From an optimization exercise on the open Yosys and OpenROAD flow, aimed at small area and a short achievable clock period; shortcuts taken in it are not production practice.
RTL that was checked went through simulation tests only; none was proved equivalent to the original.
The series may have gaps, and a smaller design here may also do less where the tests do not look.
Function not checked in runs 2 to 9: the RTL went through the layout flow alone.
Power and IR drop assume default switching activity.

==> flow/design.v <==
package FPU_pkg;
    parameter F_LENGHT=16;
    parameter F_SIGN=1;
    parameter F_MANT=7;
    parameter F_EXP= 8;
    parameter F_EXP_BIAS=(2 ** (F_EXP-1))-1;
    parameter EXP_MAX= (2**F_EXP)-1;
    parameter INF_E_F			=	15'b111111110000000;  
	parameter SNAN_E_F			=	15'b111111110111111;  
	parameter QNAN_E_F			=	15'b111111111000000;  
	parameter ZERO_E_F			=	15'b000000000000000;  
endpackage 
import FPU_pkg::*;
module lampFPU_FMA( clk,rst,
sign_op1_i,mant_op1_i,exp_op1_i,isZ_op1_i,isInf_op1_i, isSNAN_op1_i, isQNAN_op1_i,
sign_op2_i,mant_op2_i,exp_op2_i,isZ_op2_i,isInf_op2_i, isSNAN_op2_i, isQNAN_op2_i,
sign_op3_i,mant_op3_i,exp_op3_i,isInf_op3_i, isSNAN_op3_i, isQNAN_op3_i,
doFMU_i,is_mult_sub_i,is_add_sub_i,  
res_sign_o,res_mant_o, res_exp_o,
is_Overflow_o,is_Underflow_o,is_to_round_o,valid_o
);
input clk,rst;
input [F_SIGN-1:0]          sign_op1_i;
input [(F_MANT-1)+1:0]      mant_op1_i;  
input [(F_EXP-1)+1:0]       exp_op1_i;
input                       isZ_op1_i;
input						isInf_op1_i;
input						isSNAN_op1_i;
input						isQNAN_op1_i;
input [F_SIGN-1:0]          sign_op2_i;
input [(F_MANT-1)+1:0]      mant_op2_i;  
input [(F_EXP-1)+1:0]       exp_op2_i;
input                       isZ_op2_i;
input						isInf_op2_i;
input						isSNAN_op2_i;
input						isQNAN_op2_i;
input [F_SIGN-1:0]          sign_op3_i;
input [(F_MANT-1)+1:0]      mant_op3_i;  
input [(F_EXP+1)-1:0]       exp_op3_i;
input						isInf_op3_i;
input						isSNAN_op3_i;
input						isQNAN_op3_i;
input                       doFMU_i;
input                       is_mult_sub_i;
input                       is_add_sub_i;
output logic [F_SIGN-1:0]          res_sign_o;
output logic [5+(F_MANT-1):0]      res_mant_o;  
output logic [F_EXP-1:0]           res_exp_o;
output logic                       is_Overflow_o;
output logic                       is_Underflow_o;
output logic                       is_to_round_o;
output logic                       valid_o;
logic [2*(F_MANT+1)-1:0]        ext_mult_mant_temp; 
logic [F_SIGN-1:0]              mult_sign;  
logic [F_EXP-1+1:0]             biased_mult_exp_denorm,biased_out_exp_denorm;  
logic [F_EXP-1+1:0]             op3_mant_allign;
logic [3*(F_MANT+1)-1:0]        op3_mant_shift_temp;  
logic                         op3GreaterProd;                                                    
logic [3*(F_MANT+1)-1:0]      mant_small_temp;  
logic [3*(F_MANT+1)-1:0]      mant_high_temp;
logic [3*(F_MANT+1)-1+1:0]    mant_small_temp_comp2;
logic [3*(F_MANT+1)-1+1:0]        out_mant_denorm,out_mant_denorm_r;  
logic [3*(F_MANT+1)-1:0]          out_mant_norm;
logic [F_EXP-1+1:0]               res_exp_o_denorm,res_exp_o_denorm_r;
logic [F_EXP-1+1:0]               res_exp_o_norm;
logic                             sign_postnorm,sign_postnorm_r;
logic                           doOpSub;
logic                           mult_GT_op3;
logic                           sign_initial_temp;
logic [F_EXP-1+1:0]             norm_left_shift;
logic [F_EXP-1+1:0]             norm_right_shift;
logic                           sticky_allign,sticky_allign_r;
logic                           sticky_denorm;
logic                           sticky_norm;
logic [F_SIGN-1:0]              res_sign;
logic [(F_MANT-1)+5:0]          res_mant;
logic [F_EXP-1:0]               res_exp; 
logic                           is_Overflow_postnorm,is_Overflow_postmult,is_Overflow;
logic                           is_Underflow_postnorm,is_Underflow;
logic                           is_to_round;
logic                           doFMU_r;
logic							is_mult_sub_r;
logic							is_add_sub_r;
logic                           isZ_op1_r;
logic							isInf_op1_r;
logic							isSNAN_op1_r;
logic							isQNAN_op1_r;
logic                           isZ_op2_r;
logic							isInf_op2_r;
logic							isSNAN_op2_r;
logic							isQNAN_op2_r;
logic							isInf_op3_r;
logic							isSNAN_op3_r;
logic							isQNAN_op3_r;
logic                           mult_sign_r;
logic                           op3_sign_r;
logic							isCheckNanInfValid;
logic							isZeroRes;
logic							isCheckInfRes;
logic							isCheckNanRes;
logic							isCheckSignRes;
logic                           valid;
    function automatic logic[$clog2(F_MANT+3)-1:0 ] FUNC_left_LeadingZeroes(input [F_MANT+3-1:0] up_denorm_mant);
        casez(up_denorm_mant)
            10'b0000000000: FUNC_left_LeadingZeroes = 0;
            10'b0000000001: FUNC_left_LeadingZeroes = 0;   
            10'b000000001?: FUNC_left_LeadingZeroes = 1;
            10'b00000001??: FUNC_left_LeadingZeroes = 2;
            10'b0000001???: FUNC_left_LeadingZeroes = 3;
            10'b000001????: FUNC_left_LeadingZeroes = 4;
            10'b00001?????: FUNC_left_LeadingZeroes = 5;   
            10'b0001??????: FUNC_left_LeadingZeroes = 6;   
            10'b001???????: FUNC_left_LeadingZeroes = 7;   
            10'b01????????: FUNC_left_LeadingZeroes = 8;   
            10'b1?????????: FUNC_left_LeadingZeroes = 9;   
        endcase
    endfunction
     function automatic logic[$clog2(2*F_MANT)-1:0 ] FUNC_right_LeadingZeroes(input [2*F_MANT-1:0] low_denorm_mant);
        casez(low_denorm_mant)
            14'b1?????????????: FUNC_right_LeadingZeroes = 1;
            14'b01????????????: FUNC_right_LeadingZeroes = 2;
            14'b001???????????: FUNC_right_LeadingZeroes = 3;
            14'b0001??????????: FUNC_right_LeadingZeroes = 4;
            14'b00001?????????: FUNC_right_LeadingZeroes = 5;
            14'b000001????????: FUNC_right_LeadingZeroes = 6;
            14'b0000001???????: FUNC_right_LeadingZeroes = 7;
            14'b00000001??????: FUNC_right_LeadingZeroes = 8;
            14'b000000001?????: FUNC_right_LeadingZeroes = 9;
            14'b0000000001????: FUNC_right_LeadingZeroes = 10;
            14'b00000000001???: FUNC_right_LeadingZeroes = 11;
            14'b000000000001??: FUNC_right_LeadingZeroes = 12;
            14'b0000000000001?: FUNC_right_LeadingZeroes = 13;
            14'b00000000000001: FUNC_right_LeadingZeroes = 14;
            default: FUNC_right_LeadingZeroes = 0;
        endcase 
     endfunction
     function automatic logic FUNC_allign_StickyBit(input [F_EXP-1:0] right_shift,
     input [3*(F_MANT+1)-1:0] mant);
        case(right_shift)
            8'd0: FUNC_allign_StickyBit = 1'b0;
            8'd1: FUNC_allign_StickyBit = 1'b0;
            8'd2: FUNC_allign_StickyBit = 1'b0;
            8'd3: FUNC_allign_StickyBit = 1'b0;
            8'd4: FUNC_allign_StickyBit = 1'b0;
            8'd5: FUNC_allign_StickyBit = 1'b0;
            8'd6: FUNC_allign_StickyBit = 1'b0;
            8'd7: FUNC_allign_StickyBit = 1'b0;
            8'd8: FUNC_allign_StickyBit = mant[7];
            8'd9: FUNC_allign_StickyBit = |mant[7+:1];
            8'd10: FUNC_allign_StickyBit = |mant[7+:2];
            8'd11: FUNC_allign_StickyBit = |mant[7+:3];
            8'd12: FUNC_allign_StickyBit = |mant[7+:4];
            8'd13: FUNC_allign_StickyBit = |mant[7+:5];
            8'd14: FUNC_allign_StickyBit = |mant[7+:6];
            8'd15: FUNC_allign_StickyBit = |mant[7+:7];
            default: FUNC_allign_StickyBit = |mant[7+:7];
        endcase
     endfunction
     function automatic logic FUNC_calcStickyBit(input [F_MANT-1-2:0] lower_bits);  
        FUNC_calcStickyBit = |lower_bits;
     endfunction
	function automatic logic[3:0] FUNC_calcInfNanRes (
				input isMultSub_i, input isOpSub_i,
				input isZero_op1_i, isInf_op1_i,  input isSNan_op1_i, input isQNan_op1_i,
				input isZero_op2_i, isInf_op2_i,  input isSNan_op2_i, input isQNan_op2_i,
				input sign_mult_i,input sign_op3_i,
				input isInf_op3_i, input isSNan_op3_i, input isQNan_op3_i
			);
		logic realMult_sign,realOp3_sign;
		logic isNan_op1;
		logic isNan_op2;
		logic isNan_op3;
		logic isValidRes, isInfRes, isNanRes, signRes;
		isNan_op1 = isSNan_op1_i || isQNan_op1_i;
		isNan_op2 = isSNan_op2_i || isQNan_op2_i;
		isNan_op3 = isSNan_op3_i || isQNan_op3_i;
		isNanRes = 0; isInfRes = 0; signRes = 0;
		realMult_sign   = sign_mult_i ^ isMultSub_i;
		realOp3_sign 	= sign_op3_i ^ isOpSub_i;
		isValidRes 		= (isZero_op1_i|| isZero_op2_i ||isInf_op1_i || isInf_op2_i ||isInf_op3_i|| isNan_op1 || isNan_op2||isNan_op3) ? 1 : 0;
		if (isNan_op1)
		begin  
			isInfRes = 0; isNanRes = 1; signRes = sign_mult_i;
		end
		else if (isNan_op2)
		begin
			isInfRes = 0; isNanRes = 1; signRes = sign_mult_i;
		end
		else if (isNan_op3)
		begin
			isInfRes = 0; isNanRes = 1; signRes = sign_op3_i;
		end
		else  
		begin
			case({isZero_op1_i,isZero_op2_i,isInf_op1_i,isInf_op2_i,realMult_sign,realOp3_sign,isInf_op3_i})
			     7'b00_00_00_0:begin isNanRes = 0; isInfRes = 0; signRes = 0;   end
			     7'b00_00_00_1:begin isNanRes = 0; isInfRes = 1; signRes = 0;   end
			     7'b00_00_01_0:begin isNanRes = 0; isInfRes = 0; signRes = 0;   end
			     7'b00_00_01_1:begin isNanRes = 0; isInfRes = 1; signRes = 1;   end
			     7'b00_00_10_0:begin isNanRes = 0; isInfRes = 0; signRes = 0;   end
			     7'b00_00_10_1:begin isNanRes = 0; isInfRes = 1; signRes = 1;   end
			     7'b00_00_11_0:begin isNanRes = 0; isInfRes = 0; signRes = 0;   end
			     7'b00_00_11_1:begin isNanRes = 0; isInfRes = 1; signRes = 0;   end
			     7'b00_01_00_0:begin isNanRes = 0; isInfRes = 1; signRes = 0;   end
			     7'b00_01_00_1:begin isNanRes = 0; isInfRes = 1; signRes = 0;   end
			     7'b00_01_01_0:begin isNanRes = 0; isInfRes = 1; signRes = 0;   end
			     7'b00_01_01_1:begin isNanRes = 1; isInfRes = 0; signRes = 1;   end
			     7'b00_01_10_0:begin isNanRes = 0; isInfRes = 1; signRes = 1;   end
			     7'b00_01_10_1:begin isNanRes = 1; isInfRes = 0; signRes = 1;   end
			     7'b00_01_11_0:begin isNanRes = 0; isInfRes = 1; signRes = 1;   end
			     7'b00_01_11_1:begin isNanRes = 0; isInfRes = 1; signRes = 1;   end
			     7'b00_10_00_0:begin isNanRes = 0; isInfRes = 1; signRes = 0;   end
			     7'b00_10_00_1:begin isNanRes = 0; isInfRes = 1; signRes = 0;   end
			     7'b00_10_01_0:begin isNanRes = 0; isInfRes = 1; signRes = 0;   end
			     7'b00_10_01_1:begin isNanRes = 1; isInfRes = 0; signRes = 1;   end
				 7'b00_10_10_0:begin isNanRes = 0; isInfRes = 1; signRes = 1;   end
			     7'b00_10_10_1:begin isNanRes = 1; isInfRes = 0; signRes = 1;   end
			     7'b00_10_11_0:begin isNanRes = 0; isInfRes = 1; signRes = 1;   end
			     7'b00_10_11_1:begin isNanRes = 0; isInfRes = 1; signRes = 1;   end
			     7'b00_11_00_0:begin isNanRes = 0; isInfRes = 1; signRes = 0;   end
			     7'b00_11_00_1:begin isNanRes = 0; isInfRes = 1; signRes = 0;   end
			     7'b00_11_01_0:begin isNanRes = 0; isInfRes = 1; signRes = 0;   end			     
			     7'b00_11_01_1:begin isNanRes = 1; isInfRes = 0; signRes = 1;   end
			     7'b00_11_10_0:begin isNanRes = 0; isInfRes = 1; signRes = 1;   end
			     7'b00_11_10_1:begin isNanRes = 1; isInfRes = 0; signRes = 1;   end
			     7'b00_11_11_0:begin isNanRes = 0; isInfRes = 1; signRes = 1;   end
			     7'b00_11_11_1:begin isNanRes = 0; isInfRes = 1; signRes = 1;   end
			     7'b01_00_00_0:begin isNanRes = 0; isInfRes = 0; signRes = 0;   end
			     7'b01_00_00_1:begin isNanRes = 0; isInfRes = 1; signRes = 0;   end
			     7'b01_00_01_0:begin isNanRes = 0; isInfRes = 0; signRes = 1;   end
			     7'b01_00_01_1:begin isNanRes = 0; isInfRes = 1; signRes = 1;   end
			     7'b01_00_10_0:begin isNanRes = 0; isInfRes = 0; signRes = 0;   end
			     7'b01_00_10_1:begin isNanRes = 0; isInfRes = 1; signRes = 0;   end
			     7'b01_00_11_0:begin isNanRes = 0; isInfRes = 0; signRes = 1;   end
			     7'b01_00_11_1:begin isNanRes = 0; isInfRes = 1; signRes = 1;   end
			     7'b01_01_00_0:begin isNanRes = 1; isInfRes = 0; signRes = 0;   end
			     7'b01_01_00_1:begin isNanRes = 1; isInfRes = 0; signRes = 0;   end
			     7'b01_01_01_0:begin isNanRes = 1; isInfRes = 0; signRes = 1;   end
			     7'b01_01_01_1:begin isNanRes = 0; isInfRes = 0; signRes = 1;   end
			     7'b01_01_10_0:begin isNanRes = 1; isInfRes = 0; signRes = 1;   end
			     7'b01_01_10_1:begin isNanRes = 1; isInfRes = 0; signRes = 0;   end
			     7'b01_01_11_1:begin isNanRes = 1; isInfRes = 0; signRes = 1;   end
			     7'b01_10_00_0:begin isNanRes = 1; isInfRes = 0; signRes = 0;   end
			     7'b01_10_00_1:begin isNanRes = 1; isInfRes = 0; signRes = 0;   end
			     7'b01_10_01_0:begin isNanRes = 1; isInfRes = 0; signRes = 1;   end
			     7'b01_10_01_1:begin isNanRes = 1; isInfRes = 0; signRes = 1;   end
			     7'b01_10_10_0:begin isNanRes = 1; isInfRes = 0; signRes = 1;   end
			     7'b01_10_10_1:begin isNanRes = 1; isInfRes = 0; signRes = 1;   end
			     7'b01_10_11_0:begin isNanRes = 1; isInfRes = 0; signRes = 1;   end
			     7'b01_10_11_1:begin isNanRes = 1; isInfRes = 0; signRes = 1;   end
			     7'b01_11_00_0:begin isNanRes = 1; isInfRes = 0; signRes = 0;   end
			     7'b01_11_00_1:begin isNanRes = 1; isInfRes = 0; signRes = 0;   end
			     7'b01_11_01_0:begin isNanRes = 1; isInfRes = 0; signRes = 1;   end
			     7'b01_11_01_1:begin isNanRes = 1; isInfRes = 0; signRes = 1;   end
			     7'b01_11_10_0:begin isNanRes = 1; isInfRes = 0; signRes = 1;   end
			     7'b01_11_10_1:begin isNanRes = 1; isInfRes = 0; signRes = 1;   end
			     7'b01_11_11_1:begin isNanRes = 1; isInfRes = 0; signRes = 1;   end
			     7'b10_00_00_0:begin isNanRes = 0; isInfRes = 0; signRes = 0;   end
			     7'b10_00_00_1:begin isNanRes = 0; isInfRes = 1; signRes = 0;   end
			     7'b10_00_01_0:begin isNanRes = 0; isInfRes = 0; signRes = 1;   end
			     7'b10_00_01_1:begin isNanRes = 0; isInfRes = 1; signRes = 1;   end
			     7'b10_00_10_0:begin isNanRes = 0; isInfRes = 0; signRes = 0;   end
			     7'b10_00_10_1:begin isNanRes = 0; isInfRes = 1; signRes = 0;   end
			     7'b10_00_11_0:begin isNanRes = 0; isInfRes = 0; signRes = 1;   end
			     7'b10_00_11_1:begin isNanRes = 0; isInfRes = 1; signRes = 1;   end
			     7'b10_01_00_0:begin isNanRes = 1; isInfRes = 0; signRes = 0;   end
			     7'b10_01_00_1:begin isNanRes = 1; isInfRes = 0; signRes = 0;   end
			     7'b10_01_01_0:begin isNanRes = 1; isInfRes = 0; signRes = 1;   end
			     7'b10_01_01_1:begin isNanRes = 1; isInfRes = 0; signRes = 1;   end
			     7'b10_01_10_0:begin isNanRes = 1; isInfRes = 0; signRes = 1;   end
			     7'b10_01_10_1:begin isNanRes = 1; isInfRes = 0; signRes = 1;   end
			     7'b10_01_11_0:begin isNanRes = 1; isInfRes = 0; signRes = 1;   end
			     7'b10_01_11_1:begin isNanRes = 1; isInfRes = 0; signRes = 1;   end
			     7'b10_10_00_0:begin isNanRes = 1; isInfRes = 0; signRes = 0;   end
			     7'b10_10_00_1:begin isNanRes = 1; isInfRes = 0; signRes = 0;   end
			     7'b10_10_01_0:begin isNanRes = 1; isInfRes = 0; signRes = 1;   end
			     7'b10_10_01_1:begin isNanRes = 1; isInfRes = 0; signRes = 1;   end
			     7'b10_10_10_0:begin isNanRes = 1; isInfRes = 0; signRes = 1;   end
			     7'b10_10_10_1:begin isNanRes = 1; isInfRes = 0; signRes = 1;   end
			     7'b10_10_11_0:begin isNanRes = 1; isInfRes = 0; signRes = 1;   end
			     7'b10_10_11_1:begin isNanRes = 1; isInfRes = 0; signRes = 1;   end
			     7'b10_11_00_0:begin isNanRes = 1; isInfRes = 0; signRes = 0;   end
			     7'b10_11_00_1:begin isNanRes = 1; isInfRes = 0; signRes = 0;   end
			     7'b10_11_01_0:begin isNanRes = 1; isInfRes = 0; signRes = 1;   end
			     7'b10_11_01_1:begin isNanRes = 1; isInfRes = 0; signRes = 1;   end
			     7'b10_11_10_0:begin isNanRes = 1; isInfRes = 0; signRes = 1;   end
			     7'b10_11_10_1:begin isNanRes = 1; isInfRes = 0; signRes = 1;   end
			     7'b10_11_11_0:begin isNanRes = 1; isInfRes = 0; signRes = 1;   end
			     7'b10_11_11_1:begin isNanRes = 1; isInfRes = 0; signRes = 1;   end
			     7'b11_00_00_0:begin isNanRes = 0; isInfRes = 0; signRes = 0;   end
			     7'b11_00_00_1:begin isNanRes = 0; isInfRes = 1; signRes = 0;   end
			     7'b11_00_01_0:begin isNanRes = 0; isInfRes = 0; signRes = 1;   end
			     7'b11_00_01_1:begin isNanRes = 0; isInfRes = 1; signRes = 1;   end
			     7'b11_00_10_0:begin isNanRes = 0; isInfRes = 0; signRes = 0;   end
			     7'b11_00_10_1:begin isNanRes = 0; isInfRes = 1; signRes = 0;   end
			     7'b11_00_11_0:begin isNanRes = 0; isInfRes = 0; signRes = 1;   end
			     7'b11_00_11_1:begin isNanRes = 0; isInfRes = 1; signRes = 1;   end
			     7'b11_01_00_0:begin isNanRes = 1; isInfRes = 0; signRes = 0;   end
			     7'b11_01_00_1:begin isNanRes = 1; isInfRes = 0; signRes = 0;   end
			     7'b11_01_01_0:begin isNanRes = 1; isInfRes = 0; signRes = 1;   end
			     7'b11_01_01_1:begin isNanRes = 1; isInfRes = 0; signRes = 1;   end
			     7'b11_01_10_0:begin isNanRes = 1; isInfRes = 0; signRes = 1;   end
			     7'b11_01_10_1:begin isNanRes = 1; isInfRes = 0; signRes = 1;   end
			     7'b11_01_11_0:begin isNanRes = 1; isInfRes = 0; signRes = 1;   end
			     7'b11_01_11_1:begin isNanRes = 1; isInfRes = 0; signRes = 1;   end
			     7'b11_10_00_0:begin isNanRes = 1; isInfRes = 0; signRes = 0;   end
			     7'b11_10_00_1:begin isNanRes = 1; isInfRes = 0; signRes = 0;   end
			     7'b11_10_01_0:begin isNanRes = 1; isInfRes = 0; signRes = 1;   end
			     7'b11_10_01_1:begin isNanRes = 1; isInfRes = 0; signRes = 1;   end
			     7'b11_10_10_0:begin isNanRes = 1; isInfRes = 0; signRes = 1;   end
			     7'b11_10_10_1:begin isNanRes = 1; isInfRes = 0; signRes = 1;   end
			     7'b11_10_11_1:begin isNanRes = 1; isInfRes = 0; signRes = 1;   end
			     7'b11_11_00_0:begin isNanRes = 1; isInfRes = 0; signRes = 0;   end
			     7'b11_11_00_1:begin isNanRes = 1; isInfRes = 0; signRes = 0;   end
			     7'b11_11_01_0:begin isNanRes = 1; isInfRes = 0; signRes = 1;   end
			     7'b11_11_01_1:begin isNanRes = 1; isInfRes = 0; signRes = 1;   end
			     7'b11_11_10_0:begin isNanRes = 1; isInfRes = 0; signRes = 1;   end
			     7'b11_11_10_1:begin isNanRes = 1; isInfRes = 0; signRes = 1;   end
			     7'b11_11_11_0:begin isNanRes = 1; isInfRes = 0; signRes = 1;   end
			     7'b11_11_11_1:begin isNanRes = 1; isInfRes = 0; signRes = 1;   end
			endcase
		end
		FUNC_calcInfNanRes = {isValidRes, isInfRes, isNanRes, signRes};
	endfunction    
always @(posedge clk) begin
    if(rst) begin
        out_mant_denorm_r       <=  '0;
        sticky_allign_r         <=  '0;
        res_exp_o_denorm_r      <=  '0;
        doFMU_r                 <=  '0;
        is_mult_sub_r			<=	'0;
        is_add_sub_r			<=	'0;
        isZ_op1_r               <=  '0;
		isInf_op1_r				<=	'0;
		isSNAN_op1_r			<=	'0;
		isQNAN_op1_r			<=	'0;
		isZ_op2_r               <=  '0;
		isInf_op2_r				<=	'0;
		isSNAN_op2_r			<=	'0;
		isQNAN_op2_r			<=	'0;
	    isInf_op3_r				<=	'0;
		isSNAN_op3_r			<=	'0;
		isQNAN_op3_r			<=	'0;
        mult_sign_r             <=  '0;
        op3_sign_r              <=  '0;
        sign_postnorm_r         <=  '0;
        res_sign_o              <=  '0;
        res_mant_o              <=  '0;
        res_exp_o               <=  '0;
        is_Overflow_o           <=  '0;
		is_Underflow_o          <=  '0;
		is_to_round_o           <=  '0;
		valid_o                 <=  '0;
    end 
    else begin
        out_mant_denorm_r       <=  out_mant_denorm;
        sticky_allign_r         <=  sticky_allign;
        res_exp_o_denorm_r      <=  res_exp_o_denorm;
        doFMU_r                 <=  doFMU_i;
        is_mult_sub_r			<=	is_mult_sub_i;
        is_add_sub_r            <=  is_add_sub_i;
        isZ_op1_r               <=  isZ_op1_i;
		isInf_op1_r				<=	isInf_op1_i;
		isSNAN_op1_r			<=	isSNAN_op1_i;
		isQNAN_op1_r			<=	isQNAN_op1_i;
        isZ_op2_r               <=  isZ_op2_i;
		isInf_op2_r				<=	isInf_op2_i;
		isSNAN_op2_r			<=	isSNAN_op2_i;
		isQNAN_op2_r			<=	isQNAN_op2_i;
		isInf_op3_r				<=	isInf_op3_i;
		isSNAN_op3_r			<=	isSNAN_op3_i;
		isQNAN_op3_r			<=	isQNAN_op3_i;
        mult_sign_r             <=  mult_sign;
        op3_sign_r              <=  sign_op3_i;
        sign_postnorm_r         <=  sign_postnorm;
        res_mant_o              <=  res_mant;
        res_exp_o               <=  res_exp;
        res_sign_o              <=  res_sign;
        is_Overflow_o           <=  is_Overflow;
        is_Underflow_o          <=  is_Underflow;
        is_to_round_o           <=  is_to_round;
        valid_o                 <=  valid;
    end
end
always @ (*) begin
    op3_mant_allign='0;
    sticky_allign=1'b0;
    mult_GT_op3=1'b0;
    mant_small_temp='0;
    mant_high_temp='0;
    doOpSub=1'b0;
    mant_small_temp_comp2='0;
    norm_left_shift='0;
    norm_right_shift='0;
    sticky_norm=1'b0;
    is_Overflow=1'b0;
    is_Underflow=1'b0;
    is_to_round=1'b0;
    valid=doFMU_r;
    mult_sign=sign_op1_i^sign_op2_i;
    ext_mult_mant_temp=mant_op1_i*mant_op2_i;
    biased_mult_exp_denorm=exp_op1_i+exp_op2_i-F_EXP_BIAS;
    op3_mant_shift_temp={9'b0,mant_op3_i,7'b0};
    op3GreaterProd=0;
    if(biased_mult_exp_denorm>exp_op3_i)begin
        op3_mant_allign=biased_mult_exp_denorm-exp_op3_i;
        op3_mant_shift_temp=op3_mant_shift_temp>>op3_mant_allign;  
        sticky_allign=FUNC_allign_StickyBit(op3_mant_allign,op3_mant_shift_temp);
        mult_GT_op3=1;
    end
    else if(biased_mult_exp_denorm<exp_op3_i) begin 
        op3_mant_allign=exp_op3_i-biased_mult_exp_denorm;
        if(op3_mant_allign>F_MANT+2)
            op3GreaterProd=1;
        else begin   
            op3_mant_shift_temp=op3_mant_shift_temp<<op3_mant_allign;  
            mult_GT_op3=0;
        end
    end
    else begin
        if(ext_mult_mant_temp[2*F_MANT-1+1:F_MANT]>mant_op3_i)
            mult_GT_op3=1;
        else
            mult_GT_op3=0;
    end
    if (op3GreaterProd) begin
        res_exp_o_denorm=exp_op3_i;
        out_mant_denorm=op3_mant_shift_temp;
        mult_GT_op3=0;
    end
    else begin
        res_exp_o_denorm=biased_mult_exp_denorm;
        mant_small_temp= mult_GT_op3 ? {op3_mant_shift_temp}:{8'b0,ext_mult_mant_temp};
        mant_high_temp= mult_GT_op3 ? {8'b0,ext_mult_mant_temp}:{op3_mant_shift_temp};
        doOpSub=(!(is_mult_sub_i^is_add_sub_i)&&(mult_sign!=sign_op3_i))||((is_mult_sub_i^is_add_sub_i)&&(mult_sign==sign_op3_i));
        mant_small_temp_comp2=doOpSub? ({1'b0,mant_small_temp}^{(3*(F_MANT+1)){1'b1}})+1'b1:{1'b0,mant_small_temp};
        out_mant_denorm=mant_small_temp_comp2+{1'b0 ,mant_high_temp};
    end
    sign_postnorm=mult_GT_op3 ? (!is_mult_sub_i ? mult_sign : !mult_sign ):(!is_add_sub_i ? sign_op3_i : !sign_op3_i);
    is_Overflow_postnorm		= '0;
    is_Underflow_postnorm	= '0;
    if(res_exp_o_denorm_r[F_EXP+1-1]) begin
        is_Overflow_postmult=1;
        res_exp_o_norm='1;
        out_mant_norm='0;
    end
    else begin 
        is_Overflow_postmult=0;
        norm_right_shift= FUNC_left_LeadingZeroes(out_mant_denorm_r[3*(F_MANT+1)-1:2*F_MANT]);
        sticky_norm=FUNC_calcStickyBit(out_mant_denorm_r[F_MANT-1-2:0])|sticky_allign_r;
        if (norm_right_shift==0 && !out_mant_denorm_r[2*F_MANT]) begin
            norm_left_shift=FUNC_right_LeadingZeroes(out_mant_denorm_r[2*F_MANT-1:0]);
            res_exp_o_norm=res_exp_o_denorm_r-norm_left_shift;
            if(norm_left_shift>res_exp_o_denorm_r) begin
                is_Underflow_postnorm=1;
                res_exp_o_norm='0;
            end
            out_mant_norm=out_mant_denorm_r<<norm_left_shift;               
            sticky_norm=FUNC_calcStickyBit(out_mant_norm[F_MANT-1-2:0])|sticky_allign_r;
       end
        else if (norm_right_shift==0 && out_mant_denorm_r[2*F_MANT]) begin
            res_exp_o_norm=res_exp_o_denorm_r;
            out_mant_norm=out_mant_denorm_r;
        end
        else begin
            res_exp_o_norm=res_exp_o_denorm_r+norm_right_shift;
            if (res_exp_o_denorm_r[F_EXP-1+1]) begin
                is_Overflow_postnorm=1;
                res_exp_o_norm='1;
                out_mant_norm='0;
            end
            else begin
                out_mant_norm=out_mant_denorm_r>>norm_right_shift;
                sticky_norm=FUNC_calcStickyBit(out_mant_norm[F_MANT-1-2:0])|sticky_allign_r;
            end
        end
    end
    {isCheckNanInfValid, isCheckInfRes, isCheckNanRes, isCheckSignRes} = FUNC_calcInfNanRes(
					is_mult_sub_r,is_add_sub_r,												 
					isZ_op1_r, isInf_op1_r,  isSNAN_op1_r, isQNAN_op1_r,		
					isZ_op2_r, isInf_op2_r,  isSNAN_op2_r, isQNAN_op2_r,
					mult_sign_r, op3_sign_r,
					isInf_op3_r,  isSNAN_op3_r, isQNAN_op3_r									
			);
		unique if (isCheckInfRes)
			{res_sign, res_exp, res_mant}	=	{isCheckSignRes, INF_E_F, 5'b0};
		else if (isCheckNanRes)
			{res_sign, res_exp, res_mant}	=	{isCheckSignRes, QNAN_E_F, 5'b0};
		else begin
		  out_mant_norm[F_MANT-1-2]=sticky_norm|out_mant_norm[F_MANT-1-2];
		  {res_sign, res_exp, res_mant}	=	{sign_postnorm_r, res_exp_o_norm[F_EXP-1:0],out_mant_norm[2*(F_MANT+1)-1:F_MANT-1-2]};
		  is_Overflow	= is_Overflow_postnorm||is_Overflow_postmult;
		  is_Underflow	= is_Underflow_postnorm;
		  is_to_round	= ~isCheckNanInfValid;
          valid         = doFMU_r;
	      end    
  end
endmodule
==> flow/run.sh <==
#!/bin/bash
# synth_recipe.tcl (not shown) runs the flow's synth.tcl, then flattens the netlist and writes it again
# the make line also repeats each setting of config.mk as NAME=value (left out here)
make -C /OpenROAD-flow-scripts/flow DESIGN_CONFIG=/design/flow/config.mk WORK_HOME=/design/flow/orfs CLKGATE_MAP_FILE= SYNTH_SCRIPT=/design/flow/synth_recipe.tcl finish
==> flow/config.mk <==
export PLATFORM = sky130hd
export DESIGN_NAME = lampFPU_FMA
export DESIGN_NICKNAME = lampFPU_FMA
export VERILOG_FILES = /design/flow/design.v
export SDC_FILE = /design/flow/constraint.sdc
export NUM_CORES = 4
export LEC_CHECK = 0
export CAP_MARGIN = 20
export CORE_MARGIN = 2
export CORE_UTILIZATION = 40
export SLEW_MARGIN = 20
==> flow/constraint.sdc <==
create_clock -name core_clock -period 10.0 [get_ports {clk}]
set_input_delay 2.0000 -clock core_clock [delete_from_list [all_inputs] [get_ports {clk}]]
set_output_delay 2.0000 -clock core_clock [all_outputs]
set_load 0.01 [all_outputs]
### The metal 1 layer, run 1

Scale: 4 px per um.
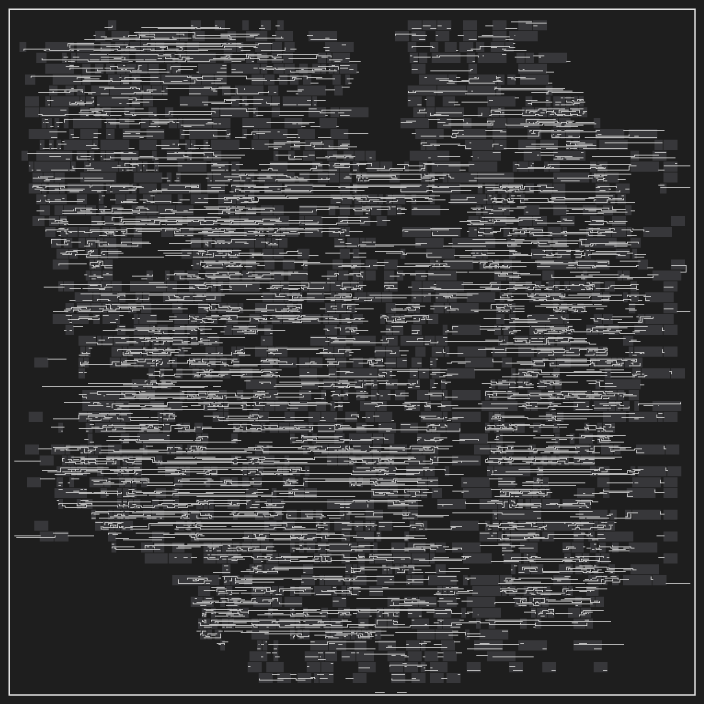
main direction	horizontal
share of all routed wire	45%
wire length on this layer	15700 um
longest straight run	59.3 um
Routed WL: 34560 um
Via Count: 11378

### Metal 2, run 1

Scale: 2 px per um.
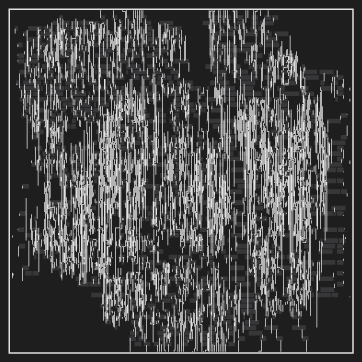
share of all routed wire	47%
wire length on this layer	16200 um
main direction	vertical
nets with wire on the layer	1570
longest straight run	70.0 um

==> results_dict.tcl, run 1 <==
set metrics [dict create \
    ys_ff_latch 77 \
    drt_iter0_markers 823 \
    drv_cap 0 \
    fp.dieH_um 171.1 \
    pre_cts_ws_ps -710.7 \
    yosys.area_share.xor_xnor 0.05938 \
    ir_drop_mv 0.2076 \
    synthToLayoutAreaGrowth_pct 26.88 \
    r2r_slack_ps 5680 \
    crit_required_ps 10230 \
    worst-setup-path-type "input pin to flip-flop" \
    tightest_slew_ps 900.3 \
    dieArea_mm2 0.02927 \
    finClkSkew_ps 13.78 \
    synth.area.top_cells "dfxtp_1, ha_1, fa_1" \
    yosysTopAreaCell "dfxtp_1" \
    grt_max_degree 49 \
    fmax_mhz 103.8 \
    insertedDiodeCount 0 \
    ys_async_sr_fraction 0 \
    start_util 0.4042 \
    avgViaCountPerCell 5.505 \
    clkSinkCount 77 \
    slew_violations 0 \
    port_buffers 94 \
    crit_path_end "out_mant_denorm_r[24]" \
    finalPower_uw 4910 \
    ctsHoldBuffers 0 \
    crit_path_end_kind "flip-flop" \
    power_density_mw_per_mm2 346.6 \
    period_minus_slack_ps 9633 \
    max_slew_margin 0.3998 \
    layout-drive-gt1-share 0.1764 \
    rr_worst_depth 14 \
    post_drt_wl_per_cell_um 16.72 \
    cp-startpoint "mant_op2_i[3]" \
    cts-buffers-inserted 9 \
    r2r_start "out_mant_denorm_r[6]" \
    crit_top_cell "fa_1" \
    htree_levels 3 \
    first_global_vias 10823 \
    slowest_stage "or4_4" \
    crit_path_max_fanout 7 \
    post-route-cell-area_mm2 0.01417 \
    place_hpwl_um 27960 \
    p_leak_uw 0.006399 \
    regToRegEndpoint "res_exp_o[4]" \
    synth-edff-count 0 \
    setup_viol 0 \
    ant_nets 0 \
    tns_ps 0 \
    fin_nets 1916 \
    clock_latency_ps 340 \
    grt.overflow.total 0 \
    synth_area_mm2 0.01117 \
    worstHoldPathType "flip-flop to flip-flop" \
    cts_root_buffer "clkbuf_16" \
    synth_nets 1715 \
    grt_pass1_wl_um 55180 \
    synth.avg_cell_area_um2 7.530 \
    synth_cell_type_count 79 \
    track_usage 0.2340 \
    cts_tree "yes" \
    synth_top_flop_cell "dfxtp_1" \
    clkTransAtPathRegs_ps 70 \
    startpoint_type "input pin" \
    synth_mux_area_frac 0.07832 \
    row_count 61 \
    postPlaceCellArea_mm2 0.01350 \
    clockBufferDepth 2 \
    seq_area_frac_synth 0.1380 \
    synthAdderAreaFrac 0.2097 \
    finalCritPeriodShare 0.9633 \
    syn_inst 1483 \
    synth_top_cell_area_share 0.1380 \
    dr.pass1.iters 7 \
    fin_ws_ps 367.3 \
    fin_util 0.5128 \
    ios 95 \
    grt_setup_unrepaired "true" \
    status "timing/DRC/antenna clean" \
    critPathMaxStageDelay_ps 600 \
    critPathArrivalTime_ps 9860 \
    yosys_warnings 1 \
    gp_congestion 0.9173 \
    antenna_found_initial 0 \
    synth_compound_area_frac 0.2245 \
]
### Metal 3, run 1

Scale: 2 px per um.
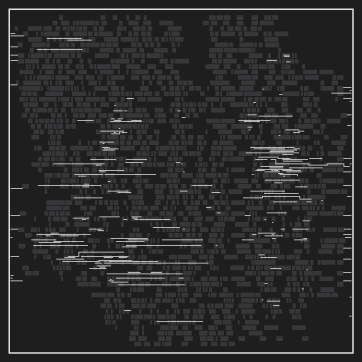
nets with wire on the layer	168
main direction	horizontal
wire length on this layer	1670 um
longest straight run	52.0 um
met3 GRT Util: 0.01804

### Metal 4, run 1

Scale: 2 px per um.
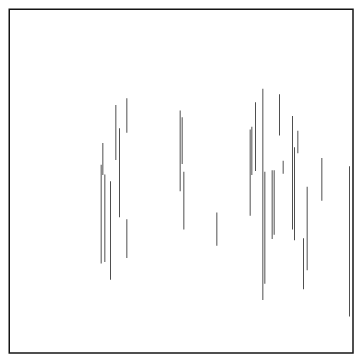
wire length on this layer	1000 um
share of all routed wire	2.9%

run 1: critical path, delay by kind of cell:
family,cells,cell delay (ps)
adders and majority gates,7,2900
and+or+nand+nor,10,2170
buffers and inverters,6,640
xor gates and xnor gates,2,380
muxes,1,60
AOI/OAI and AO/OA,11,1730
run 1: kinds of logic after synthesis:
group / after synthesis
AOI/OAI and AO/OA: 394
xor gates and xnor gates: 74
adders and majority gates: 162
buffers and inverters: 194
DFF: 77
muxes: 78
other: 1
and+or+nand+nor: 503
run 1: layer usage:
metal	up-vias	GRT usage	share of wire
met5	-	0	0
met4	0	0.08880	0.029
met3	64	0.01804	0.048
met2	345	0.3862	0.47
met1	5353	0.3183	0.45
li1	5616	-	-
run 1: cell type report:
| cell class | instances | area, um2 |
|---|---|---|
| Multi-Input combinational cell | 1212 | 9220 |
| Clock inverter | 7 | 113.9 |
| Fill cell | 2732 | 13460 |
| Inverter | 130 | 488.0 |
| Sequential cell | 77 | 1541 |
| Timing Repair Buffer | 254 | 2107 |
| Clock buffer | 9 | 225.2 |
| Tap cell | 378 | 473.0 |
run 1: worst min-delay path by stage:
| stage | slack (ps) | end | depth (start not counted) | start |
|---|---|---|---|---|
| after floorplan | 410 | valid_o | 1 | doFMU_r |
| after global placement | 420 | valid_o | 1 | doFMU_r |
| after detailed placement | 430 | valid_o | 1 | doFMU_r |
| after CTS | 440 | valid_o | 1 | doFMU_r |
| after global routing | 470 | valid_o | 1 | doFMU_r |
| final | 440 | valid_o | 1 | doFMU_r |
run 1: state kept, by name (all words and copies together), names as in the netlist, 8 cells and up:
register / flops
res_exp_o: 8
res_exp_o_denorm_r: 9
out_mant_denorm_r: 25
res_mant_o: 12
run 1: cell usage after synthesis (7+ instances only):
| master | instances |
|---|---|
| o21bai_1 | 10 |
| fa_1 | 42 |
| xnor2_1 | 43 |
| nor2b_1 | 26 |
| nand2b_1 | 17 |
| inv_1 | 126 |
| nor2_1 | 159 |
| and2_1 | 68 |
| buf_2 | 8 |
| o211ai_1 | 11 |
| nor4_1 | 9 |
| xor2_1 | 29 |
| nor3_1 | 34 |
| nand3_1 | 15 |
| clkbuf_1 | 49 |
| a21o_1 | 16 |
| mux2i_1 | 60 |
| nand2_1 | 116 |
| o21a_1 | 9 |
| and3_1 | 14 |
| a211o_1 | 8 |
| a211oi_1 | 26 |
| or3_1 | 9 |
| o21ai_0 | 70 |
| or2_2 | 7 |
| ha_1 | 120 |
| mux2_2 | 12 |
| a21oi_1 | 143 |
| nand4_1 | 14 |
| a31oi_1 | 20 |
| dfxtp_1 | 77 |
run 1: layout by cell type, fill, tap and decap left out, types with 12 or more instances in the layout:
cell type / Yosys / routed
clkdlybuf4s50_1: 0 / 79
nand4_1: 14 / 14
nand2_1: 116 / 108
xor2_1: 29 / 28
nor2_1: 159 / 156
a21oi_1: 143 / 139
nor3_1: 34 / 33
a21o_1: 16 / 16
inv_1: 126 / 120
ha_1: 120 / 113
nand3_1: 15 / 14
xnor2_1: 43 / 42
and3_1: 14 / 12
a31oi_1: 20 / 20
a211oi_1: 26 / 24
o21ai_0: 70 / 64
fa_1: 42 / 39
mux2_2: 12 / 12
buf_4: 1 / 162
nand2b_1: 17 / 16
nor2b_1: 26 / 25
and2_1: 68 / 60
mux2i_1: 60 / 60
dfxtp_1: 77 / 77
run 1: per-stage QoR:
step / hold slack, ps / instances
2_1_floorplan: 413.8 / 1483
3_3_place_gp: 416.9 / 2039
3_5_place_dp: 428.0 / 2039
4_1_cts: 444.6 / 2060
5_1_grt: 469.9 / 2067
6_report: 443.8 / 2067
run 1: power breakdown:
group	leakage [uW]	internal [uW]	total, uW	switching, uW
Clock	0.000166	225	369	144
Combinational	0.00560	1840	4090	2250
Sequential	0.000636	364	451	87.3
Total	0.00640	2430	4910	2480
run 1: what timing repair did:
action                                  4_1_cts  5_1_grt
pin swaps                                    26       59
gates resized for setup                      25      101
buffers inserted                              5        7
endpoints found under the setup margin       10       14
gates cloned                                  0        0
### Clock nets, run 1

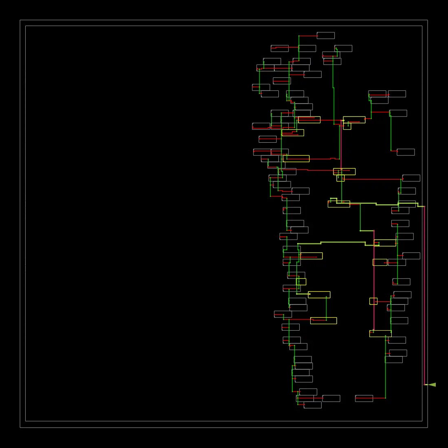

--- run 2 (changed files replaced; the others as in run 1) ---
==> flow/design.v <==
package FPU_pkg;
    parameter F_LENGHT=16;
    parameter F_SIGN=1;
    parameter F_MANT=7;
    parameter F_EXP= 8;
    parameter F_EXP_BIAS=(2 ** (F_EXP-1))-1;
    parameter EXP_MAX= (2**F_EXP)-1;
    parameter INF_E_F			=	15'b111111110000000;  
	parameter SNAN_E_F			=	15'b111111110111111;  
	parameter QNAN_E_F			=	15'b111111111000000;  
	parameter ZERO_E_F			=	15'b000000000000000;  
endpackage 
import FPU_pkg::*;
module lampFPU_FMA( clk,rst,
sign_op1_i,mant_op1_i,exp_op1_i,isZ_op1_i,isInf_op1_i, isSNAN_op1_i, isQNAN_op1_i,
sign_op2_i,mant_op2_i,exp_op2_i,isZ_op2_i,isInf_op2_i, isSNAN_op2_i, isQNAN_op2_i,
sign_op3_i,mant_op3_i,exp_op3_i,isInf_op3_i, isSNAN_op3_i, isQNAN_op3_i,
doFMU_i,is_mult_sub_i,is_add_sub_i,  
res_sign_o,res_mant_o, res_exp_o,
is_Overflow_o,is_Underflow_o,is_to_round_o,valid_o
);
input clk,rst;
input [F_SIGN-1:0]          sign_op1_i;
input [(F_MANT-1)+1:0]      mant_op1_i;  
input [(F_EXP-1)+1:0]       exp_op1_i;
input                       isZ_op1_i;
input						isInf_op1_i;
input						isSNAN_op1_i;
input						isQNAN_op1_i;
input [F_SIGN-1:0]          sign_op2_i;
input [(F_MANT-1)+1:0]      mant_op2_i;  
input [(F_EXP-1)+1:0]       exp_op2_i;
input                       isZ_op2_i;
input						isInf_op2_i;
input						isSNAN_op2_i;
input						isQNAN_op2_i;
input [F_SIGN-1:0]          sign_op3_i;
input [(F_MANT-1)+1:0]      mant_op3_i;  
input [(F_EXP+1)-1:0]       exp_op3_i;
input						isInf_op3_i;
input						isSNAN_op3_i;
input						isQNAN_op3_i;
input                       doFMU_i;
input                       is_mult_sub_i;
input                       is_add_sub_i;
output logic [F_SIGN-1:0]          res_sign_o;
output logic [5+(F_MANT-1):0]      res_mant_o;  
output logic [F_EXP-1:0]           res_exp_o;
output logic                       is_Overflow_o;
output logic                       is_Underflow_o;
output logic                       is_to_round_o;
output logic                       valid_o;
	function automatic logic[3:0] FUNC_calcInfNanRes (
				input isMultSub_i, input isOpSub_i,
				input isZero_op1_i, isInf_op1_i,  input isSNan_op1_i, input isQNan_op1_i,
				input isZero_op2_i, isInf_op2_i,  input isSNan_op2_i, input isQNan_op2_i,
				input sign_mult_i,input sign_op3_i,
				input isInf_op3_i, input isSNan_op3_i, input isQNan_op3_i
			);
		logic realMult_sign,realOp3_sign;
		logic isNan_op1;
		logic isNan_op2;
		logic isNan_op3;
		logic isValidRes, isInfRes, isNanRes, signRes;
		isNan_op1 = isSNan_op1_i || isQNan_op1_i;
		isNan_op2 = isSNan_op2_i || isQNan_op2_i;
		isNan_op3 = isSNan_op3_i || isQNan_op3_i;
		isNanRes = 0; isInfRes = 0; signRes = 0;
		realMult_sign   = sign_mult_i ^ isMultSub_i;
		realOp3_sign 	= sign_op3_i ^ isOpSub_i;
		isValidRes 		= (isZero_op1_i|| isZero_op2_i ||isInf_op1_i || isInf_op2_i ||isInf_op3_i|| isNan_op1 || isNan_op2||isNan_op3) ? 1 : 0;
		if (isNan_op1)
		begin  
			isInfRes = 0; isNanRes = 1; signRes = sign_mult_i;
		end
		else if (isNan_op2)
		begin
			isInfRes = 0; isNanRes = 1; signRes = sign_mult_i;
		end
		else if (isNan_op3)
		begin
			isInfRes = 0; isNanRes = 1; signRes = sign_op3_i;
		end
		else  
		begin
			case({isZero_op1_i,isZero_op2_i,isInf_op1_i,isInf_op2_i,realMult_sign,realOp3_sign,isInf_op3_i})
			     7'b00_00_00_0:begin isNanRes = 0; isInfRes = 0; signRes = 0;   end
			     7'b00_00_00_1:begin isNanRes = 0; isInfRes = 1; signRes = 0;   end
			     7'b00_00_01_0:begin isNanRes = 0; isInfRes = 0; signRes = 0;   end
			     7'b00_00_01_1:begin isNanRes = 0; isInfRes = 1; signRes = 1;   end
			     7'b00_00_10_0:begin isNanRes = 0; isInfRes = 0; signRes = 0;   end
			     7'b00_00_10_1:begin isNanRes = 0; isInfRes = 1; signRes = 1;   end
			     7'b00_00_11_0:begin isNanRes = 0; isInfRes = 0; signRes = 0;   end
			     7'b00_00_11_1:begin isNanRes = 0; isInfRes = 1; signRes = 0;   end
			     7'b00_01_00_0:begin isNanRes = 0; isInfRes = 1; signRes = 0;   end
			     7'b00_01_00_1:begin isNanRes = 0; isInfRes = 1; signRes = 0;   end
			     7'b00_01_01_0:begin isNanRes = 0; isInfRes = 1; signRes = 0;   end
			     7'b00_01_01_1:begin isNanRes = 1; isInfRes = 0; signRes = 1;   end
			     7'b00_01_10_0:begin isNanRes = 0; isInfRes = 1; signRes = 1;   end
			     7'b00_01_10_1:begin isNanRes = 1; isInfRes = 0; signRes = 1;   end
			     7'b00_01_11_0:begin isNanRes = 0; isInfRes = 1; signRes = 1;   end
			     7'b00_01_11_1:begin isNanRes = 0; isInfRes = 1; signRes = 1;   end
			     7'b00_10_00_0:begin isNanRes = 0; isInfRes = 1; signRes = 0;   end
			     7'b00_10_00_1:begin isNanRes = 0; isInfRes = 1; signRes = 0;   end
			     7'b00_10_01_0:begin isNanRes = 0; isInfRes = 1; signRes = 0;   end
			     7'b00_10_01_1:begin isNanRes = 1; isInfRes = 0; signRes = 1;   end
				 7'b00_10_10_0:begin isNanRes = 0; isInfRes = 1; signRes = 1;   end
			     7'b00_10_10_1:begin isNanRes = 1; isInfRes = 0; signRes = 1;   end
			     7'b00_10_11_0:begin isNanRes = 0; isInfRes = 1; signRes = 1;   end
			     7'b00_10_11_1:begin isNanRes = 0; isInfRes = 1; signRes = 1;   end
			     7'b00_11_00_0:begin isNanRes = 0; isInfRes = 1; signRes = 0;   end
			     7'b00_11_00_1:begin isNanRes = 0; isInfRes = 1; signRes = 0;   end
			     7'b00_11_01_0:begin isNanRes = 0; isInfRes = 1; signRes = 0;   end			     
			     7'b00_11_01_1:begin isNanRes = 1; isInfRes = 0; signRes = 1;   end
			     7'b00_11_10_0:begin isNanRes = 0; isInfRes = 1; signRes = 1;   end
			     7'b00_11_10_1:begin isNanRes = 1; isInfRes = 0; signRes = 1;   end
			     7'b00_11_11_0:begin isNanRes = 0; isInfRes = 1; signRes = 1;   end
			     7'b00_11_11_1:begin isNanRes = 0; isInfRes = 1; signRes = 1;   end
			     7'b01_00_00_0:begin isNanRes = 0; isInfRes = 0; signRes = 0;   end
			     7'b01_00_00_1:begin isNanRes = 0; isInfRes = 1; signRes = 0;   end
			     7'b01_00_01_0:begin isNanRes = 0; isInfRes = 0; signRes = 1;   end
			     7'b01_00_01_1:begin isNanRes = 0; isInfRes = 1; signRes = 1;   end
			     7'b01_00_10_0:begin isNanRes = 0; isInfRes = 0; signRes = 0;   end
			     7'b01_00_10_1:begin isNanRes = 0; isInfRes = 1; signRes = 0;   end
			     7'b01_00_11_0:begin isNanRes = 0; isInfRes = 0; signRes = 1;   end
			     7'b01_00_11_1:begin isNanRes = 0; isInfRes = 1; signRes = 1;   end
			     7'b01_01_00_0:begin isNanRes = 1; isInfRes = 0; signRes = 0;   end
			     7'b01_01_00_1:begin isNanRes = 1; isInfRes = 0; signRes = 0;   end
			     7'b01_01_01_0:begin isNanRes = 1; isInfRes = 0; signRes = 1;   end
			     7'b01_01_01_1:begin isNanRes = 0; isInfRes = 0; signRes = 1;   end
			     7'b01_01_10_0:begin isNanRes = 1; isInfRes = 0; signRes = 1;   end
			     7'b01_01_10_1:begin isNanRes = 1; isInfRes = 0; signRes = 0;   end
			     7'b01_01_11_1:begin isNanRes = 1; isInfRes = 0; signRes = 1;   end
			     7'b01_10_00_0:begin isNanRes = 1; isInfRes = 0; signRes = 0;   end
			     7'b01_10_00_1:begin isNanRes = 1; isInfRes = 0; signRes = 0;   end
			     7'b01_10_01_0:begin isNanRes = 1; isInfRes = 0; signRes = 1;   end
			     7'b01_10_01_1:begin isNanRes = 1; isInfRes = 0; signRes = 1;   end
			     7'b01_10_10_0:begin isNanRes = 1; isInfRes = 0; signRes = 1;   end
			     7'b01_10_10_1:begin isNanRes = 1; isInfRes = 0; signRes = 1;   end
			     7'b01_10_11_0:begin isNanRes = 1; isInfRes = 0; signRes = 1;   end
			     7'b01_10_11_1:begin isNanRes = 1; isInfRes = 0; signRes = 1;   end
			     7'b01_11_00_0:begin isNanRes = 1; isInfRes = 0; signRes = 0;   end
			     7'b01_11_00_1:begin isNanRes = 1; isInfRes = 0; signRes = 0;   end
			     7'b01_11_01_0:begin isNanRes = 1; isInfRes = 0; signRes = 1;   end
			     7'b01_11_01_1:begin isNanRes = 1; isInfRes = 0; signRes = 1;   end
			     7'b01_11_10_0:begin isNanRes = 1; isInfRes = 0; signRes = 1;   end
			     7'b01_11_10_1:begin isNanRes = 1; isInfRes = 0; signRes = 1;   end
			     7'b01_11_11_1:begin isNanRes = 1; isInfRes = 0; signRes = 1;   end
			     7'b10_00_00_0:begin isNanRes = 0; isInfRes = 0; signRes = 0;   end
			     7'b10_00_00_1:begin isNanRes = 0; isInfRes = 1; signRes = 0;   end
			     7'b10_00_01_0:begin isNanRes = 0; isInfRes = 0; signRes = 1;   end
			     7'b10_00_01_1:begin isNanRes = 0; isInfRes = 1; signRes = 1;   end
			     7'b10_00_10_0:begin isNanRes = 0; isInfRes = 0; signRes = 0;   end
			     7'b10_00_10_1:begin isNanRes = 0; isInfRes = 1; signRes = 0;   end
			     7'b10_00_11_0:begin isNanRes = 0; isInfRes = 0; signRes = 1;   end
			     7'b10_00_11_1:begin isNanRes = 0; isInfRes = 1; signRes = 1;   end
			     7'b10_01_00_0:begin isNanRes = 1; isInfRes = 0; signRes = 0;   end
			     7'b10_01_00_1:begin isNanRes = 1; isInfRes = 0; signRes = 0;   end
			     7'b10_01_01_0:begin isNanRes = 1; isInfRes = 0; signRes = 1;   end
			     7'b10_01_01_1:begin isNanRes = 1; isInfRes = 0; signRes = 1;   end
			     7'b10_01_10_0:begin isNanRes = 1; isInfRes = 0; signRes = 1;   end
			     7'b10_01_10_1:begin isNanRes = 1; isInfRes = 0; signRes = 1;   end
			     7'b10_01_11_0:begin isNanRes = 1; isInfRes = 0; signRes = 1;   end
			     7'b10_01_11_1:begin isNanRes = 1; isInfRes = 0; signRes = 1;   end
			     7'b10_10_00_0:begin isNanRes = 1; isInfRes = 0; signRes = 0;   end
			     7'b10_10_00_1:begin isNanRes = 1; isInfRes = 0; signRes = 0;   end
			     7'b10_10_01_0:begin isNanRes = 1; isInfRes = 0; signRes = 1;   end
			     7'b10_10_01_1:begin isNanRes = 1; isInfRes = 0; signRes = 1;   end
			     7'b10_10_10_0:begin isNanRes = 1; isInfRes = 0; signRes = 1;   end
			     7'b10_10_10_1:begin isNanRes = 1; isInfRes = 0; signRes = 1;   end
			     7'b10_10_11_0:begin isNanRes = 1; isInfRes = 0; signRes = 1;   end
			     7'b10_10_11_1:begin isNanRes = 1; isInfRes = 0; signRes = 1;   end
			     7'b10_11_00_0:begin isNanRes = 1; isInfRes = 0; signRes = 0;   end
			     7'b10_11_00_1:begin isNanRes = 1; isInfRes = 0; signRes = 0;   end
			     7'b10_11_01_0:begin isNanRes = 1; isInfRes = 0; signRes = 1;   end
			     7'b10_11_01_1:begin isNanRes = 1; isInfRes = 0; signRes = 1;   end
			     7'b10_11_10_0:begin isNanRes = 1; isInfRes = 0; signRes = 1;   end
			     7'b10_11_10_1:begin isNanRes = 1; isInfRes = 0; signRes = 1;   end
			     7'b10_11_11_0:begin isNanRes = 1; isInfRes = 0; signRes = 1;   end
			     7'b10_11_11_1:begin isNanRes = 1; isInfRes = 0; signRes = 1;   end
			     7'b11_00_00_0:begin isNanRes = 0; isInfRes = 0; signRes = 0;   end
			     7'b11_00_00_1:begin isNanRes = 0; isInfRes = 1; signRes = 0;   end
			     7'b11_00_01_0:begin isNanRes = 0; isInfRes = 0; signRes = 1;   end
			     7'b11_00_01_1:begin isNanRes = 0; isInfRes = 1; signRes = 1;   end
			     7'b11_00_10_0:begin isNanRes = 0; isInfRes = 0; signRes = 0;   end
			     7'b11_00_10_1:begin isNanRes = 0; isInfRes = 1; signRes = 0;   end
			     7'b11_00_11_0:begin isNanRes = 0; isInfRes = 0; signRes = 1;   end
			     7'b11_00_11_1:begin isNanRes = 0; isInfRes = 1; signRes = 1;   end
			     7'b11_01_00_0:begin isNanRes = 1; isInfRes = 0; signRes = 0;   end
			     7'b11_01_00_1:begin isNanRes = 1; isInfRes = 0; signRes = 0;   end
			     7'b11_01_01_0:begin isNanRes = 1; isInfRes = 0; signRes = 1;   end
			     7'b11_01_01_1:begin isNanRes = 1; isInfRes = 0; signRes = 1;   end
			     7'b11_01_10_0:begin isNanRes = 1; isInfRes = 0; signRes = 1;   end
			     7'b11_01_10_1:begin isNanRes = 1; isInfRes = 0; signRes = 1;   end
			     7'b11_01_11_0:begin isNanRes = 1; isInfRes = 0; signRes = 1;   end
			     7'b11_01_11_1:begin isNanRes = 1; isInfRes = 0; signRes = 1;   end
			     7'b11_10_00_0:begin isNanRes = 1; isInfRes = 0; signRes = 0;   end
			     7'b11_10_00_1:begin isNanRes = 1; isInfRes = 0; signRes = 0;   end
			     7'b11_10_01_0:begin isNanRes = 1; isInfRes = 0; signRes = 1;   end
			     7'b11_10_01_1:begin isNanRes = 1; isInfRes = 0; signRes = 1;   end
			     7'b11_10_10_0:begin isNanRes = 1; isInfRes = 0; signRes = 1;   end
			     7'b11_10_10_1:begin isNanRes = 1; isInfRes = 0; signRes = 1;   end
			     7'b11_10_11_1:begin isNanRes = 1; isInfRes = 0; signRes = 1;   end
			     7'b11_11_00_0:begin isNanRes = 1; isInfRes = 0; signRes = 0;   end
			     7'b11_11_00_1:begin isNanRes = 1; isInfRes = 0; signRes = 0;   end
			     7'b11_11_01_0:begin isNanRes = 1; isInfRes = 0; signRes = 1;   end
			     7'b11_11_01_1:begin isNanRes = 1; isInfRes = 0; signRes = 1;   end
			     7'b11_11_10_0:begin isNanRes = 1; isInfRes = 0; signRes = 1;   end
			     7'b11_11_10_1:begin isNanRes = 1; isInfRes = 0; signRes = 1;   end
			     7'b11_11_11_0:begin isNanRes = 1; isInfRes = 0; signRes = 1;   end
			     7'b11_11_11_1:begin isNanRes = 1; isInfRes = 0; signRes = 1;   end
			endcase
		end
		FUNC_calcInfNanRes = {isValidRes, isInfRes, isNanRes, signRes};
	endfunction    
logic [15:0] prod;
logic [8:0]  exp_prod;
logic signed [10:0] align;       
logic        op3_only;           
logic        exp_gt, exp_eq;
logic        mult_gt;            
logic        mult_sign, do_sub;
logic [23:0] op3_al;
logic [8:0]  exp_pre;
logic        sign_pre;
logic        chk_valid, chk_inf, chk_nan, chk_sign, chk_spec;
logic [15:0] prod_r;             
logic [23:0] op3_r;              
logic        inv_prod_r, sub_r;
logic [7:0]  exp_r;
logic        sign_r, force_ff_r, nan_r, ovf_r, noround_r, valid_r;
always_comb begin
    mult_sign = sign_op1_i ^ sign_op2_i;
    prod      = mant_op1_i * mant_op2_i;
    exp_prod  = exp_op1_i + exp_op2_i - 9'd127;
    align     = $signed({2'b0, exp_prod}) - $signed({2'b0, exp_op3_i}) + 11'sd9;
    op3_only  = align < 0;
    exp_gt    = align > 9;
    exp_eq    = align == 9;
    mult_gt   = exp_gt | (exp_eq & (prod[14:7] > mant_op3_i));
    if (op3_only)
        op3_al = {9'b0, mant_op3_i, 7'b0};
    else if (align > 23)
        op3_al = '0;
    else
        op3_al = {mant_op3_i, 16'b0} >> align[4:0];
    do_sub    = sign_op1_i ^ sign_op2_i ^ sign_op3_i ^ is_mult_sub_i ^ is_add_sub_i;
    exp_pre   = op3_only ? exp_op3_i : exp_prod;
    sign_pre  = mult_gt ? (mult_sign ^ is_mult_sub_i) : (sign_op3_i ^ is_add_sub_i);
    {chk_valid, chk_inf, chk_nan, chk_sign} = FUNC_calcInfNanRes(
        is_mult_sub_i, is_add_sub_i,
        isZ_op1_i, isInf_op1_i, isSNAN_op1_i, isQNAN_op1_i,
        isZ_op2_i, isInf_op2_i, isSNAN_op2_i, isQNAN_op2_i,
        mult_sign, sign_op3_i,
        isInf_op3_i, isSNAN_op3_i, isQNAN_op3_i);
    chk_spec  = chk_inf | chk_nan;
end
always_ff @(posedge clk) begin
    if (rst) begin
        prod_r     <= '0;
        op3_r      <= '0;
        inv_prod_r <= 1'b0;
        sub_r      <= 1'b0;
        exp_r      <= '0;
        sign_r     <= 1'b0;
        force_ff_r <= 1'b0;
        nan_r      <= 1'b0;
        ovf_r      <= 1'b0;
        noround_r  <= 1'b0;
        valid_r    <= 1'b0;
    end else begin
        prod_r     <= op3_only ? 16'b0 : (prod ^ {16{do_sub & ~mult_gt}});
        op3_r      <= op3_al ^ {24{do_sub & mult_gt & ~op3_only}};
        inv_prod_r <= do_sub & ~mult_gt & ~op3_only;
        sub_r      <= do_sub & ~op3_only;
        exp_r      <= exp_pre[7:0];
        sign_r     <= chk_spec ? chk_sign : sign_pre;
        force_ff_r <= chk_spec | exp_pre[8];
        nan_r      <= chk_nan & ~chk_inf;
        ovf_r      <= ~chk_spec & exp_pre[8];
        noround_r  <= chk_spec | chk_valid;
        valid_r    <= doFMU_i;
    end
end
logic [24:0] sum;
logic [31:0] n0, n1, n2, n3, n4, n5;
logic [4:0]  lz;
logic        sum_zero;
logic signed [9:0] exp_adj;
logic        unf;
logic [11:0] mant_n;
logic [7:0]  exp_n;
always_comb begin
    sum = {1'b0, {8{inv_prod_r}}, prod_r} + {1'b0, op3_r} + {24'b0, sub_r};
    n0 = {sum[23:0], 8'b0};
    lz[4] = ~|n0[31:16]; n1 = lz[4] ? {n0[15:0], 16'b0} : n0;
    lz[3] = ~|n1[31:24]; n2 = lz[3] ? {n1[23:0], 8'b0}  : n1;
    lz[2] = ~|n2[31:28]; n3 = lz[2] ? {n2[27:0], 4'b0}  : n2;
    lz[1] = ~|n3[31:30]; n4 = lz[1] ? {n3[29:0], 2'b0}  : n3;
    lz[0] = ~n4[31];     n5 = lz[0] ? {n4[30:0], 1'b0}  : n4;
    sum_zero = ~n5[31];
    exp_adj  = sum_zero ? $signed({2'b0, exp_r}) : $signed({2'b0, exp_r}) + 10'sd9 - $signed({5'b0, lz});
    unf      = exp_adj < 0;
    mant_n   = {sum[24] & (lz == 5'd0), n5[31:22], |n5[21:17]};
    exp_n    = unf ? 8'b0 : exp_adj[7:0];
end
always_ff @(posedge clk) begin
    if (rst) begin
        res_sign_o     <= 1'b0;
        res_mant_o     <= '0;
        res_exp_o      <= '0;
        is_Overflow_o  <= 1'b0;
        is_Underflow_o <= 1'b0;
        is_to_round_o  <= 1'b0;
        valid_o        <= 1'b0;
    end else begin
        res_sign_o     <= sign_r;
        res_mant_o     <= force_ff_r ? {nan_r, 11'b0} : mant_n;
        res_exp_o      <= force_ff_r ? 8'hff : exp_n;
        is_Overflow_o  <= ovf_r;
        is_Underflow_o <= ~force_ff_r & unf;
        is_to_round_o  <= ~noround_r;
        valid_o        <= valid_r;
    end
end
endmodule
### Clock nets, run 2

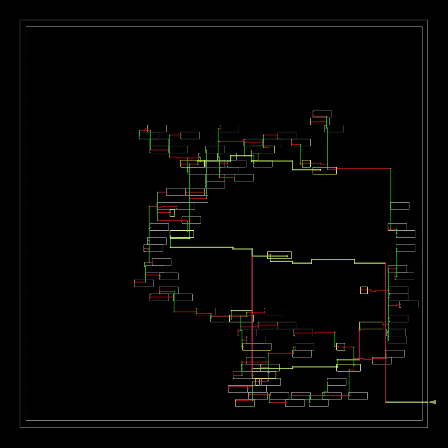
P_clk: 329 uW
clock buf count: 10
clk sinks: 81
Seq Cell Count: 81
Clock Skew: 9.031 ps

### The metal 1 layer, run 2

Scale: 4 px per um.
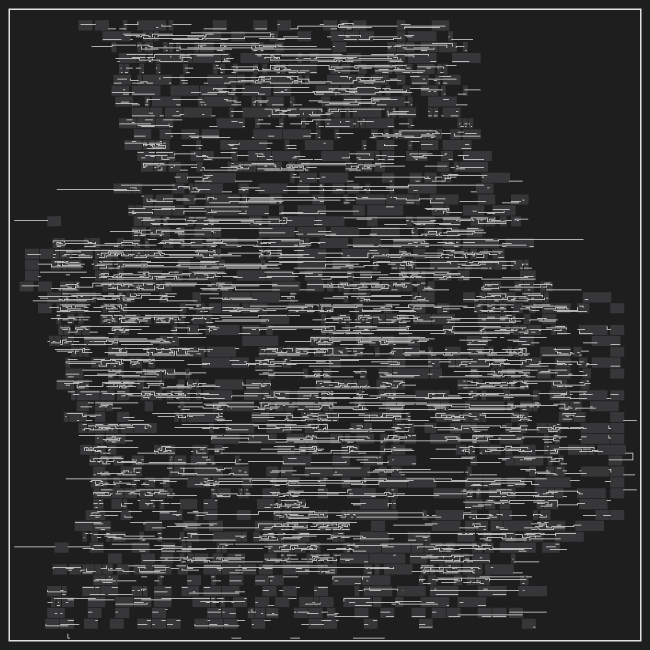
Via Count: 8305
met1 Usage GRT: 0.2674
Routed WL: 23000 um

==> results_dict.tcl, run 2 <==
set metrics [dict create \
    status "timing/DRC/antenna clean" \
    synth_cell_type_count 96 \
    seq_area_mm2 0.001622 \
    synth.avg_cell_area_um2 8.024 \
    cts_resized 0 \
    gp_congestion 0.9201 \
    start_util 0.4041 \
    top_register "op3_r" \
    place_hpwl_um 19090 \
    first_global_vias 7756 \
    p_leak_uw 0.004821 \
    antenna_found_initial 0 \
    synth.area.top_cells "dfxtp_1, ha_1, fa_1" \
    ios 95 \
    track_usage 0.1883 \
    layout_common_cells "ha_1, inv_1, nand2_1" \
    synth_nets 1395 \
    period_minus_slack_ps 8585 \
    critPathMaxStageDelay_ps 770 \
    worstHoldPathType "flip-flop to flip-flop" \
    synth_top_flop_cell "dfxtp_1" \
    dieArea_mm2 0.02481 \
    multiInputGateArea_mm2 0.007182 \
    cts_setup_buffers 0 \
    postPlaceCellArea_mm2 0.01059 \
    seq_area_frac_synth 0.1720 \
    slew_violations 0 \
    fmax_mhz 116.5 \
    post-route-cell-area_mm2 0.01090 \
    avgViaCountPerCell 5.300 \
    yosysMostFrequentCell "ha_1" \
    grt_pass1_wl_um 37980 \
    top_usage_layer "met2" \
    critPathTopFamily "adder cells" \
    yosysTopAreaCell "dfxtp_1" \
    ys_async_sr_fraction 0 \
    finalCritPeriodShare 0.8585 \
    synthToLayoutAreaGrowth_pct 15.57 \
    dr.pass1.iters 6 \
    htree_levels 3 \
    tightest_slew_ps 970.8 \
    clock_latency_ps 350 \
    ant_nets 0 \
    slowest_stage "nand3_1" \
    yosys_warnings 1 \
    ir_drop_mv 0.1695 \
    synth_top_cell_area_share 0.1720 \
    synth_area_mm2 0.009428 \
    cts-buffers-inserted 9 \
    clockBufferDepth 2 \
    insertedDiodeCount 0 \
    grt_use_met2 0.3007 \
    grt_setup_unrepaired "false" \
    crit_required_ps 10200 \
    ys_ff_latch 81 \
    final_common_cell "ha_1" \
    clkTransAtPathRegs_ps 60 \
    worst-setup-path-type "input pin to flip-flop" \
    power_density_mw_per_mm2 298.6 \
    cts_tree "yes" \
    stdcell_count 1567 \
    critPathArrivalTime_ps 8790 \
    largest_reg_flops 24 \
    fin_nets 1463 \
    startpoint_type "input pin" \
    fp.dieH_um 157.5 \
    ys_top_cells_by_count "ha_1, inv_1, nand2_1" \
    fill_cells 2344 \
    post_drt_wl_per_cell_um 14.68 \
    reg.largest.list "op3_r x24, prod_r x16, res_mant_o x12" \
]
### Metal 3, run 2

Scale: 2 px per um.
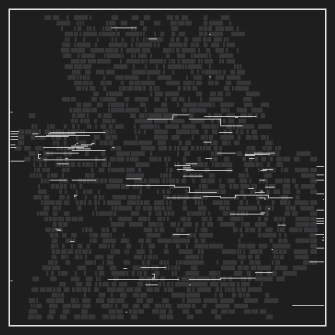
share of all routed wire	3.5%
main direction	horizontal
longest straight run	35.4 um
wire length on this layer	802 um
nets with wire on the layer	79
met3 GRT Util: 0.02698

==> run 2: changes by cell type in the layout (fill, tap and decap cells not counted), moves of 10 or more <==
cell / delta
nor2b_1: -10
clkdlybuf4s50_1: +14
and2_1: -25
a21oi_1: -52
mux2i_1: -39
xor2_1: +11
nor2_1: -65
a211oi_1: -10
buf_4: -156
inv_1: -12
==> run 2: cell families after synthesis <==
family,synth area share
DFF,0.1720
and+or+nand+nor,0.2040
xor gates and xnor gates,0.07883
buffers and inverters,0.06742
AOI/OAI and AO/OA,0.2130
muxes,0.03305
adders and majority gates,0.2317
==> run 2: final timing paths <==
kind	from	to	slack [ps]	cells past startpoint
setup / recovery	mant_op2_i[3]	prod_r[0]	1410	26
hold / removal	noround_r	is_to_round_o	380	1
setup reg to reg	prod_r[0]	res_exp_o[0]	2860	25
hold reg to reg	noround_r	is_to_round_o	380	1
==> run 2: through the flow <==
stage / hold slack [ps] / total power [uW] / worst slack [ps] / util
after floorplan: 362.7 / 2426 / 2485 / -
after global placement: 374.3 / 2901 / 1244 / 0.4539
after detailed placement: 371.8 / 2914 / 1056 / 0.4539
after CTS: 381.6 / 3263 / 1402 / 0.4666
after global routing: 396.4 / 3588 / 932.8 / 0.4670
final: 377.3 / 3253 / 1415 / 0.4670
==> run 2: area by class of cell <==
class                           instances  share of cell area
Clock inverter                          6            0.006201
Sequential cell                        81              0.1488
Tap cell                              319             0.03663
Timing Repair Buffer                  100             0.09003
Multi-Input combinational cell        941              0.6592
Clock buffer                           10             0.02102
Inverter                              110             0.03813
==> run 2: metal layers <==
layer  wire length (um)  up-vias
li1                   -     4265
met5                  0        -
met2              10430      160
met3                802       26
met1              11470     3854
met4                299        0
==> run 2: where the power goes <==
group	total (uW)	internal, uW	switching, uW
combinational	2480	1030	1450
clock	329	194	135
sequential	440	406	34.4
### Metal 2, run 2

Scale: 2 px per um.
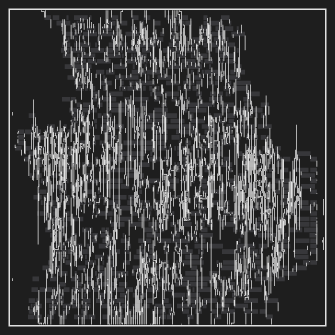

==> run 3: changes to the inputs <==
--- a/flow/config.mk
+++ b/flow/config.mk
@@ -10,2 +10,3 @@
 export CORE_UTILIZATION = 40
+export SETUP_SLACK_MARGIN = 3
 export SLEW_MARGIN = 20
### Metal 2, run 3

Scale: 2 px per um.
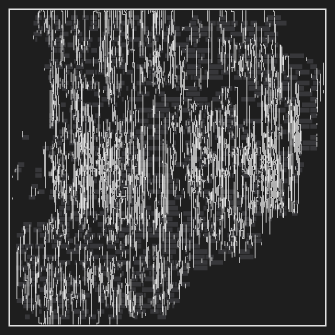
share of all routed wire	47%
nets with wire on the layer	1231
wire length on this layer	11700 um
longest straight run	48.8 um
Routed WL: 24800 um
Via Count: 8587

### Metal 4, run 3

Scale: 2 px per um.
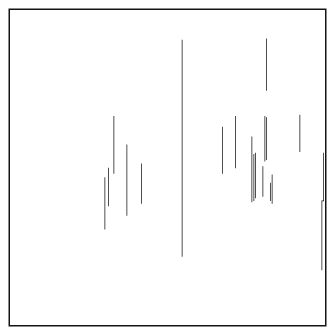
share of all routed wire	2.2%
main direction	vertical
wire length on this layer	549 um

==> results_dict.tcl, run 3 <==
set metrics [dict create \
    status "timing/DRC/antenna clean" \
    place_hpwl_um 19250 \
    synth_top_cell_area_share 0.1720 \
    critPathTopFamily "adder cells" \
    worst-setup-path-type "input pin to flip-flop" \
    layout_common_cells "ha_1, inv_1, nand2_1" \
    holdPathStages 1 \
    grt.overflow.total 0 \
    period_minus_slack_ps 7124 \
    critPathMaxStageDelay_ps 530 \
    max_slew_margin 0.3336 \
    insertedDiodeCount 0 \
    yosys_warnings 1 \
    post_drt_wl_per_cell_um 15.50 \
    highest_layer "met4" \
    power_density_mw_per_mm2 314.0 \
    grt_max_degree 57 \
    r2r_start "prod_r[0]" \
    finalCritPeriodShare 0.7124 \
    avgViaCountPerCell 5.367 \
    top_register "op3_r" \
    ys_ff_latch 81 \
    ios 95 \
    crit_required_ps 10210 \
    clkTransAtPathRegs_ps 60 \
    met2WireLength_um 11700 \
    finClkSkew_ps 10.19 \
    cp_num_buf_inv 7 \
    crit_path_max_fanout 7 \
    grt_pass1_wl_um 39630 \
    slew_violations 0 \
    finalPower_uw 3679 \
    synthToLayoutAreaGrowth_pct 24.27 \
    clkSinkCount 81 \
    crit_cells 29 \
    fmax_mhz 140.4 \
    drv_cap 0 \
    dieArea_mm2 0.02481 \
    ir_drop_mv 0.1390 \
    grt_setup_unrepaired "true" \
    cts_tree "yes" \
    final_common_cell "ha_1" \
    cts_root_buffer "clkbuf_16" \
    hold_viol 0 \
    dr.pass1.iters 6 \
    track_usage 0.1980 \
    wl_met3_um 859 \
    synth_nets 1395 \
    worstHoldEndpoint "is_to_round_o" \
    reg.largest.list "op3_r x24, prod_r x16, res_mant_o x12" \
    tns_ps 0 \
    regToRegEndpoint "res_exp_o[0]" \
    drt_iter0_markers 566 \
    p_leak_uw 0.005174 \
    critPathArrivalTime_ps 7330 \
    clockBufferDepth 2 \
    synth-edff-count 0 \
    seq_area_frac_synth 0.1720 \
    startpoint_type "input pin" \
    synth_top_flop_cell "dfxtp_1" \
    fin_nets 1496 \
    gp_congestion 0.9310 \
    yosysTopAreaCell "dfxtp_1" \
    route.detailed.drc 0 \
    hold_start "noround_r" \
    synth.area.top_cells "dfxtp_1, ha_1, fa_1" \
    largest_reg_flops 24 \
    first_global_vias 8092 \
    clock_latency_ps 350 \
    die_width_um 157.5 \
    synth_area_mm2 0.009428 \
    yosysMostFrequentCell "ha_1" \
    core-area_mm2 0.02333 \
    layout-drive-gt1-share 0.1397 \
    ys_async_sr_fraction 0 \
    syn_inst 1175 \
    cts-buffers-inserted 9 \
    crit_path_end_kind "flip-flop" \
    synth_cell_type_count 96 \
    slowest_stage "fa_1" \
    htree_levels 3 \
    r2r_slack_ps 3440 \
    drt-met1-wl_um 11690 \
    fp.dieH_um 157.5 \
    antenna_found_initial 0 \
    worstHoldPathType "flip-flop to flip-flop" \
    start_util 0.4041 \
    row_count 56 \
    ys_top_cells_by_count "ha_1, inv_1, nand2_1" \
    setup_viol 0 \
    ant_nets 0 \
    port_buffers 94 \
    rr_worst_depth 25 \
    tightest_slew_ps 992.5 \
    synth.avg_cell_area_um2 8.024 \
]
### Metal 3, run 3

Scale: 2 px per um.
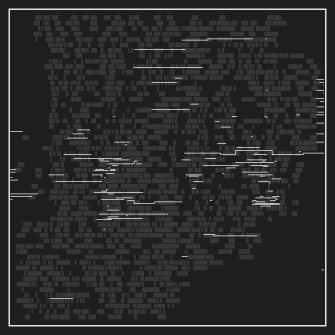
longest straight run	34.5 um
main direction	horizontal
wire length on this layer	859 um
met3 GRT Util: 0.02093

[run 3: cell types whose count changed in the layout (fill, tap and decap cells not counted), moves of 6 or more]
cell,change
buf_4,+20
clkdlybuf4s50_1,-16
a21oi_1,-13
a21oi_2,+11
buf_6,+10
xnor2_1,-8
and2_1,-7
and2_4,+7
xnor2_2,+7
o21ai_0,-6
[run 3: through the flow]
stage | setup slack, ps | utilization | instance area, um2 | instances | hold WS (ps)
2_1_floorplan | 3001 | - | 9595 | 1175 | 362.7
3_3_place_gp | 1949 | 0.4582 | 10690 | 1549 | 371.7
3_5_place_dp | 1901 | 0.4582 | 10690 | 1549 | 366.1
4_1_cts | 2904 | 0.4846 | 11310 | 1581 | 374.7
5_1_grt | 2636 | 0.5021 | 11720 | 1600 | 378.1
6_report | 2876 | 0.5021 | 11720 | 1600 | 376.2
[run 3: worst reg2reg max path, delay by kind of cell, from the launching register on]
| family | cells | cell delay (ps) |
|---|---|---|
| adder cells (fa/ha/maj) | 5 | 1770 |
| buffers and inverters | 1 | 140 |
| AND/OR/NAND/NOR | 9 | 2340 |
| AO/OA/AOI/OAI | 9 | 1650 |
| flip-flops | 1 | 310 |
| XOR/XNOR | 1 | 220 |
[run 3: cell families (layout without fill, tap and decap cells)]
logic type,Yosys count,after routing,share of synthesized area
adder cells (fa/ha/maj),150,150,0.2317
AO/OA/AOI/OAI,299,299,0.2130
multiplexers,30,30,0.03305
AND/OR/NAND/NOR,378,379,0.2040
buffers and inverters,153,258,0.06742
XOR/XNOR,84,84,0.07883
flip-flops,81,81,0.1720
[run 3: power breakdown]
part           total (uW)  internal [uW]  switching, uW
combinational        2860           1230           1630
clock                 377            245            132
sequential            441            406           34.9
[run 3: how the worst max path moves through the flow]
| stage | from | slack (ps) | to |
|---|---|---|---|
| after floorplan | mant_op2_i[7] | 3000 | op3_r[12] |
| after global placement | mant_op2_i[5] | 1950 | op3_r[7] |
| after detailed placement | mant_op1_i[3] | 1900 | op3_r[7] |
| after CTS | mant_op1_i[3] | 2900 | op3_r[7] |
| after global routing | mant_op2_i[6] | 2640 | op3_r[1] |
| final | mant_op1_i[3] | 2880 | op3_r[13] |
[run 3: routing by layer]
metal | global-route usage | up-vias
met5 | 0 | -
met4 | 0.06797 | 0
met3 | 0.02093 | 41
met2 | 0.3217 | 191
met1 | 0.2734 | 4021
li1 | - | 4334
[run 3: area by class of cell]
cell class                 count  area (um2)
clock inverter                 6       116.4
clock buffer                  10       229.0
inverter                     110       415.4
sequential                    81        1622
timing repair buffer         132        1358
tap                          319       399.1
multi-input combinational    942        7577
fill                        2258       11620
[run 3: timing repair]
| action | CTS | global route |
|---|---|---|
| hold buffers | 0 | 0 |
| setup endpoints to repair | 42 | 51 |
| pin swaps | 29 | 22 |
| gates resized for setup | 102 | 43 |
| gates cloned | 3 | 3 |
| setup buffers | 13 | 16 |
### The metal 1 layer, run 3

Scale: 4 px per um.
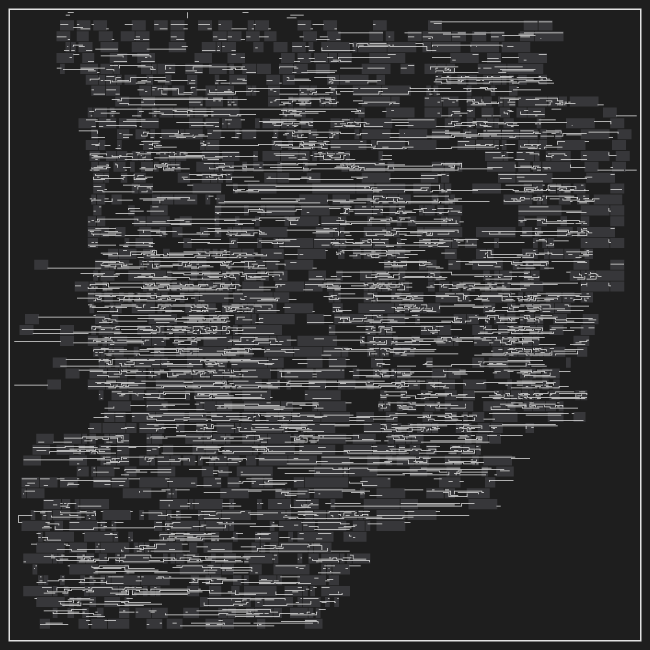

==> run 4: changes to the inputs <==
--- a/flow/design.v
+++ b/flow/design.v
@@ -226,5 +226,3 @@
 logic        chk_valid, chk_inf, chk_nan, chk_sign, chk_spec;
-logic [15:0] prod_r;             
-logic [23:0] op3_r;              
-logic        inv_prod_r, sub_r;
+logic [24:0] sum, sum_r;         
 logic [7:0]  exp_r;
@@ -256,2 +254,4 @@
     chk_spec  = chk_inf | chk_nan;
+    sum = {1'b0, {8{do_sub & ~mult_gt & ~op3_only}}, op3_only ? 16'b0 : (prod ^ {16{do_sub & ~mult_gt}})}
+        + {1'b0, op3_al ^ {24{do_sub & mult_gt & ~op3_only}}} + {24'b0, do_sub & ~op3_only};
 end
@@ -259,6 +259,3 @@
     if (rst) begin
-        prod_r     <= '0;
-        op3_r      <= '0;
-        inv_prod_r <= 1'b0;
-        sub_r      <= 1'b0;
+        sum_r      <= '0;
         exp_r      <= '0;
@@ -271,6 +268,3 @@
     end else begin
-        prod_r     <= op3_only ? 16'b0 : (prod ^ {16{do_sub & ~mult_gt}});
-        op3_r      <= op3_al ^ {24{do_sub & mult_gt & ~op3_only}};
-        inv_prod_r <= do_sub & ~mult_gt & ~op3_only;
-        sub_r      <= do_sub & ~op3_only;
+        sum_r      <= sum;
         exp_r      <= exp_pre[7:0];
@@ -284,3 +278,2 @@
 end
-logic [24:0] sum;
 logic [31:0] n0, n1, n2, n3, n4, n5;
@@ -293,4 +286,3 @@
 always_comb begin
-    sum = {1'b0, {8{inv_prod_r}}, prod_r} + {1'b0, op3_r} + {24'b0, sub_r};
-    n0 = {sum[23:0], 8'b0};
+    n0 = {sum_r[23:0], 8'b0};
     lz[4] = ~|n0[31:16]; n1 = lz[4] ? {n0[15:0], 16'b0} : n0;
@@ -303,3 +295,3 @@
     unf      = exp_adj < 0;
-    mant_n   = {sum[24] & (lz == 5'd0), n5[31:22], |n5[21:17]};
+    mant_n   = {sum_r[24] & (lz == 5'd0), n5[31:22], |n5[21:17]};
     exp_n    = unf ? 8'b0 : exp_adj[7:0];
--- a/flow/config.mk
+++ b/flow/config.mk
@@ -10,3 +10,2 @@
 export CORE_UTILIZATION = 40
-export SETUP_SLACK_MARGIN = 3
 export SLEW_MARGIN = 20
### The metal 1 layer, run 4

Scale: 4 px per um.
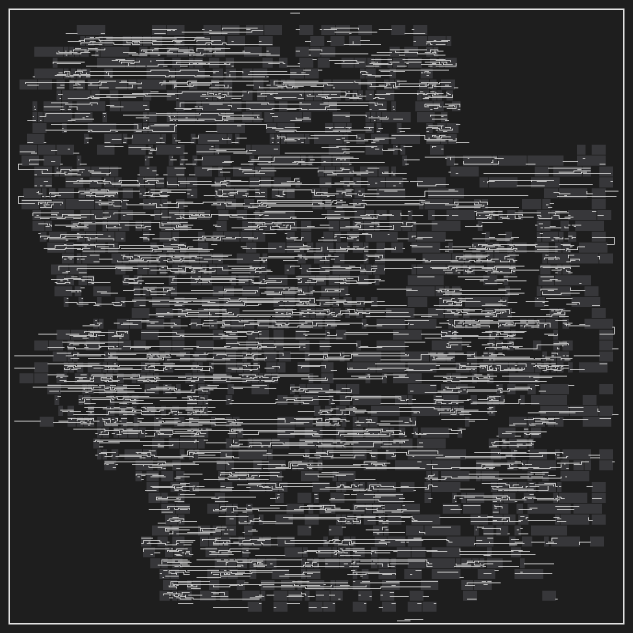
wire length on this layer	12000 um
longest straight run	29.9 um
main direction	horizontal
share of all routed wire	50%
Via Count: 8508
met1 Usage GRT: 0.2913
Routed WL: 23820 um

### Metal 4, run 4

Scale: 2 px per um.
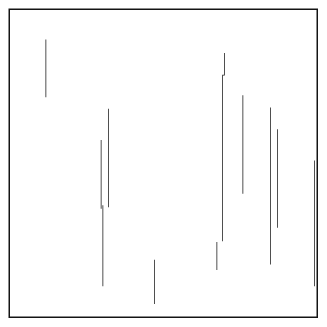
wire length on this layer	520 um
main direction	vertical

==> results_dict.tcl, run 4 <==
set metrics [dict create \
    drt_iter0_markers 476 \
    synth_top_flop_cell "dfxtp_1" \
    ys_ff_latch 64 \
    slew_violations 0 \
    period_minus_slack_ps 9726 \
    ys_async_sr_fraction 0 \
    largest_reg_flops 25 \
    synth_nets 1375 \
    yosysTopAreaCell "ha_1" \
    top_register "sum_r" \
    cts_tree "yes" \
    avgViaCountPerCell 5.304 \
    critPathArrivalTime_ps 9920 \
    place_inst 1576 \
    fin_nets 1540 \
    seq_area_frac_synth 0.1438 \
    synth.avg_cell_area_um2 7.722 \
    track_usage 0.2000 \
    die_width_um 153.3 \
    drv_cap 0 \
    critPathMaxStageDelay_ps 550 \
    yosysMostFrequentCell "ha_1" \
    crit_required_ps 10200 \
    port_buffers 94 \
    core-area_mm2 0.02182 \
    p_leak_uw 0.005172 \
    stdcell_count 1604 \
    clockBufferDepth 2 \
    insertedDiodeCount 0 \
    gp_congestion 0.8993 \
    ir_drop_mv 0.1415 \
    synth_top_cell_area_share 0.1545 \
    worst-setup-path-type "input pin to flip-flop" \
    crit_top_cell "fa_1" \
    layout-drive-gt1-share 0.1329 \
    fill_cells 2134 \
    power_density_mw_per_mm2 304.8 \
    synth_cell_type_count 77 \
    cts-buffers-inserted 9 \
    worstHoldPathType "flip-flop to flip-flop" \
    row_count 54 \
    startpoint_type "input pin" \
    synth-edff-count 0 \
    crit_path_end_kind "flip-flop" \
    dieArea_mm2 0.02349 \
    route.detailed.drc 0 \
    reg.largest.list "sum_r x25, res_mant_o x12" \
    max_slew_margin 0.4301 \
    synth.area.top_cells "ha_1, dfxtp_1, fa_1" \
    synthToLayoutAreaGrowth_pct 26.13 \
    hold_viol 0 \
    grt_max_degree 60 \
    ctsHoldBuffers 0 \
    antenna_found_initial 0 \
    finalCritPeriodShare 0.9726 \
    tns_ps 0 \
    fp.dieH_um 153.3 \
    status "timing/DRC/antenna clean" \
    tightest_slew_ps 852.0 \
    ant_nets 0 \
    cts_root_buffer "clkbuf_16" \
    start_util 0.4083 \
    layout_common_cells "ha_1, inv_1, buf_4" \
]
### Clock nets, run 4

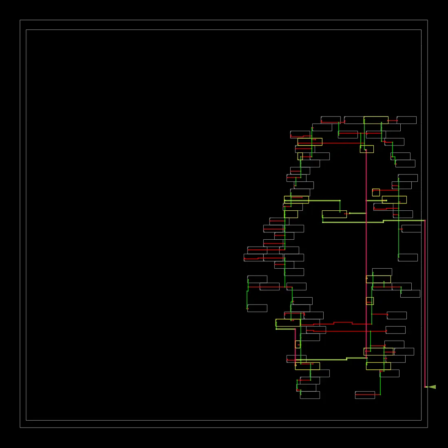
Clock Latency Late Sink: 330 ps
Seq Cell Count: 64
P_clk: 313 uW

## run 4: changes by cell type in the layout (fill, tap and decap cells not counted), sizes merged, moves of 14 or more
cell	before	now
buf	49	104
and2	37	55
xor2	40	22
dfxtp	81	64
nand2	106	89
a31oi	19	5
## run 4: cells by family after synthesis
group / synth area share
and+or+nand+nor: 0.2301
AOI/OAI and AO/OA: 0.2193
adders and majority gates: 0.2466
buffers and inverters: 0.06670
xor gates and xnor gates: 0.06880
DFF: 0.1438
muxes: 0.02471
## run 4: report_power, final
| group | switching, uW | internal (uW) | total [uW] |
|---|---|---|---|
| Sequential | 53.9 | 332 | 385 |
| Clock | 108 | 205 | 313 |
| Combinational | 1490 | 1230 | 2730 |
## run 4: layout make-up
cell class	instances	area, um2	area share
Sequential cell	64	1281	0.1140
Multi-Input combinational cell	940	7168	0.6378
Clock buffer	11	252.7	0.02249
Tap cell	280	350.3	0.03117
Clock inverter	5	55.05	0.004898
Timing Repair Buffer	197	1730	0.1540
Inverter	107	401.6	0.03573
## run 4: worst max-delay path: cells and delay by family
family,cells,cell delay (ps)
fa+ha+maj,7,2970
xor+xnor,2,300
simple gates,7,1230
buf+inv,6,950
compound gates,15,2440
## run 4: timing repair
action,in CTS,in global routing
gates resized for setup,2,49
gates cloned,0,1
endpoints found under the setup margin,2,15
pin swaps,0,23
setup buffers,0,11
## run 4: final timing paths
check	start	to	slack [ps]	depth (start not counted)
setup / recovery	mant_op1_i[1]	sum_r[23]	270	37
hold reg to reg	noround_r	is_to_round_o	370	1
hold / removal	noround_r	is_to_round_o	370	1
setup reg to reg	sum_r[16]	res_exp_o[1]	4600	21
## run 4: metrics by stage
stage	utilization	hold slack, ps	instance area, um2
after floorplan	-	362.7	8911
after global placement	0.4899	370.2	10690
after detailed placement	0.4899	365.3	10690
after CTS	0.5045	372.8	11010
after global routing	0.5150	382.7	11240
final	0.5150	372.4	11240
## run 4: per-layer routing
metal,global-route usage,part of all wire,vias to the layer above
met5,0,0,-
met3,0.01815,0.033,28
met1,0.2913,0.50,3911
met4,0.06305,0.022,0
met2,0.3119,0.44,164
li1,-,-,4405
### Metal 2, run 4

Scale: 2 px per um.
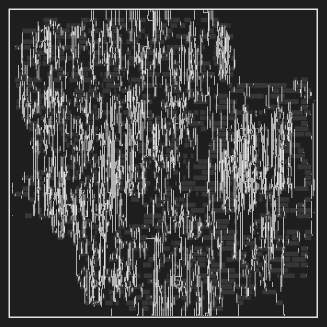

==> run 5: changes to the inputs <==
--- a/flow/design.v
+++ b/flow/design.v
@@ -219,4 +219,2 @@
 logic        op3_only;           
-logic        exp_gt, exp_eq;
-logic        mult_gt;            
 logic        mult_sign, do_sub;
@@ -224,7 +222,11 @@
 logic [8:0]  exp_pre;
-logic        sign_pre;
 logic        chk_valid, chk_inf, chk_nan, chk_sign, chk_spec;
-logic [24:0] sum, sum_r;         
+logic [15:0] prod_r;             
+logic [23:0] op3_r;              
+logic        sub_r;              
+logic        exp_gt_r;           
+logic        exp_eq_r;           
 logic [7:0]  exp_r;
-logic        sign_r, force_ff_r, nan_r, ovf_r, noround_r, valid_r;
+logic        sign_gt_r, sign_le_r;   
+logic        force_ff_r, nan_r, ovf_r, noround_r, valid_r;
 always_comb begin
@@ -235,5 +237,2 @@
     op3_only  = align < 0;
-    exp_gt    = align > 9;
-    exp_eq    = align == 9;
-    mult_gt   = exp_gt | (exp_eq & (prod[14:7] > mant_op3_i));
     if (op3_only)
@@ -246,3 +245,2 @@
     exp_pre   = op3_only ? exp_op3_i : exp_prod;
-    sign_pre  = mult_gt ? (mult_sign ^ is_mult_sub_i) : (sign_op3_i ^ is_add_sub_i);
     {chk_valid, chk_inf, chk_nan, chk_sign} = FUNC_calcInfNanRes(
@@ -254,4 +252,2 @@
     chk_spec  = chk_inf | chk_nan;
-    sum = {1'b0, {8{do_sub & ~mult_gt & ~op3_only}}, op3_only ? 16'b0 : (prod ^ {16{do_sub & ~mult_gt}})}
-        + {1'b0, op3_al ^ {24{do_sub & mult_gt & ~op3_only}}} + {24'b0, do_sub & ~op3_only};
 end
@@ -259,5 +255,10 @@
     if (rst) begin
-        sum_r      <= '0;
+        prod_r     <= '0;
+        op3_r      <= '0;
+        sub_r      <= 1'b0;
+        exp_gt_r   <= 1'b0;
+        exp_eq_r   <= 1'b0;
         exp_r      <= '0;
-        sign_r     <= 1'b0;
+        sign_gt_r  <= 1'b0;
+        sign_le_r  <= 1'b0;
         force_ff_r <= 1'b0;
@@ -268,5 +269,10 @@
     end else begin
-        sum_r      <= sum;
+        prod_r     <= op3_only ? 16'b0 : prod;
+        op3_r      <= op3_al ^ {24{do_sub & ~op3_only}};
+        sub_r      <= do_sub & ~op3_only;
+        exp_gt_r   <= align > 9;
+        exp_eq_r   <= align == 9;
         exp_r      <= exp_pre[7:0];
-        sign_r     <= chk_spec ? chk_sign : sign_pre;
+        sign_gt_r  <= chk_spec ? chk_sign : (mult_sign ^ is_mult_sub_i);
+        sign_le_r  <= chk_spec ? chk_sign : (sign_op3_i ^ is_add_sub_i);
         force_ff_r <= chk_spec | exp_pre[8];
@@ -278,2 +284,4 @@
 end
+logic        mult_gt;
+logic [24:0] add_a, add_b, add_p, add_g, grp_g, grp_p, carry, sum;
 logic [31:0] n0, n1, n2, n3, n4, n5;
@@ -286,3 +294,20 @@
 always_comb begin
-    n0 = {sum_r[23:0], 8'b0};
+    mult_gt = exp_gt_r | (exp_eq_r & (prod_r[14:7] > (op3_r[14:7] ^ {8{sub_r}})));
+    add_a = {9'b0, prod_r};
+    add_b = {sub_r, op3_r};
+    add_p = add_a ^ add_b;
+    add_g = add_a & add_b;
+    grp_g = add_g;
+    grp_p = add_p;
+    for (int l = 0; l < 5; l++)
+        for (int i = 0; i < 25; i++)
+            if ((i >> l) & 1) begin
+                grp_g[i] = grp_g[i] | (grp_p[i] & grp_g[((i >> l) << l) - 1]);
+                grp_p[i] = grp_p[i] & grp_p[((i >> l) << l) - 1];
+            end
+    carry[0] = sub_r & mult_gt;
+    for (int i = 1; i < 25; i++)
+        carry[i] = grp_g[i-1] | (sub_r & mult_gt & grp_p[i-1]);
+    sum = add_p ^ carry ^ {sub_r & mult_gt, {24{sub_r & ~mult_gt}}};
+    n0 = {sum[23:0], 8'b0};
     lz[4] = ~|n0[31:16]; n1 = lz[4] ? {n0[15:0], 16'b0} : n0;
@@ -295,3 +320,3 @@
     unf      = exp_adj < 0;
-    mant_n   = {sum_r[24] & (lz == 5'd0), n5[31:22], |n5[21:17]};
+    mant_n   = {sum[24] & (lz == 5'd0), n5[31:22], |n5[21:17]};
     exp_n    = unf ? 8'b0 : exp_adj[7:0];
@@ -308,3 +333,3 @@
     end else begin
-        res_sign_o     <= sign_r;
+        res_sign_o     <= mult_gt ? sign_gt_r : sign_le_r;
         res_mant_o     <= force_ff_r ? {nan_r, 11'b0} : mant_n;
### Metal 2, run 5

Scale: 2 px per um.
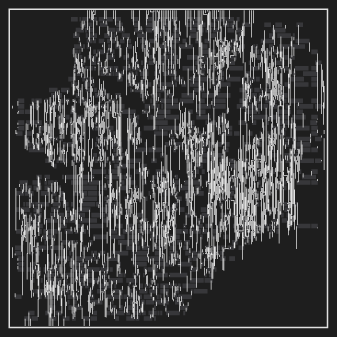
longest straight run	51.3 um
share of all routed wire	46%
wire length on this layer	11300 um
Via Count: 8733
met2 global-route usage: 0.3290
Routed WL: 24940 um

### The metal 1 layer, run 5

Scale: 4 px per um.
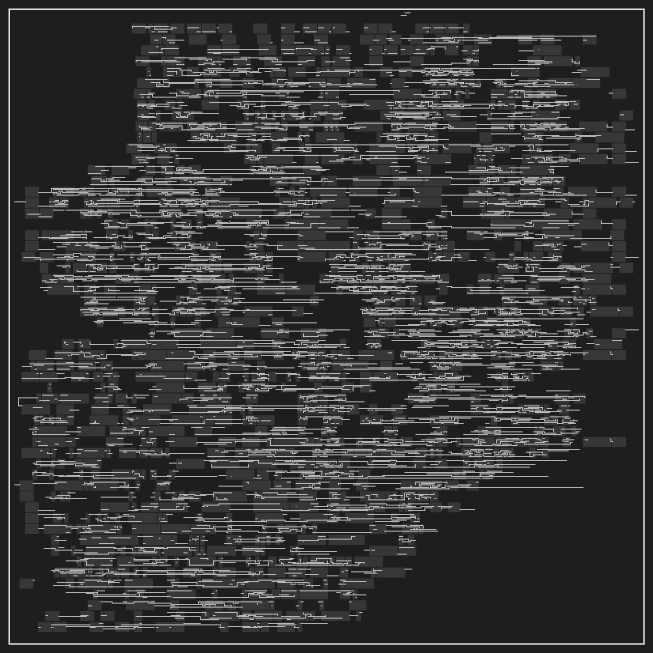
nets with wire on the layer	1400
wire length on this layer	12000 um
longest straight run	47.8 um
main direction	horizontal
share of all routed wire	48%
met1 Usage GRT: 0.2877

### Clock nets, run 5

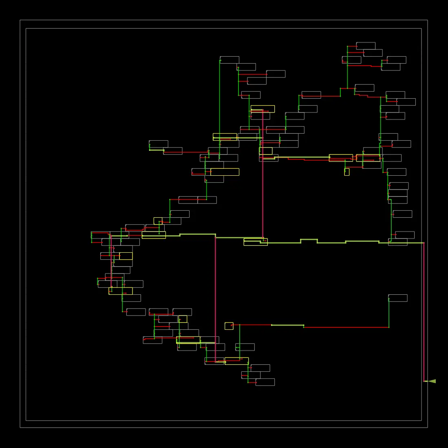
P_clk: 345 uW
Seq Cell Count: 83
clk sinks: 83
clock buf count: 11
TritonCTS buffer count: 9

==> results_dict.tcl, run 5 <==
set metrics [dict create \
    status "timing/DRC/antenna clean" \
    multiInputGateArea_mm2 0.007219 \
    worstHoldPathType "flip-flop to flip-flop" \
    syn_inst 1220 \
    grt_setup_unrepaired "false" \
    row_count 56 \
    layout-drive-gt1-share 0.03950 \
    fill_cells 2403 \
    synthToLayoutAreaGrowth_pct 15.99 \
    drv_cap 0 \
    cts_resized 0 \
    dr.pass1.iters 5 \
    avgViaCountPerCell 5.424 \
    synth_cell_type_count 78 \
    hold_viol 0 \
    port_buffers 94 \
    slew_violations 0 \
    track_usage 0.2041 \
    fp.dieH_um 158.3 \
    cts_setup_buffers 0 \
    antenna_found_initial 0 \
    ant_nets 0 \
    slowest_stage "nor4_1" \
    yosysMostFrequentCell "inv_1" \
    seq_area_frac_synth 0.1744 \
    seq_area_mm2 0.001662 \
    synth_top_cell_area_share 0.1744 \
    finalCritPeriodShare 0.8707 \
    gp_congestion 0.9202 \
    synth_nets 1432 \
    synthSimpleGateAreaFrac 0.2003 \
    synth_mux_area_frac 0.02561 \
    fin_nets 1498 \
    tns_ps 0 \
    synth.area.top_cells "dfxtp_1, ha_1, fa_1" \
    ys_ff_latch 83 \
    synth_top_flop_cell "dfxtp_1" \
    layout_common_cells "inv_1, a21oi_1, ha_1" \
    yosysTopAreaCell "dfxtp_1" \
    grt_max_degree 50 \
    hold_slack_ps 376.3 \
    period_minus_slack_ps 8707 \
    clockBufferDepth 2 \
    post_drt_wl_per_cell_um 15.49 \
    finClkSkew_ps 12.53 \
    synth-edff-count 0 \
    ys_top_cells_by_count "inv_1, a21oi_1, ha_1" \
    route.detailed.drc 0 \
    crit_path_max_fanout 23 \
    ctsHoldBuffers 0 \
    ir_drop_mv 0.1306 \
    ios 95 \
    synth.avg_cell_area_um2 7.808 \
    synth_top_family_by_area "compound AO/OA/AOI/OAI gates" \
    p_leak_uw 0.004768 \
    start_util 0.4070 \
    max_slew_margin 0.3544 \
    synth_area_mm2 0.009525 \
    first_global_vias 8118 \
    worst-setup-path-type "flip-flop to flip-flop" \
    ys_async_sr_fraction 0 \
    largest_reg_flops 24 \
    cts_tree "yes" \
    top_register "op3_r" \
    crit_required_ps 10220 \
    clock_latency_ps 350 \
    grt_pass1_wl_um 41140 \
    place_hpwl_um 20120 \
    startpoint_type "flip-flop" \
    crit_path_end_kind "flip-flop" \
    drt_iter0_markers 659 \
    tightest_slew_ps 966.0 \
    critPathArrivalTime_ps 8930 \
    htree_levels 3 \
    insertedDiodeCount 0 \
    final_common_cell "inv_1" \
    core-area_mm2 0.02340 \
    yosys_warnings 1 \
    yosys.area_share.xor_xnor 0.09182 \
    clkTransAtPathRegs_ps 70 \
    reg.largest.list "op3_r x24, prod_r x16, res_mant_o x12" \
    synth_compound_area_frac 0.2221 \
]
## run 5: path summary, 6_finish.rpt
| path | slack (ps) | endpoint | startpoint | cells past startpoint |
|---|---|---|---|---|
| worst min-delay path | 380 | is_to_round_o | noround_r | 1 |
| worst min register to register | 380 | is_to_round_o | noround_r | 1 |
| worst max register to register | 1290 | res_exp_o[3] | sub_r | 28 |
| worst max-delay path | 1290 | res_exp_o[3] | sub_r | 28 |
## run 5: logic make-up after synthesis
group | Yosys count
xor gates and xnor gates | 99
AOI/OAI and AO/OA | 320
muxes | 20
buffers and inverters | 169
and+or+nand+nor | 387
adders and majority gates | 142
DFF | 83
## run 5: per-stage QoR
stage	util	total power [uW]	worst slack, ps	area (um2)	instances
final	0.4721	3253	1293	11050	1610
after global routing	0.4721	3563	749.6	11050	1610
after detailed placement	0.4584	2873	1541	10730	1593
after global placement	0.4584	2891	1764	10730	1593
after floorplan	-	2294	3252	9525	1220
after CTS	0.4718	3240	1531	11040	1609
## run 5: cell type report
| class | count | area share |
|---|---|---|
| Inverter | 122 | 0.04145 |
| Clock buffer | 11 | 0.02288 |
| Tap cell | 319 | 0.03613 |
| Multi-Input combinational cell | 968 | 0.6535 |
| Sequential cell | 83 | 0.1504 |
| Clock inverter | 5 | 0.005549 |
| Timing Repair Buffer | 102 | 0.09015 |
## run 5: report_power, final
part           switching, uW  total, uW  leakage, uW  internal (uW)
clock network            137        345     0.000156            208
logic                   1490       2440      0.00393            951
registers               54.7        471     0.000685            417
total                   1680       3250      0.00477           1580
## run 5: layer usage
metal  up-vias  track usage  wire [um]
met2       225       0.3290      11350
li1       4412            -          -
met4         0      0.05663        513
met1      4060       0.2877      12040
met3        36      0.02559       1034
met5         -            0          0
## run 5: critical path: cells and delay by family (launching register included)
kind / cells / cell delay [ps]
adders and majority gates: 4 / 1200
xor gates and xnor gates: 3 / 980
buffers and inverters: 1 / 270
and+or+nand+nor: 10 / 3080
DFF: 1 / 680
AOI/OAI and AO/OA: 10 / 2360
### Metal 4, run 5

Scale: 2 px per um.
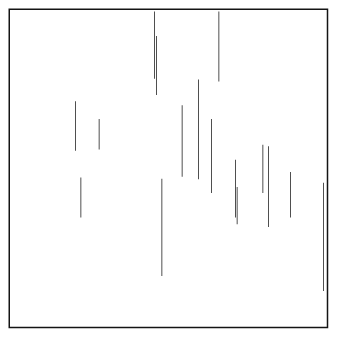

==> run 6: changes to the inputs <==
--- a/flow/config.mk
+++ b/flow/config.mk
@@ -10,2 +10,3 @@
 export CORE_UTILIZATION = 40
+export SETUP_SLACK_MARGIN = 3
 export SLEW_MARGIN = 20
### Metal 4, run 6

Scale: 2 px per um.
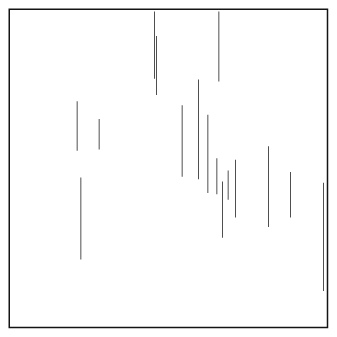
main direction	vertical
nets with wire on the layer	15
longest straight run	53.7 um

### Metal 3, run 6

Scale: 2 px per um.
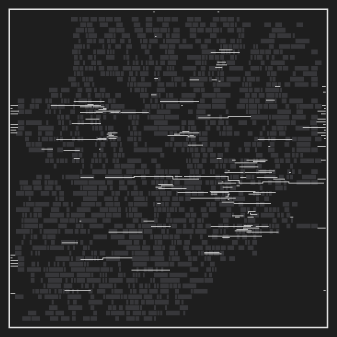
Routed WL: 25560 um
Via Count: 8844

==> results_dict.tcl, run 6 <==
set metrics [dict create \
    status "timing/DRC/antenna clean" \
    final_common_cell "inv_1" \
    ys_async_sr_fraction 0 \
    ctsHoldBuffers 0 \
    rr_worst_depth 28 \
    met2WireLength_um 11680 \
    p_leak_uw 0.004993 \
    grt_setup_unrepaired "false" \
    fill_cells 2369 \
    gp_congestion 0.9202 \
    port_buffers 94 \
    hold_viol 0 \
    clockBufferDepth 2 \
    pre_cts_ws_ps 1541 \
    max_slew_margin 0.3990 \
    worstHoldPathType "flip-flop to flip-flop" \
    period_minus_slack_ps 6693 \
    fp.dieH_um 158.3 \
    yosys_warnings 1 \
    highest_layer "met4" \
    worst-setup-path-type "flip-flop to flip-flop" \
    crit_path_end_kind "flip-flop" \
    antenna_found_initial 0 \
    yosysMostFrequentCell "inv_1" \
    r2r_start "sub_r" \
    drt-met1-wl_um 12320 \
    clock_latency_ps 350 \
    fin_nets 1517 \
    crit_required_ps 10220 \
    ir_drop_mv 0.1367 \
    wl_met3_um 1048 \
    crit_top_cell "ha_1" \
    grt.overflow.total 0 \
    dieArea_mm2 0.02506 \
    slowest_stage "or4_4" \
    fmax_mhz 149.4 \
    track_usage 0.2054 \
    syn_inst 1220 \
    synth-edff-count 0 \
    finalCritPeriodShare 0.6693 \
    regToRegEndpoint "res_exp_o[3]" \
    dr.pass1.iters 5 \
    drt_iter0_markers 627 \
    finClkSkew_ps 12.12 \
    cts-buffers-inserted 9 \
    startpoint_type "flip-flop" \
    place_hpwl_um 20120 \
    post_drt_wl_per_cell_um 15.69 \
    layout-drive-gt1-share 0.07176 \
    holdPathStages 1 \
    synth_compound_area_frac 0.2221 \
    die_width_um 158.3 \
    row_count 56 \
    ys_top_cells_by_count "inv_1, a21oi_1, ha_1" \
    insertedDiodeCount 0 \
    reg.largest.list "op3_r x24, prod_r x16, res_mant_o x12" \
    ys_ff_latch 83 \
    synthSimpleGateAreaFrac 0.2003 \
    cts_tree "yes" \
    power_density_mw_per_mm2 299.2 \
    crit_path_max_fanout 19 \
    ant_nets 0 \
    ios 95 \
    synth_area_mm2 0.009525 \
    grt_pass1_wl_um 41370 \
    htree_levels 3 \
    synth.area.top_cells "dfxtp_1, ha_1, fa_1" \
    grt_max_degree 50 \
    yosys.area_share.xor_xnor 0.09182 \
    tightest_slew_ps 901.5 \
    cp_num_buf_inv 1 \
    start_util 0.4070 \
    cp-startpoint "sub_r" \
    top_register "op3_r" \
    yosysTopAreaCell "dfxtp_1" \
    critPathMaxStageDelay_ps 630 \
    crit_cells 28 \
    largest_reg_flops 24 \
    critPathArrivalTime_ps 6910 \
    synth_top_cell_area_share 0.1744 \
    setup_viol 0 \
    synth_top_flop_cell "dfxtp_1" \
    avgViaCountPerCell 5.429 \
    fin_ws_ps 3307 \
    synth.avg_cell_area_um2 7.808 \
    core-area_mm2 0.02340 \
    synth_nets 1432 \
    r2r_slack_ps 3310 \
    synth_top_family_by_area "compound AO/OA/AOI/OAI gates" \
    clkSinkCount 83 \
    synthAdderAreaFrac 0.2180 \
    synth_cell_type_count 78 \
    critPathTopFamily "compound AO/OA/AOI/OAI gates" \
    route.detailed.drc 0 \
    cts_root_buffer "clkbuf_16" \
    synthToLayoutAreaGrowth_pct 19.85 \
    layout_common_cells "inv_1, ha_1, a21oi_1" \
    slew_violations 0 \
    drv_cap 0 \
    crit_path_end "res_exp_o[3]" \
    seq_area_frac_synth 0.1744 \
    tns_ps 0 \
    first_global_vias 8179 \
    synth_mux_area_frac 0.02561 \
    clkTransAtPathRegs_ps 70 \
    hold_start "noround_r" \
]
### Metal 2, run 6

Scale: 2 px per um.
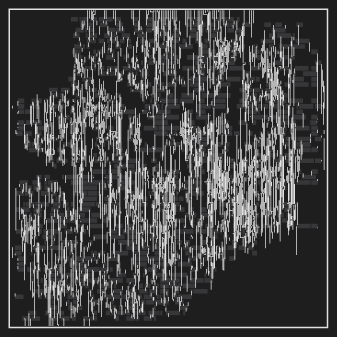
wire length on this layer	11700 um
main direction	vertical
share of all routed wire	46%
longest straight run	53.7 um
nets with wire on the layer	1236
met2 global-route usage: 0.3335

## run 6: cell count changes in the layout (fill, tap and decap cells not counted), sizes merged
| cell | before | now |
|---|---|---|
| buf | 9 | 27 |
| clkdlybuf4s50 | 93 | 84 |
| clkinv | 6 | 5 |
| clkinvlp | 0 | 1 |
| dlymetal6s2s | 0 | 9 |
| nand2 | 102 | 103 |
## run 6: repair_timing
| action | CTS | global route |
|---|---|---|
| endpoints found under the setup margin | 9 | 10 |
| resized for setup | 18 | 29 |
| setup buffers | 5 | 13 |
| cloned | 0 | 1 |
| pin swaps | 3 | 8 |
## run 6: final cells by class
type	instances	area [um2]	area share
Multi-Input combinational cell	969	7407	0.6488
Sequential cell	83	1665	0.1459
Timing Repair Buffer	120	1166	0.1021
Inverter	122	464.2	0.04066
Tap cell	319	399.1	0.03496
Clock buffer	11	252.7	0.02214
Clock inverter	5	61.31	0.005370
## run 6: cell families (layout without fill, tap and decap cells)
logic type | count (synthesis) | count (layout)
muxes | 20 | 20
buffers and inverters | 169 | 258
xor gates and xnor gates | 99 | 99
DFF | 83 | 83
adders and majority gates | 142 | 142
and+or+nand+nor | 387 | 388
AOI/OAI and AO/OA | 320 | 320
## run 6: worst min path at each step
stage                     to  slack, ps
2_1_floorplan  is_to_round_o        360
3_3_place_gp   is_to_round_o        370
3_5_place_dp   is_to_round_o        370
4_1_cts        is_to_round_o        380
5_1_grt        is_to_round_o        400
6_report       is_to_round_o        380
## run 6: routing by layer
layer | GRT usage | up-vias
met3 | 0.02885 | 36
met4 | 0.05191 | 0
li1 | - | 4460
met2 | 0.3335 | 241
met5 | 0 | -
met1 | 0.2874 | 4107
## run 6: through the flow
step | total power (uW) | util | hold slack (ps) | instances | cell area [um2]
6_report | 3416 | 0.4878 | 376.3 | 1629 | 11420
5_1_grt | 3727 | 0.4878 | 402.5 | 1629 | 11420
4_1_cts | 3302 | 0.4767 | 378.2 | 1614 | 11160
3_5_place_dp | 2873 | 0.4584 | 368.3 | 1593 | 10730
3_3_place_gp | 2891 | 0.4584 | 369.2 | 1593 | 10730
2_1_floorplan | 2294 | - | 362.7 | 1220 | 9525
## run 6: where the power goes
group          switching [uW]  internal (uW)
clock                     138            208
combinational            1560           1040
sequential               54.1            417
## run 6: worst register-to-register path: cells and delay by family (launching register included)
family	cells	cell delay [ps]
xor gates and xnor gates	3	660
AOI/OAI and AO/OA	12	2620
adders and majority gates	4	1100
DFF	1	390
and+or+nand+nor	8	1690
buffers and inverters	1	120
### Clock nets, run 6

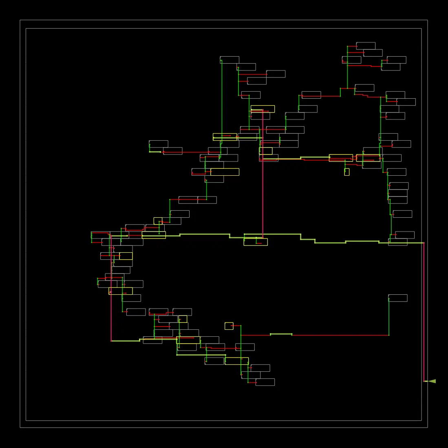

==> run 7: changes to the inputs <==
--- a/flow/config.mk
+++ b/flow/config.mk
@@ -10,3 +10,3 @@
 export CORE_UTILIZATION = 40
-export SETUP_SLACK_MARGIN = 3
+export SETUP_SLACK_MARGIN = 5
 export SLEW_MARGIN = 20
### Clock nets, run 7

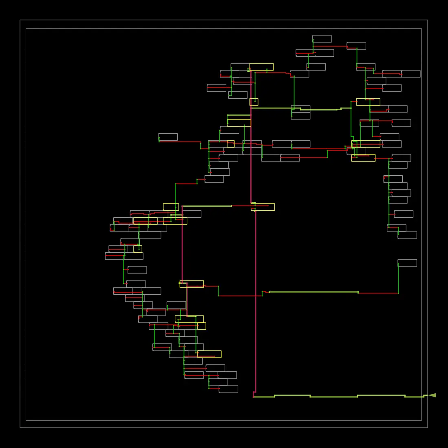
P_clk: 377 uW
Clock Skew: 15.67 ps
Clock Latency Late Sink: 360 ps

### Metal 4, run 7

Scale: 2 px per um.
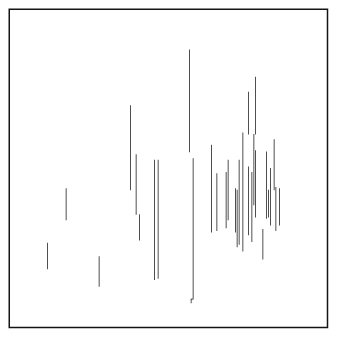
wire length on this layer	996 um
share of all routed wire	3.4%
nets with wire on the layer	28

### Metal 3, run 7

Scale: 2 px per um.
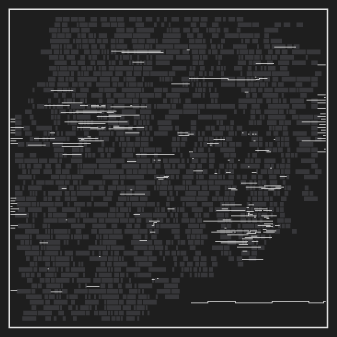
Routed WL: 29000 um
Via Count: 9492
met3 GRT Util: 0.02531

==> results_dict.tcl, run 7 <==
set metrics [dict create \
    ir_drop_mv 0.1551 \
    hold_slack_ps 381.2 \
    synth_mux_area_frac 0.02561 \
    critPathMaxStageDelay_ps 480 \
    power_density_mw_per_mm2 318.6 \
    synthAdderAreaFrac 0.2180 \
    hold_viol 0 \
    top_register "op3_r" \
    row_count 56 \
    yosys.area_share.xor_xnor 0.09182 \
    p_leak_uw 0.005691 \
    reg.largest.list "op3_r x24, prod_r x16, res_mant_o x12" \
    drv_cap 0 \
    crit_path_end_kind "flip-flop" \
    gp_congestion 0.9377 \
    ys_async_sr_fraction 0 \
    clkPwrFrac 0.088 \
    place_inst 1592 \
    cts-buffers-inserted 9 \
    post-route-cell-area_mm2 0.01345 \
    synthSimpleGateAreaFrac 0.2003 \
    synth_cell_type_count 78 \
    worst-setup-path-type "flip-flop to flip-flop" \
    dr.pass1.iters 5 \
    cts_tree "yes" \
    synthToLayoutAreaGrowth_pct 41.18 \
    yosysTopAreaCell "dfxtp_1" \
    synth_compound_area_frac 0.2221 \
    fmax_mhz 161.1 \
    route.detailed.drc 0 \
    layout_common_cells "inv_1, nor2_1, buf_4" \
    fin_nets 1609 \
    critPathArrivalTime_ps 6430 \
    stdcell_count 1721 \
    grt_pass1_wl_um 45770 \
    final_common_cell "inv_1" \
    crit_required_ps 10220 \
    max_slew_margin 0.4488 \
    clockBufferDepth 2 \
    drt_iter0_markers 647 \
    place_hpwl_um 21060 \
    worstHoldPathType "flip-flop to flip-flop" \
    tightest_slew_ps 825.6 \
    dieArea_mm2 0.02506 \
    power.switching_uw 2159 \
    track_usage 0.2288 \
    port_buffers 94 \
    synth_area_mm2 0.009525 \
    insertedDiodeCount 0 \
    antenna_found_initial 0 \
    syn_inst 1220 \
    synth_top_flop_cell "dfxtp_1" \
    synth.area.top_cells "dfxtp_1, ha_1, fa_1" \
    grt_max_degree 50 \
    htree_levels 3 \
    start_util 0.4070 \
    slew_violations 0 \
    yosys_warnings 1 \
    crit_path_max_fanout 8 \
    synth_nets 1432 \
    status "timing/DRC/antenna clean" \
    synth.avg_cell_area_um2 7.808 \
    fp.dieH_um 158.3 \
    layout-drive-gt1-share 0.2675 \
    seq_area_frac_synth 0.1744 \
    synth-edff-count 0 \
    setup_viol 0 \
    tns_ps 0 \
    die_width_um 158.3 \
    finalCritPeriodShare 0.6209 \
    seqPwrFrac 0.111 \
    cts_root_buffer "clkbuf_16" \
    largest_reg_flops 24 \
    first_global_vias 9013 \
    grt_setup_unrepaired "true" \
    p_int_uw 2126 \
    synth_top_family_by_area "compound AO/OA/AOI/OAI gates" \
    post_drt_wl_per_cell_um 16.85 \
    grt.overflow.total 0 \
    avgViaCountPerCell 5.515 \
    clkSinkCount 83 \
    startpoint_type "flip-flop" \
    postPlaceCellArea_mm2 0.01114 \
    p_comb_frac 0.801 \
    switching_share 0.5039 \
    period_minus_slack_ps 6209 \
    synth_top_cell_area_share 0.1744 \
    core-area_mm2 0.02340 \
    ios 95 \
    yosysMostFrequentCell "inv_1" \
    ys_ff_latch 83 \
    ant_nets 0 \
    clkTransAtPathRegs_ps 80 \
    slowest_stage "or4_1" \
    ys_top_cells_by_count "inv_1, a21oi_1, ha_1" \
    ctsHoldBuffers 0 \
]
-- run 7: through the flow --
step	utilization	setup WS (ps)	total power, uW
2_1_floorplan	-	3955	2496
3_3_place_gp	0.4760	2399	3069
3_5_place_dp	0.4760	2241	3062
4_1_cts	0.5446	3815	3939
5_1_grt	0.5746	3537	4594
6_report	0.5746	3791	4284
-- run 7: critical path, delay by kind of cell (launching register included) --
kind / cells / cell delay [ps]
compound gates: 13 / 2680
simple gates: 9 / 1510
fa+ha+maj: 4 / 960
buf+inv: 4 / 410
flops: 1 / 390
xor+xnor: 1 / 130
-- run 7: power by group through the flow --
stage	clock network (uW)	registers [uW]	logic, uW
after global placement	0	479	2590
final	377	474	3430
after global routing	395	483	3720
after detailed placement	0	480	2580
after floorplan	0	471	2020
after CTS	382	473	3080
-- run 7: kinds of logic after synthesis --
logic type      after synthesis
xor+xnor                     99
simple gates                387
buf+inv                     169
compound gates              320
flops                        83
mux                          20
fa+ha+maj                   142
-- run 7: timing repair --
item | CTS | global route
buffers inserted | 70 | 35
cloned | 7 | 1
gates resized for setup | 260 | 85
setup endpoints to repair | 73 | 73
pin swaps | 70 | 79
-- run 7: metal layers --
layer,up-vias,GRT usage,part of all wire
met1,4502,0.3010,0.45
met5,-,0,0
met4,0,0.09695,0.034
li1,4655,-,-
met2,269,0.3816,0.48
met3,66,0.02531,0.038
-- run 7: final timing paths --
check             from             to  slack [ps]  cells past startpoint
min reg2reg  noround_r  is_to_round_o         380                      1
min          noround_r  is_to_round_o         380                      1
max              sub_r   res_exp_o[4]        3790                     31
max reg2reg      sub_r   res_exp_o[4]        3790                     31
-- run 7: layout make-up --
| class | instances | area [um2] |
|---|---|---|
| clock buffers | 9 | 225.2 |
| clock inverters | 7 | 110.1 |
| fillers | 2107 | 9955 |
| inverters | 122 | 483.0 |
| multi-input cells | 976 | 8613 |
| flip-flops and latches | 83 | 1665 |
| well taps | 319 | 399.1 |
| repair buffers | 205 | 1952 |
### Metal 2, run 7

Scale: 2 px per um.
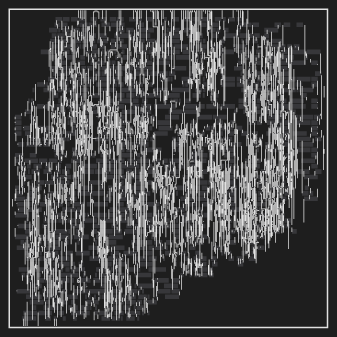

==> run 8: changes to the inputs <==
--- a/flow/config.mk
+++ b/flow/config.mk
@@ -10,3 +10,3 @@
 export CORE_UTILIZATION = 40
-export SETUP_SLACK_MARGIN = 5
+export SETUP_SLACK_MARGIN = 4
 export SLEW_MARGIN = 20
### Metal 2, run 8

Scale: 2 px per um.
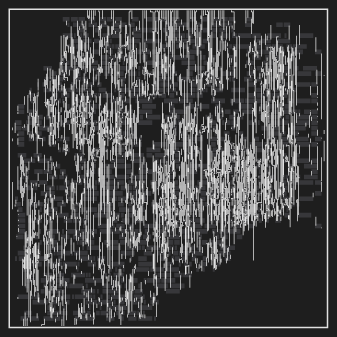
main direction	vertical
nets with wire on the layer	1295

### The metal 1 layer, run 8

Scale: 4 px per um.
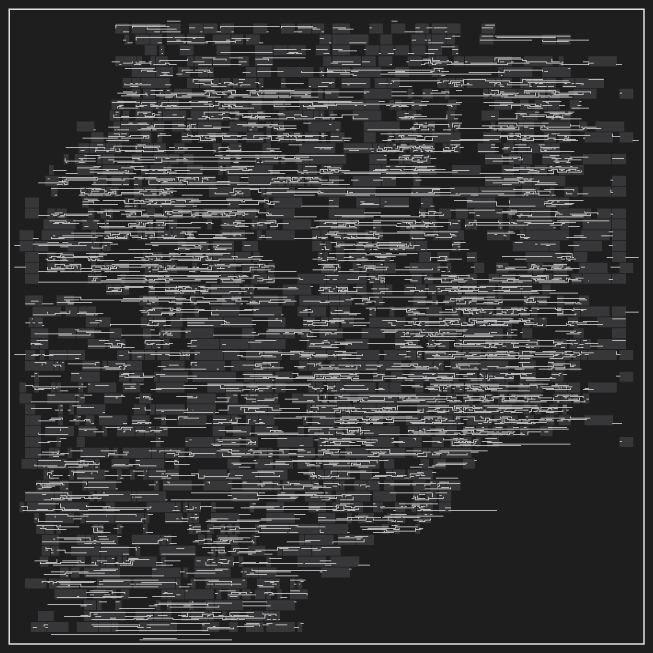
Routed WL: 27520 um
met1 Usage GRT: 0.2846

==> results_dict.tcl, run 8 <==
set metrics [dict create \
    tightest_slew_ps 860.3 \
    max_slew_margin 0.4226 \
    crit_path_max_fanout 6 \
    period_minus_slack_ps 6333 \
    crit_path_end "res_exp_o[5]" \
    synth.area.top_cells "dfxtp_1, ha_1, fa_1" \
    layout_common_cells "inv_1, nor2_1, nand2_1" \
    clkTransAtPathRegs_ps 70 \
    dr.pass1.iters 5 \
    grt_pass1_wl_um 42760 \
    antenna_found_initial 0 \
    post_drt_wl_per_cell_um 16.38 \
    grt.overflow.total 0 \
    rr_worst_depth 30 \
    yosysTopAreaCell "dfxtp_1" \
    worst-setup-path-type "flip-flop to flip-flop" \
    ys_async_sr_fraction 0 \
    p_int_uw 1949 \
    cp_num_buf_inv 3 \
    worstHoldPathType "flip-flop to flip-flop" \
    power.switching_uw 1978 \
    finalCritPeriodShare 0.6333 \
    syn_inst 1220 \
    largest_reg_flops 24 \
    tns_ps 0 \
    cts_root_buffer "clkbuf_16" \
    grt_max_degree 50 \
    final_common_cell "inv_1" \
    switching_share 0.5037 \
    synth_nets 1432 \
    ys_ff_latch 83 \
    finClkSkew_ps 9.516 \
    synth_top_cell_area_share 0.1744 \
    slowest_stage "o211ai_1" \
    drt_iter0_markers 456 \
    hold_viol 0 \
    drv_cap 0 \
    status "timing/DRC/antenna clean" \
    startpoint_type "flip-flop" \
    crit_cells 30 \
    avgViaCountPerCell 5.510 \
    synth.avg_cell_area_um2 7.808 \
    ir_drop_mv 0.1851 \
    route.detailed.drc 0 \
    synth_cell_type_count 78 \
    ios 95 \
    seq_area_mm2 0.001665 \
    fin_nets 1568 \
    critPathTopFamily "compound AO/OA/AOI/OAI gates" \
    synth_area_mm2 0.009525 \
    top_register "op3_r" \
    yosysMostFrequentCell "inv_1" \
    grt_setup_unrepaired "true" \
    layout-drive-gt1-share 0.2057 \
    r2r_start "sub_r" \
    crit_top_cell "o31a_1" \
    ant_nets 0 \
    synth_top_flop_cell "dfxtp_1" \
    clock_latency_ps 350 \
    fill_cells 2209 \
    r2r_slack_ps 3670 \
    start_util 0.4070 \
    p_comb_frac 0.787 \
    seqPwrFrac 0.120 \
    htree_levels 3 \
    die_width_um 158.3 \
    core-area_mm2 0.02340 \
    critPathMaxStageDelay_ps 410 \
    dieArea_mm2 0.02506 \
    reg.largest.list "op3_r x24, prod_r x16, res_mant_o x12" \
    fp.dieH_um 158.3 \
    clkSinkCount 83 \
    place_hpwl_um 20290 \
    cts_tree "yes" \
    power_density_mw_per_mm2 311.9 \
    crit_required_ps 10220 \
    regToRegEndpoint "res_exp_o[5]" \
    synth-edff-count 0 \
    fmax_mhz 157.9 \
    p_leak_uw 0.005341 \
    insertedDiodeCount 0 \
    port_buffers 94 \
    crit_path_end_kind "flip-flop" \
    cp-startpoint "sub_r" \
    clockBufferDepth 2 \
    seq_area_frac_synth 0.1744 \
    finalPower_uw 3928 \
    yosys_warnings 1 \
    first_global_vias 8587 \
    setup_viol 0 \
    synthToLayoutAreaGrowth_pct 32.20 \
    track_usage 0.2107 \
    cts-buffers-inserted 9 \
    critPathArrivalTime_ps 6550 \
    ys_top_cells_by_count "inv_1, a21oi_1, ha_1" \
    slew_violations 0 \
    gp_congestion 0.9359 \
    clkPwrFrac 0.093 \
    row_count 56 \
    multiInputGateArea_mm2 0.008172 \
    ctsHoldBuffers 0 \
]
### Metal 3, run 8

Scale: 2 px per um.
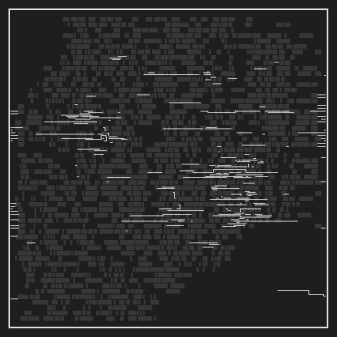
nets with wire on the layer	133
wire length on this layer	1210 um
share of all routed wire	4.4%
Via Count: 9257
met3 GRT Util: 0.02613

## run 8: cell types whose count changed in the layout (fill, tap and decap cells not counted), sizes merged, moves of 2 or more
cell | before | now
buf | 132 | 87
clkbuf | 10 | 12
clkdlybuf4s50 | 69 | 71
dlygate4sd2 | 1 | 3
nand2b | 10 | 8
## run 8: per-layer routing
layer / track usage / part of all wire / up-vias / routed length, um
li1: - / - / 4553 / -
met1: 0.2846 / 0.45 / 4351 / 12430
met2: 0.3563 / 0.48 / 285 / 13200
met3: 0.02613 / 0.044 / 68 / 1205
met4: 0.05534 / 0.025 / 0 / 685
met5: 0 / 0 / - / 0
## run 8: area by class of cell
cell class                 instances  area share
inverter                         122     0.03835
tap                              319     0.03170
clock buffer                       9     0.01789
sequential                        83      0.1323
multi-input combinational        972      0.6489
clock inverter                     7    0.007850
timing repair buffer             168      0.1230
## run 8: how the worst min path moves through the flow
| stage | from | to | slack (ps) | depth (start not counted) |
|---|---|---|---|---|
| floorplan | noround_r | is_to_round_o | 360 | 1 |
| global placement | noround_r | is_to_round_o | 360 | 1 |
| detailed placement | noround_r | is_to_round_o | 370 | 1 |
| CTS | noround_r | is_to_round_o | 380 | 1 |
| global route | noround_r | is_to_round_o | 430 | 1 |
| finish | noround_r | is_to_round_o | 380 | 1 |
## run 8: power groups by stage
stage,logic [uW],clock network (uW),registers [uW]
3_3_place_gp,2460,0,479
6_report,3090,364,471
4_1_cts,2710,370,472
3_5_place_dp,2450,0,480
5_1_grt,3370,384,481
2_1_floorplan,1910,0,471
## run 8: logic make-up after synthesis
family,after synthesis,share of synthesized area
adder cells (fa/ha/maj),142,0.2180
XOR/XNOR,99,0.09182
AND/OR/NAND/NOR,387,0.2003
AO/OA/AOI/OAI,320,0.2221
multiplexers,20,0.02561
flip-flops,83,0.1744
buffers and inverters,169,0.06765
## run 8: repair_timing
action / 4_1_cts / 5_1_grt
pin swaps: 41 / 69
resized for setup: 147 / 147
cloned: 2 / 2
setup buffers: 35 / 31
endpoints found under the setup margin: 55 / 35
## run 8: through the flow
step	utilization	instances	hold slack [ps]	setup WS (ps)	area, um2
after floorplan	-	1220	362.7	3955	9674
after global placement	0.4640	1594	365.0	2423	10860
after detailed placement	0.4640	1594	373.2	2199	10860
after CTS	0.5029	1647	383.2	3715	11770
after global routing	0.5381	1680	428.6	3417	12590
final	0.5381	1680	384.0	3667	12590
## run 8: worst reg2reg max path: cells and delay by family (launching register included)
family	cells	cell delay, ps
AND/OR/NAND/NOR	8	1280
flip-flops	1	380
adder cells (fa/ha/maj)	4	990
AO/OA/AOI/OAI	13	2930
XOR/XNOR	2	260
buffers and inverters	3	370
### Metal 4, run 8

Scale: 2 px per um.
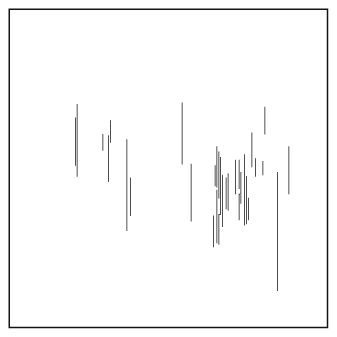

==> run 9: changes to the inputs <==
--- a/flow/config.mk
+++ b/flow/config.mk
@@ -7,2 +7,3 @@
 export LEC_CHECK = 0
+export ABC_AREA = 1
 export CAP_MARGIN = 20
@@ -10,3 +11,3 @@
 export CORE_UTILIZATION = 40
-export SETUP_SLACK_MARGIN = 4
+export SETUP_SLACK_MARGIN = 3
 export SLEW_MARGIN = 20
### Metal 4, run 9

Scale: 2 px per um.
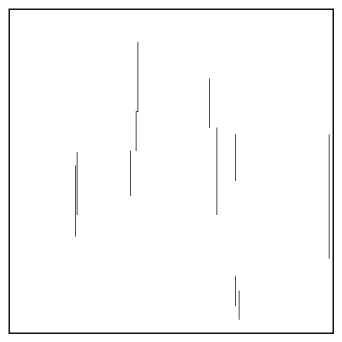
Routed WL: 23680 um
Via Count: 9356

### Metal 2, run 9

Scale: 2 px per um.
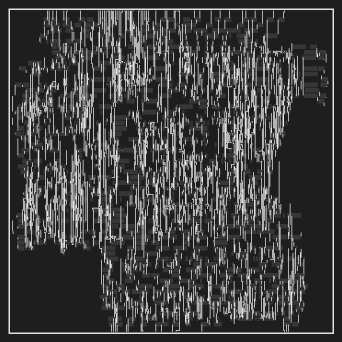
met2 global-route usage: 0.3108

==> results_dict.tcl, run 9 <==
set metrics [dict create \
    r2r_slack_ps 3630 \
    grt_pass1_wl_um 40050 \
    hold_start "noround_r" \
    pre_cts_ws_ps 2910 \
    place_inst 1926 \
    p_int_uw 1376 \
    layout-drive-gt1-share 0.05494 \
    status "timing/DRC/antenna clean" \
    fin_nets 1827 \
    insertedDiodeCount 0 \
    cts-buffers-inserted 9 \
    start_util 0.4064 \
    critPathArrivalTime_ps 6760 \
    drv_cap 0 \
    crit_path_end_kind "flip-flop" \
    core-area_mm2 0.02432 \
    dr.pass1.iters 5 \
    highest_layer "met4" \
    ys_async_sr_fraction 0 \
    yosys_warnings 1 \
    startpoint_type "input pin" \
    multiInputGateArea_mm2 0.006844 \
    avgViaCountPerCell 4.813 \
    grt_max_degree 40 \
    clkTransAtPathRegs_ps 60 \
    tns_ps 0 \
    fp.dieH_um 161.2 \
    clkSinkCount 83 \
    regToRegEndpoint "res_exp_o[7]" \
    post_drt_wl_per_cell_um 12.18 \
    crit_path_max_fanout 8 \
    top_register "op3_r" \
    p_leak_uw 0.006058 \
    synthToLayoutAreaGrowth_pct 14.81 \
    drt-met1-wl_um 11720 \
    critPathMaxStageDelay_ps 680 \
    wl_met3_um 840 \
    port_buffers 94 \
    finalPower_uw 2928 \
    grt_setup_unrepaired "true" \
    holdPathStages 1 \
    route.detailed.drc 0 \
    fin_ws_ps 3484 \
    synth_cell_type_count 56 \
    gp_congestion 0.9068 \
    crit_chain "clkdlybuf4s50_1, nand2_1, fa_1, fa_1, inv_1, fa_1, inv_1, fa_1, inv_1, ha_1, nand2_1, inv_1, nor2_1, o21ai_0, nand3_1, a21boi_0, o21ai_0, nand2_1, nand2_1, inv_1, o21ai_0, nand2_1, a21oi_1, o21a_1" \
    p_comb_frac 0.727 \
    cts_setup_buffers 0 \
    slowest_stage "clkdlybuf4s50_1" \
    ant_nets 0 \
    cp-startpoint "mant_op1_i[5]" \
    cts_tree "yes" \
    fmax_mhz 153.5 \
    ios 95 \
    row_count 57 \
    fin_util 0.4666 \
    fill_cells 2554 \
    antenna_found_initial 0 \
    synth_top_flop_cell "dfxtp_1" \
    htree_levels 3 \
    worstHoldEndpoint "is_to_round_o" \
    finalCritPeriodShare 0.6516 \
    critPathTopFamily "adder cells" \
    reg.largest.list "op3_r x24, prod_r x16, res_mant_o x12" \
    largest_reg_flops 24 \
    period_minus_slack_ps 6516 \
    ys_ff_latch 83 \
    drt_iter0_markers 440 \
    final_common_cell "nand2_1" \
    ir_drop_mv 0.1788 \
    first_global_vias 8645 \
    cp_num_buf_inv 6 \
    met2WireLength_um 10790 \
    seq_area_mm2 0.001662 \
    stdcell_count 1944 \
    seq_area_frac_synth 0.1681 \
    grt.overflow.total 0 \
    yosysMostFrequentCell "nand2_1" \
    switching_share 0.5300 \
    synth-edff-count 0 \
    worstHoldPathType "flip-flop to flip-flop" \
    dieArea_mm2 0.02598 \
    power.switching_uw 1552 \
    max_slew_margin 0.3372 \
    synth_area_mm2 0.009883 \
    yosysTopAreaCell "dfxtp_1" \
    syn_inst 1557 \
    synth.area.top_cells "dfxtp_1, nand2_1, ha_1" \
    clockBufferDepth 2 \
    setup_viol 0 \
    worst-setup-path-type "input pin to flip-flop" \
    power_density_mw_per_mm2 258.0 \
    rr_worst_depth 41 \
    die_width_um 161.2 \
    crit_required_ps 10250 \
    r2r_start "sub_r" \
    synth_top_cell_area_share 0.1681 \
    track_usage 0.1858 \
    ys_top_cells_by_count "nand2_1, inv_1, nor2_1" \
    seqPwrFrac 0.158 \
    hold_viol 0 \
    layout_common_cells "nand2_1, inv_1, nor2_1" \
    synth.avg_cell_area_um2 6.348 \
    place_hpwl_um 19660 \
    slew_violations 0 \
    clkPwrFrac 0.115 \
    synth_nets 1769 \
    tightest_slew_ps 988.1 \
    cts_root_buffer "clkbuf_16" \
]
### Clock nets, run 9

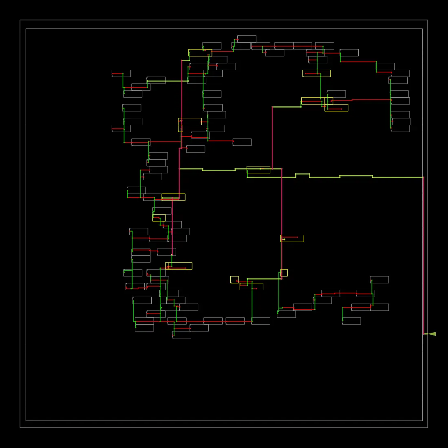
Clock Latency Late Sink: 350 ps
P_clk: 338 uW
Clock Skew: 7.315 ps

==> run 9: cell count changes after synthesis, sizes merged, moves of 43 or more <==
cell	delta
and2	-43
nand3	+68
o21ai	+63
nand2	+313
nor2	+48
inv	+178
xnor2	-58
==> run 9: power groups by stage <==
stage	Combinational (uW)	Sequential, uW	Clock, uW
global placement	2100	470	0
CTS	2120	463	349
finish	2130	463	338
detailed placement	2110	469	0
global route	2460	471	362
floorplan	1710	462	0
==> run 9: layout make-up <==
class,count,area share
multi-input combinational,1122,0.6032
timing repair inverter,1,0.0006616
clock inverter,5,0.005293
timing repair buffer,97,0.08601
clock buffer,11,0.02139
inverter,301,0.1013
sequential,83,0.1464
tap,324,0.03573
==> run 9: metrics by stage <==
stage | instance area [um2] | hold slack [ps]
after global routing | 11350 | 407.6
after floorplan | 9883 | 362.7
final | 11350 | 379.0
after global placement | 10990 | 373.0
after CTS | 11290 | 382.0
after detailed placement | 10990 | 371.5
==> run 9: per-layer routing <==
layer,GRT usage,vias up
li1,-,4990
met1,0.2581,4188
met2,0.3108,155
met3,0.01669,23
met4,0.04830,0
met5,0,-
==> run 9: what timing repair did <==
action                                  4_1_cts  5_1_grt
hold endpoints to repair                      0        0
hold buffers                                  0        0
endpoints found under the setup margin        0       31
gates resized for setup                       0       14
==> run 9: worst max-delay path by stage <==
| stage | end | cells past startpoint |
|---|---|---|
| after floorplan | res_exp_o[7] | 42 |
| after global placement | op3_r[12] | 26 |
| after detailed placement | op3_r[12] | 26 |
| after CTS | res_exp_o[7] | 43 |
| after global routing | op3_r[10] | 26 |
| final | prod_r[15] | 24 |
==> run 9: cell families after synthesis <==
kind of cell    count (synthesis)  synth area share
flops                          83            0.1681
mux                             2          0.002026
simple gates                  702            0.3065
compound gates                229            0.1296
buf+inv                       353            0.1420
xor+xnor                       46           0.04152
fa+ha+maj                     142            0.2102

[afterwards: timing with drivers on the ports]
Ports are ideal in the flow. The routed layouts listed here were re-timed in OpenROAD. Step 1 (the two cells are an assumption about what drives the block):
set clk [get_ports {clk}]
set_driving_cell -lib_cell sky130_fd_sc_hd__clkbuf_16 $clk
set_driving_cell -lib_cell sky130_fd_sc_hd__buf_2 [delete_from_list [all_inputs] $clk]
Step 2 adds t to the input delays and takes it off the output delays; t is the mean of the earliest and latest rising clock arrival at the registers after step 1. Input paths then give back, and output paths get back, about the clock's delay inside the block. a / b / c = no drivers / after step 1 / after step 2; a / b = the first two.
| run | shift t [ns] | setup WS [ns] | hold slack, ns | latest minus earliest clock arrival (ns) | worst data-port slew with drivers (ns) |
|---|---|---|---|---|---|
| run 1 | 0.379 | 0.367 / 0.375 / -0.004 | 0.444 / 0.444 / 0.444 | 0.013 / 0.013 | 0.05 |
| run 2 | 0.389 | 1.415 / 1.437 / 1.049 | 0.377 / 0.377 / 0.377 | 0.009 / 0.009 | 0.05 |
| run 3 | 0.391 | 2.876 / 2.884 / 2.493 | 0.376 / 0.376 / 0.376 | 0.010 / 0.010 | 0.05 |
| run 4 | 0.365 | 0.274 / 0.285 / -0.080 | 0.372 / 0.372 / 0.372 | 0.004 / 0.004 | 0.05 |
| run 5 | 0.393 | 1.293 / 1.293 / 1.293 | 0.376 / 0.376 / 0.376 | 0.013 / 0.013 | 0.06 |
| run 6 | 0.393 | 3.307 / 3.307 / 3.023 | 0.376 / 0.376 / 0.376 | 0.012 / 0.012 | 0.06 |
| run 7 | 0.399 | 3.791 / 3.791 / 3.791 | 0.381 / 0.381 / 0.381 | 0.020 / 0.020 | 0.06 |
| run 8 | 0.396 | 3.667 / 3.667 / 3.667 | 0.384 / 0.384 / 0.384 | 0.012 / 0.011 | 0.05 |
| run 9 | 0.388 | 3.484 / 3.501 / 3.113 | 0.379 / 0.379 / 0.379 | 0.008 / 0.008 | 0.05 |
Met with ideal ports but missed after step 2: setup timing in run 1 and run 4. The setup slack of run 3, which loses most, moves by +0.008 ns with the drivers and by -0.383 ns with both steps.
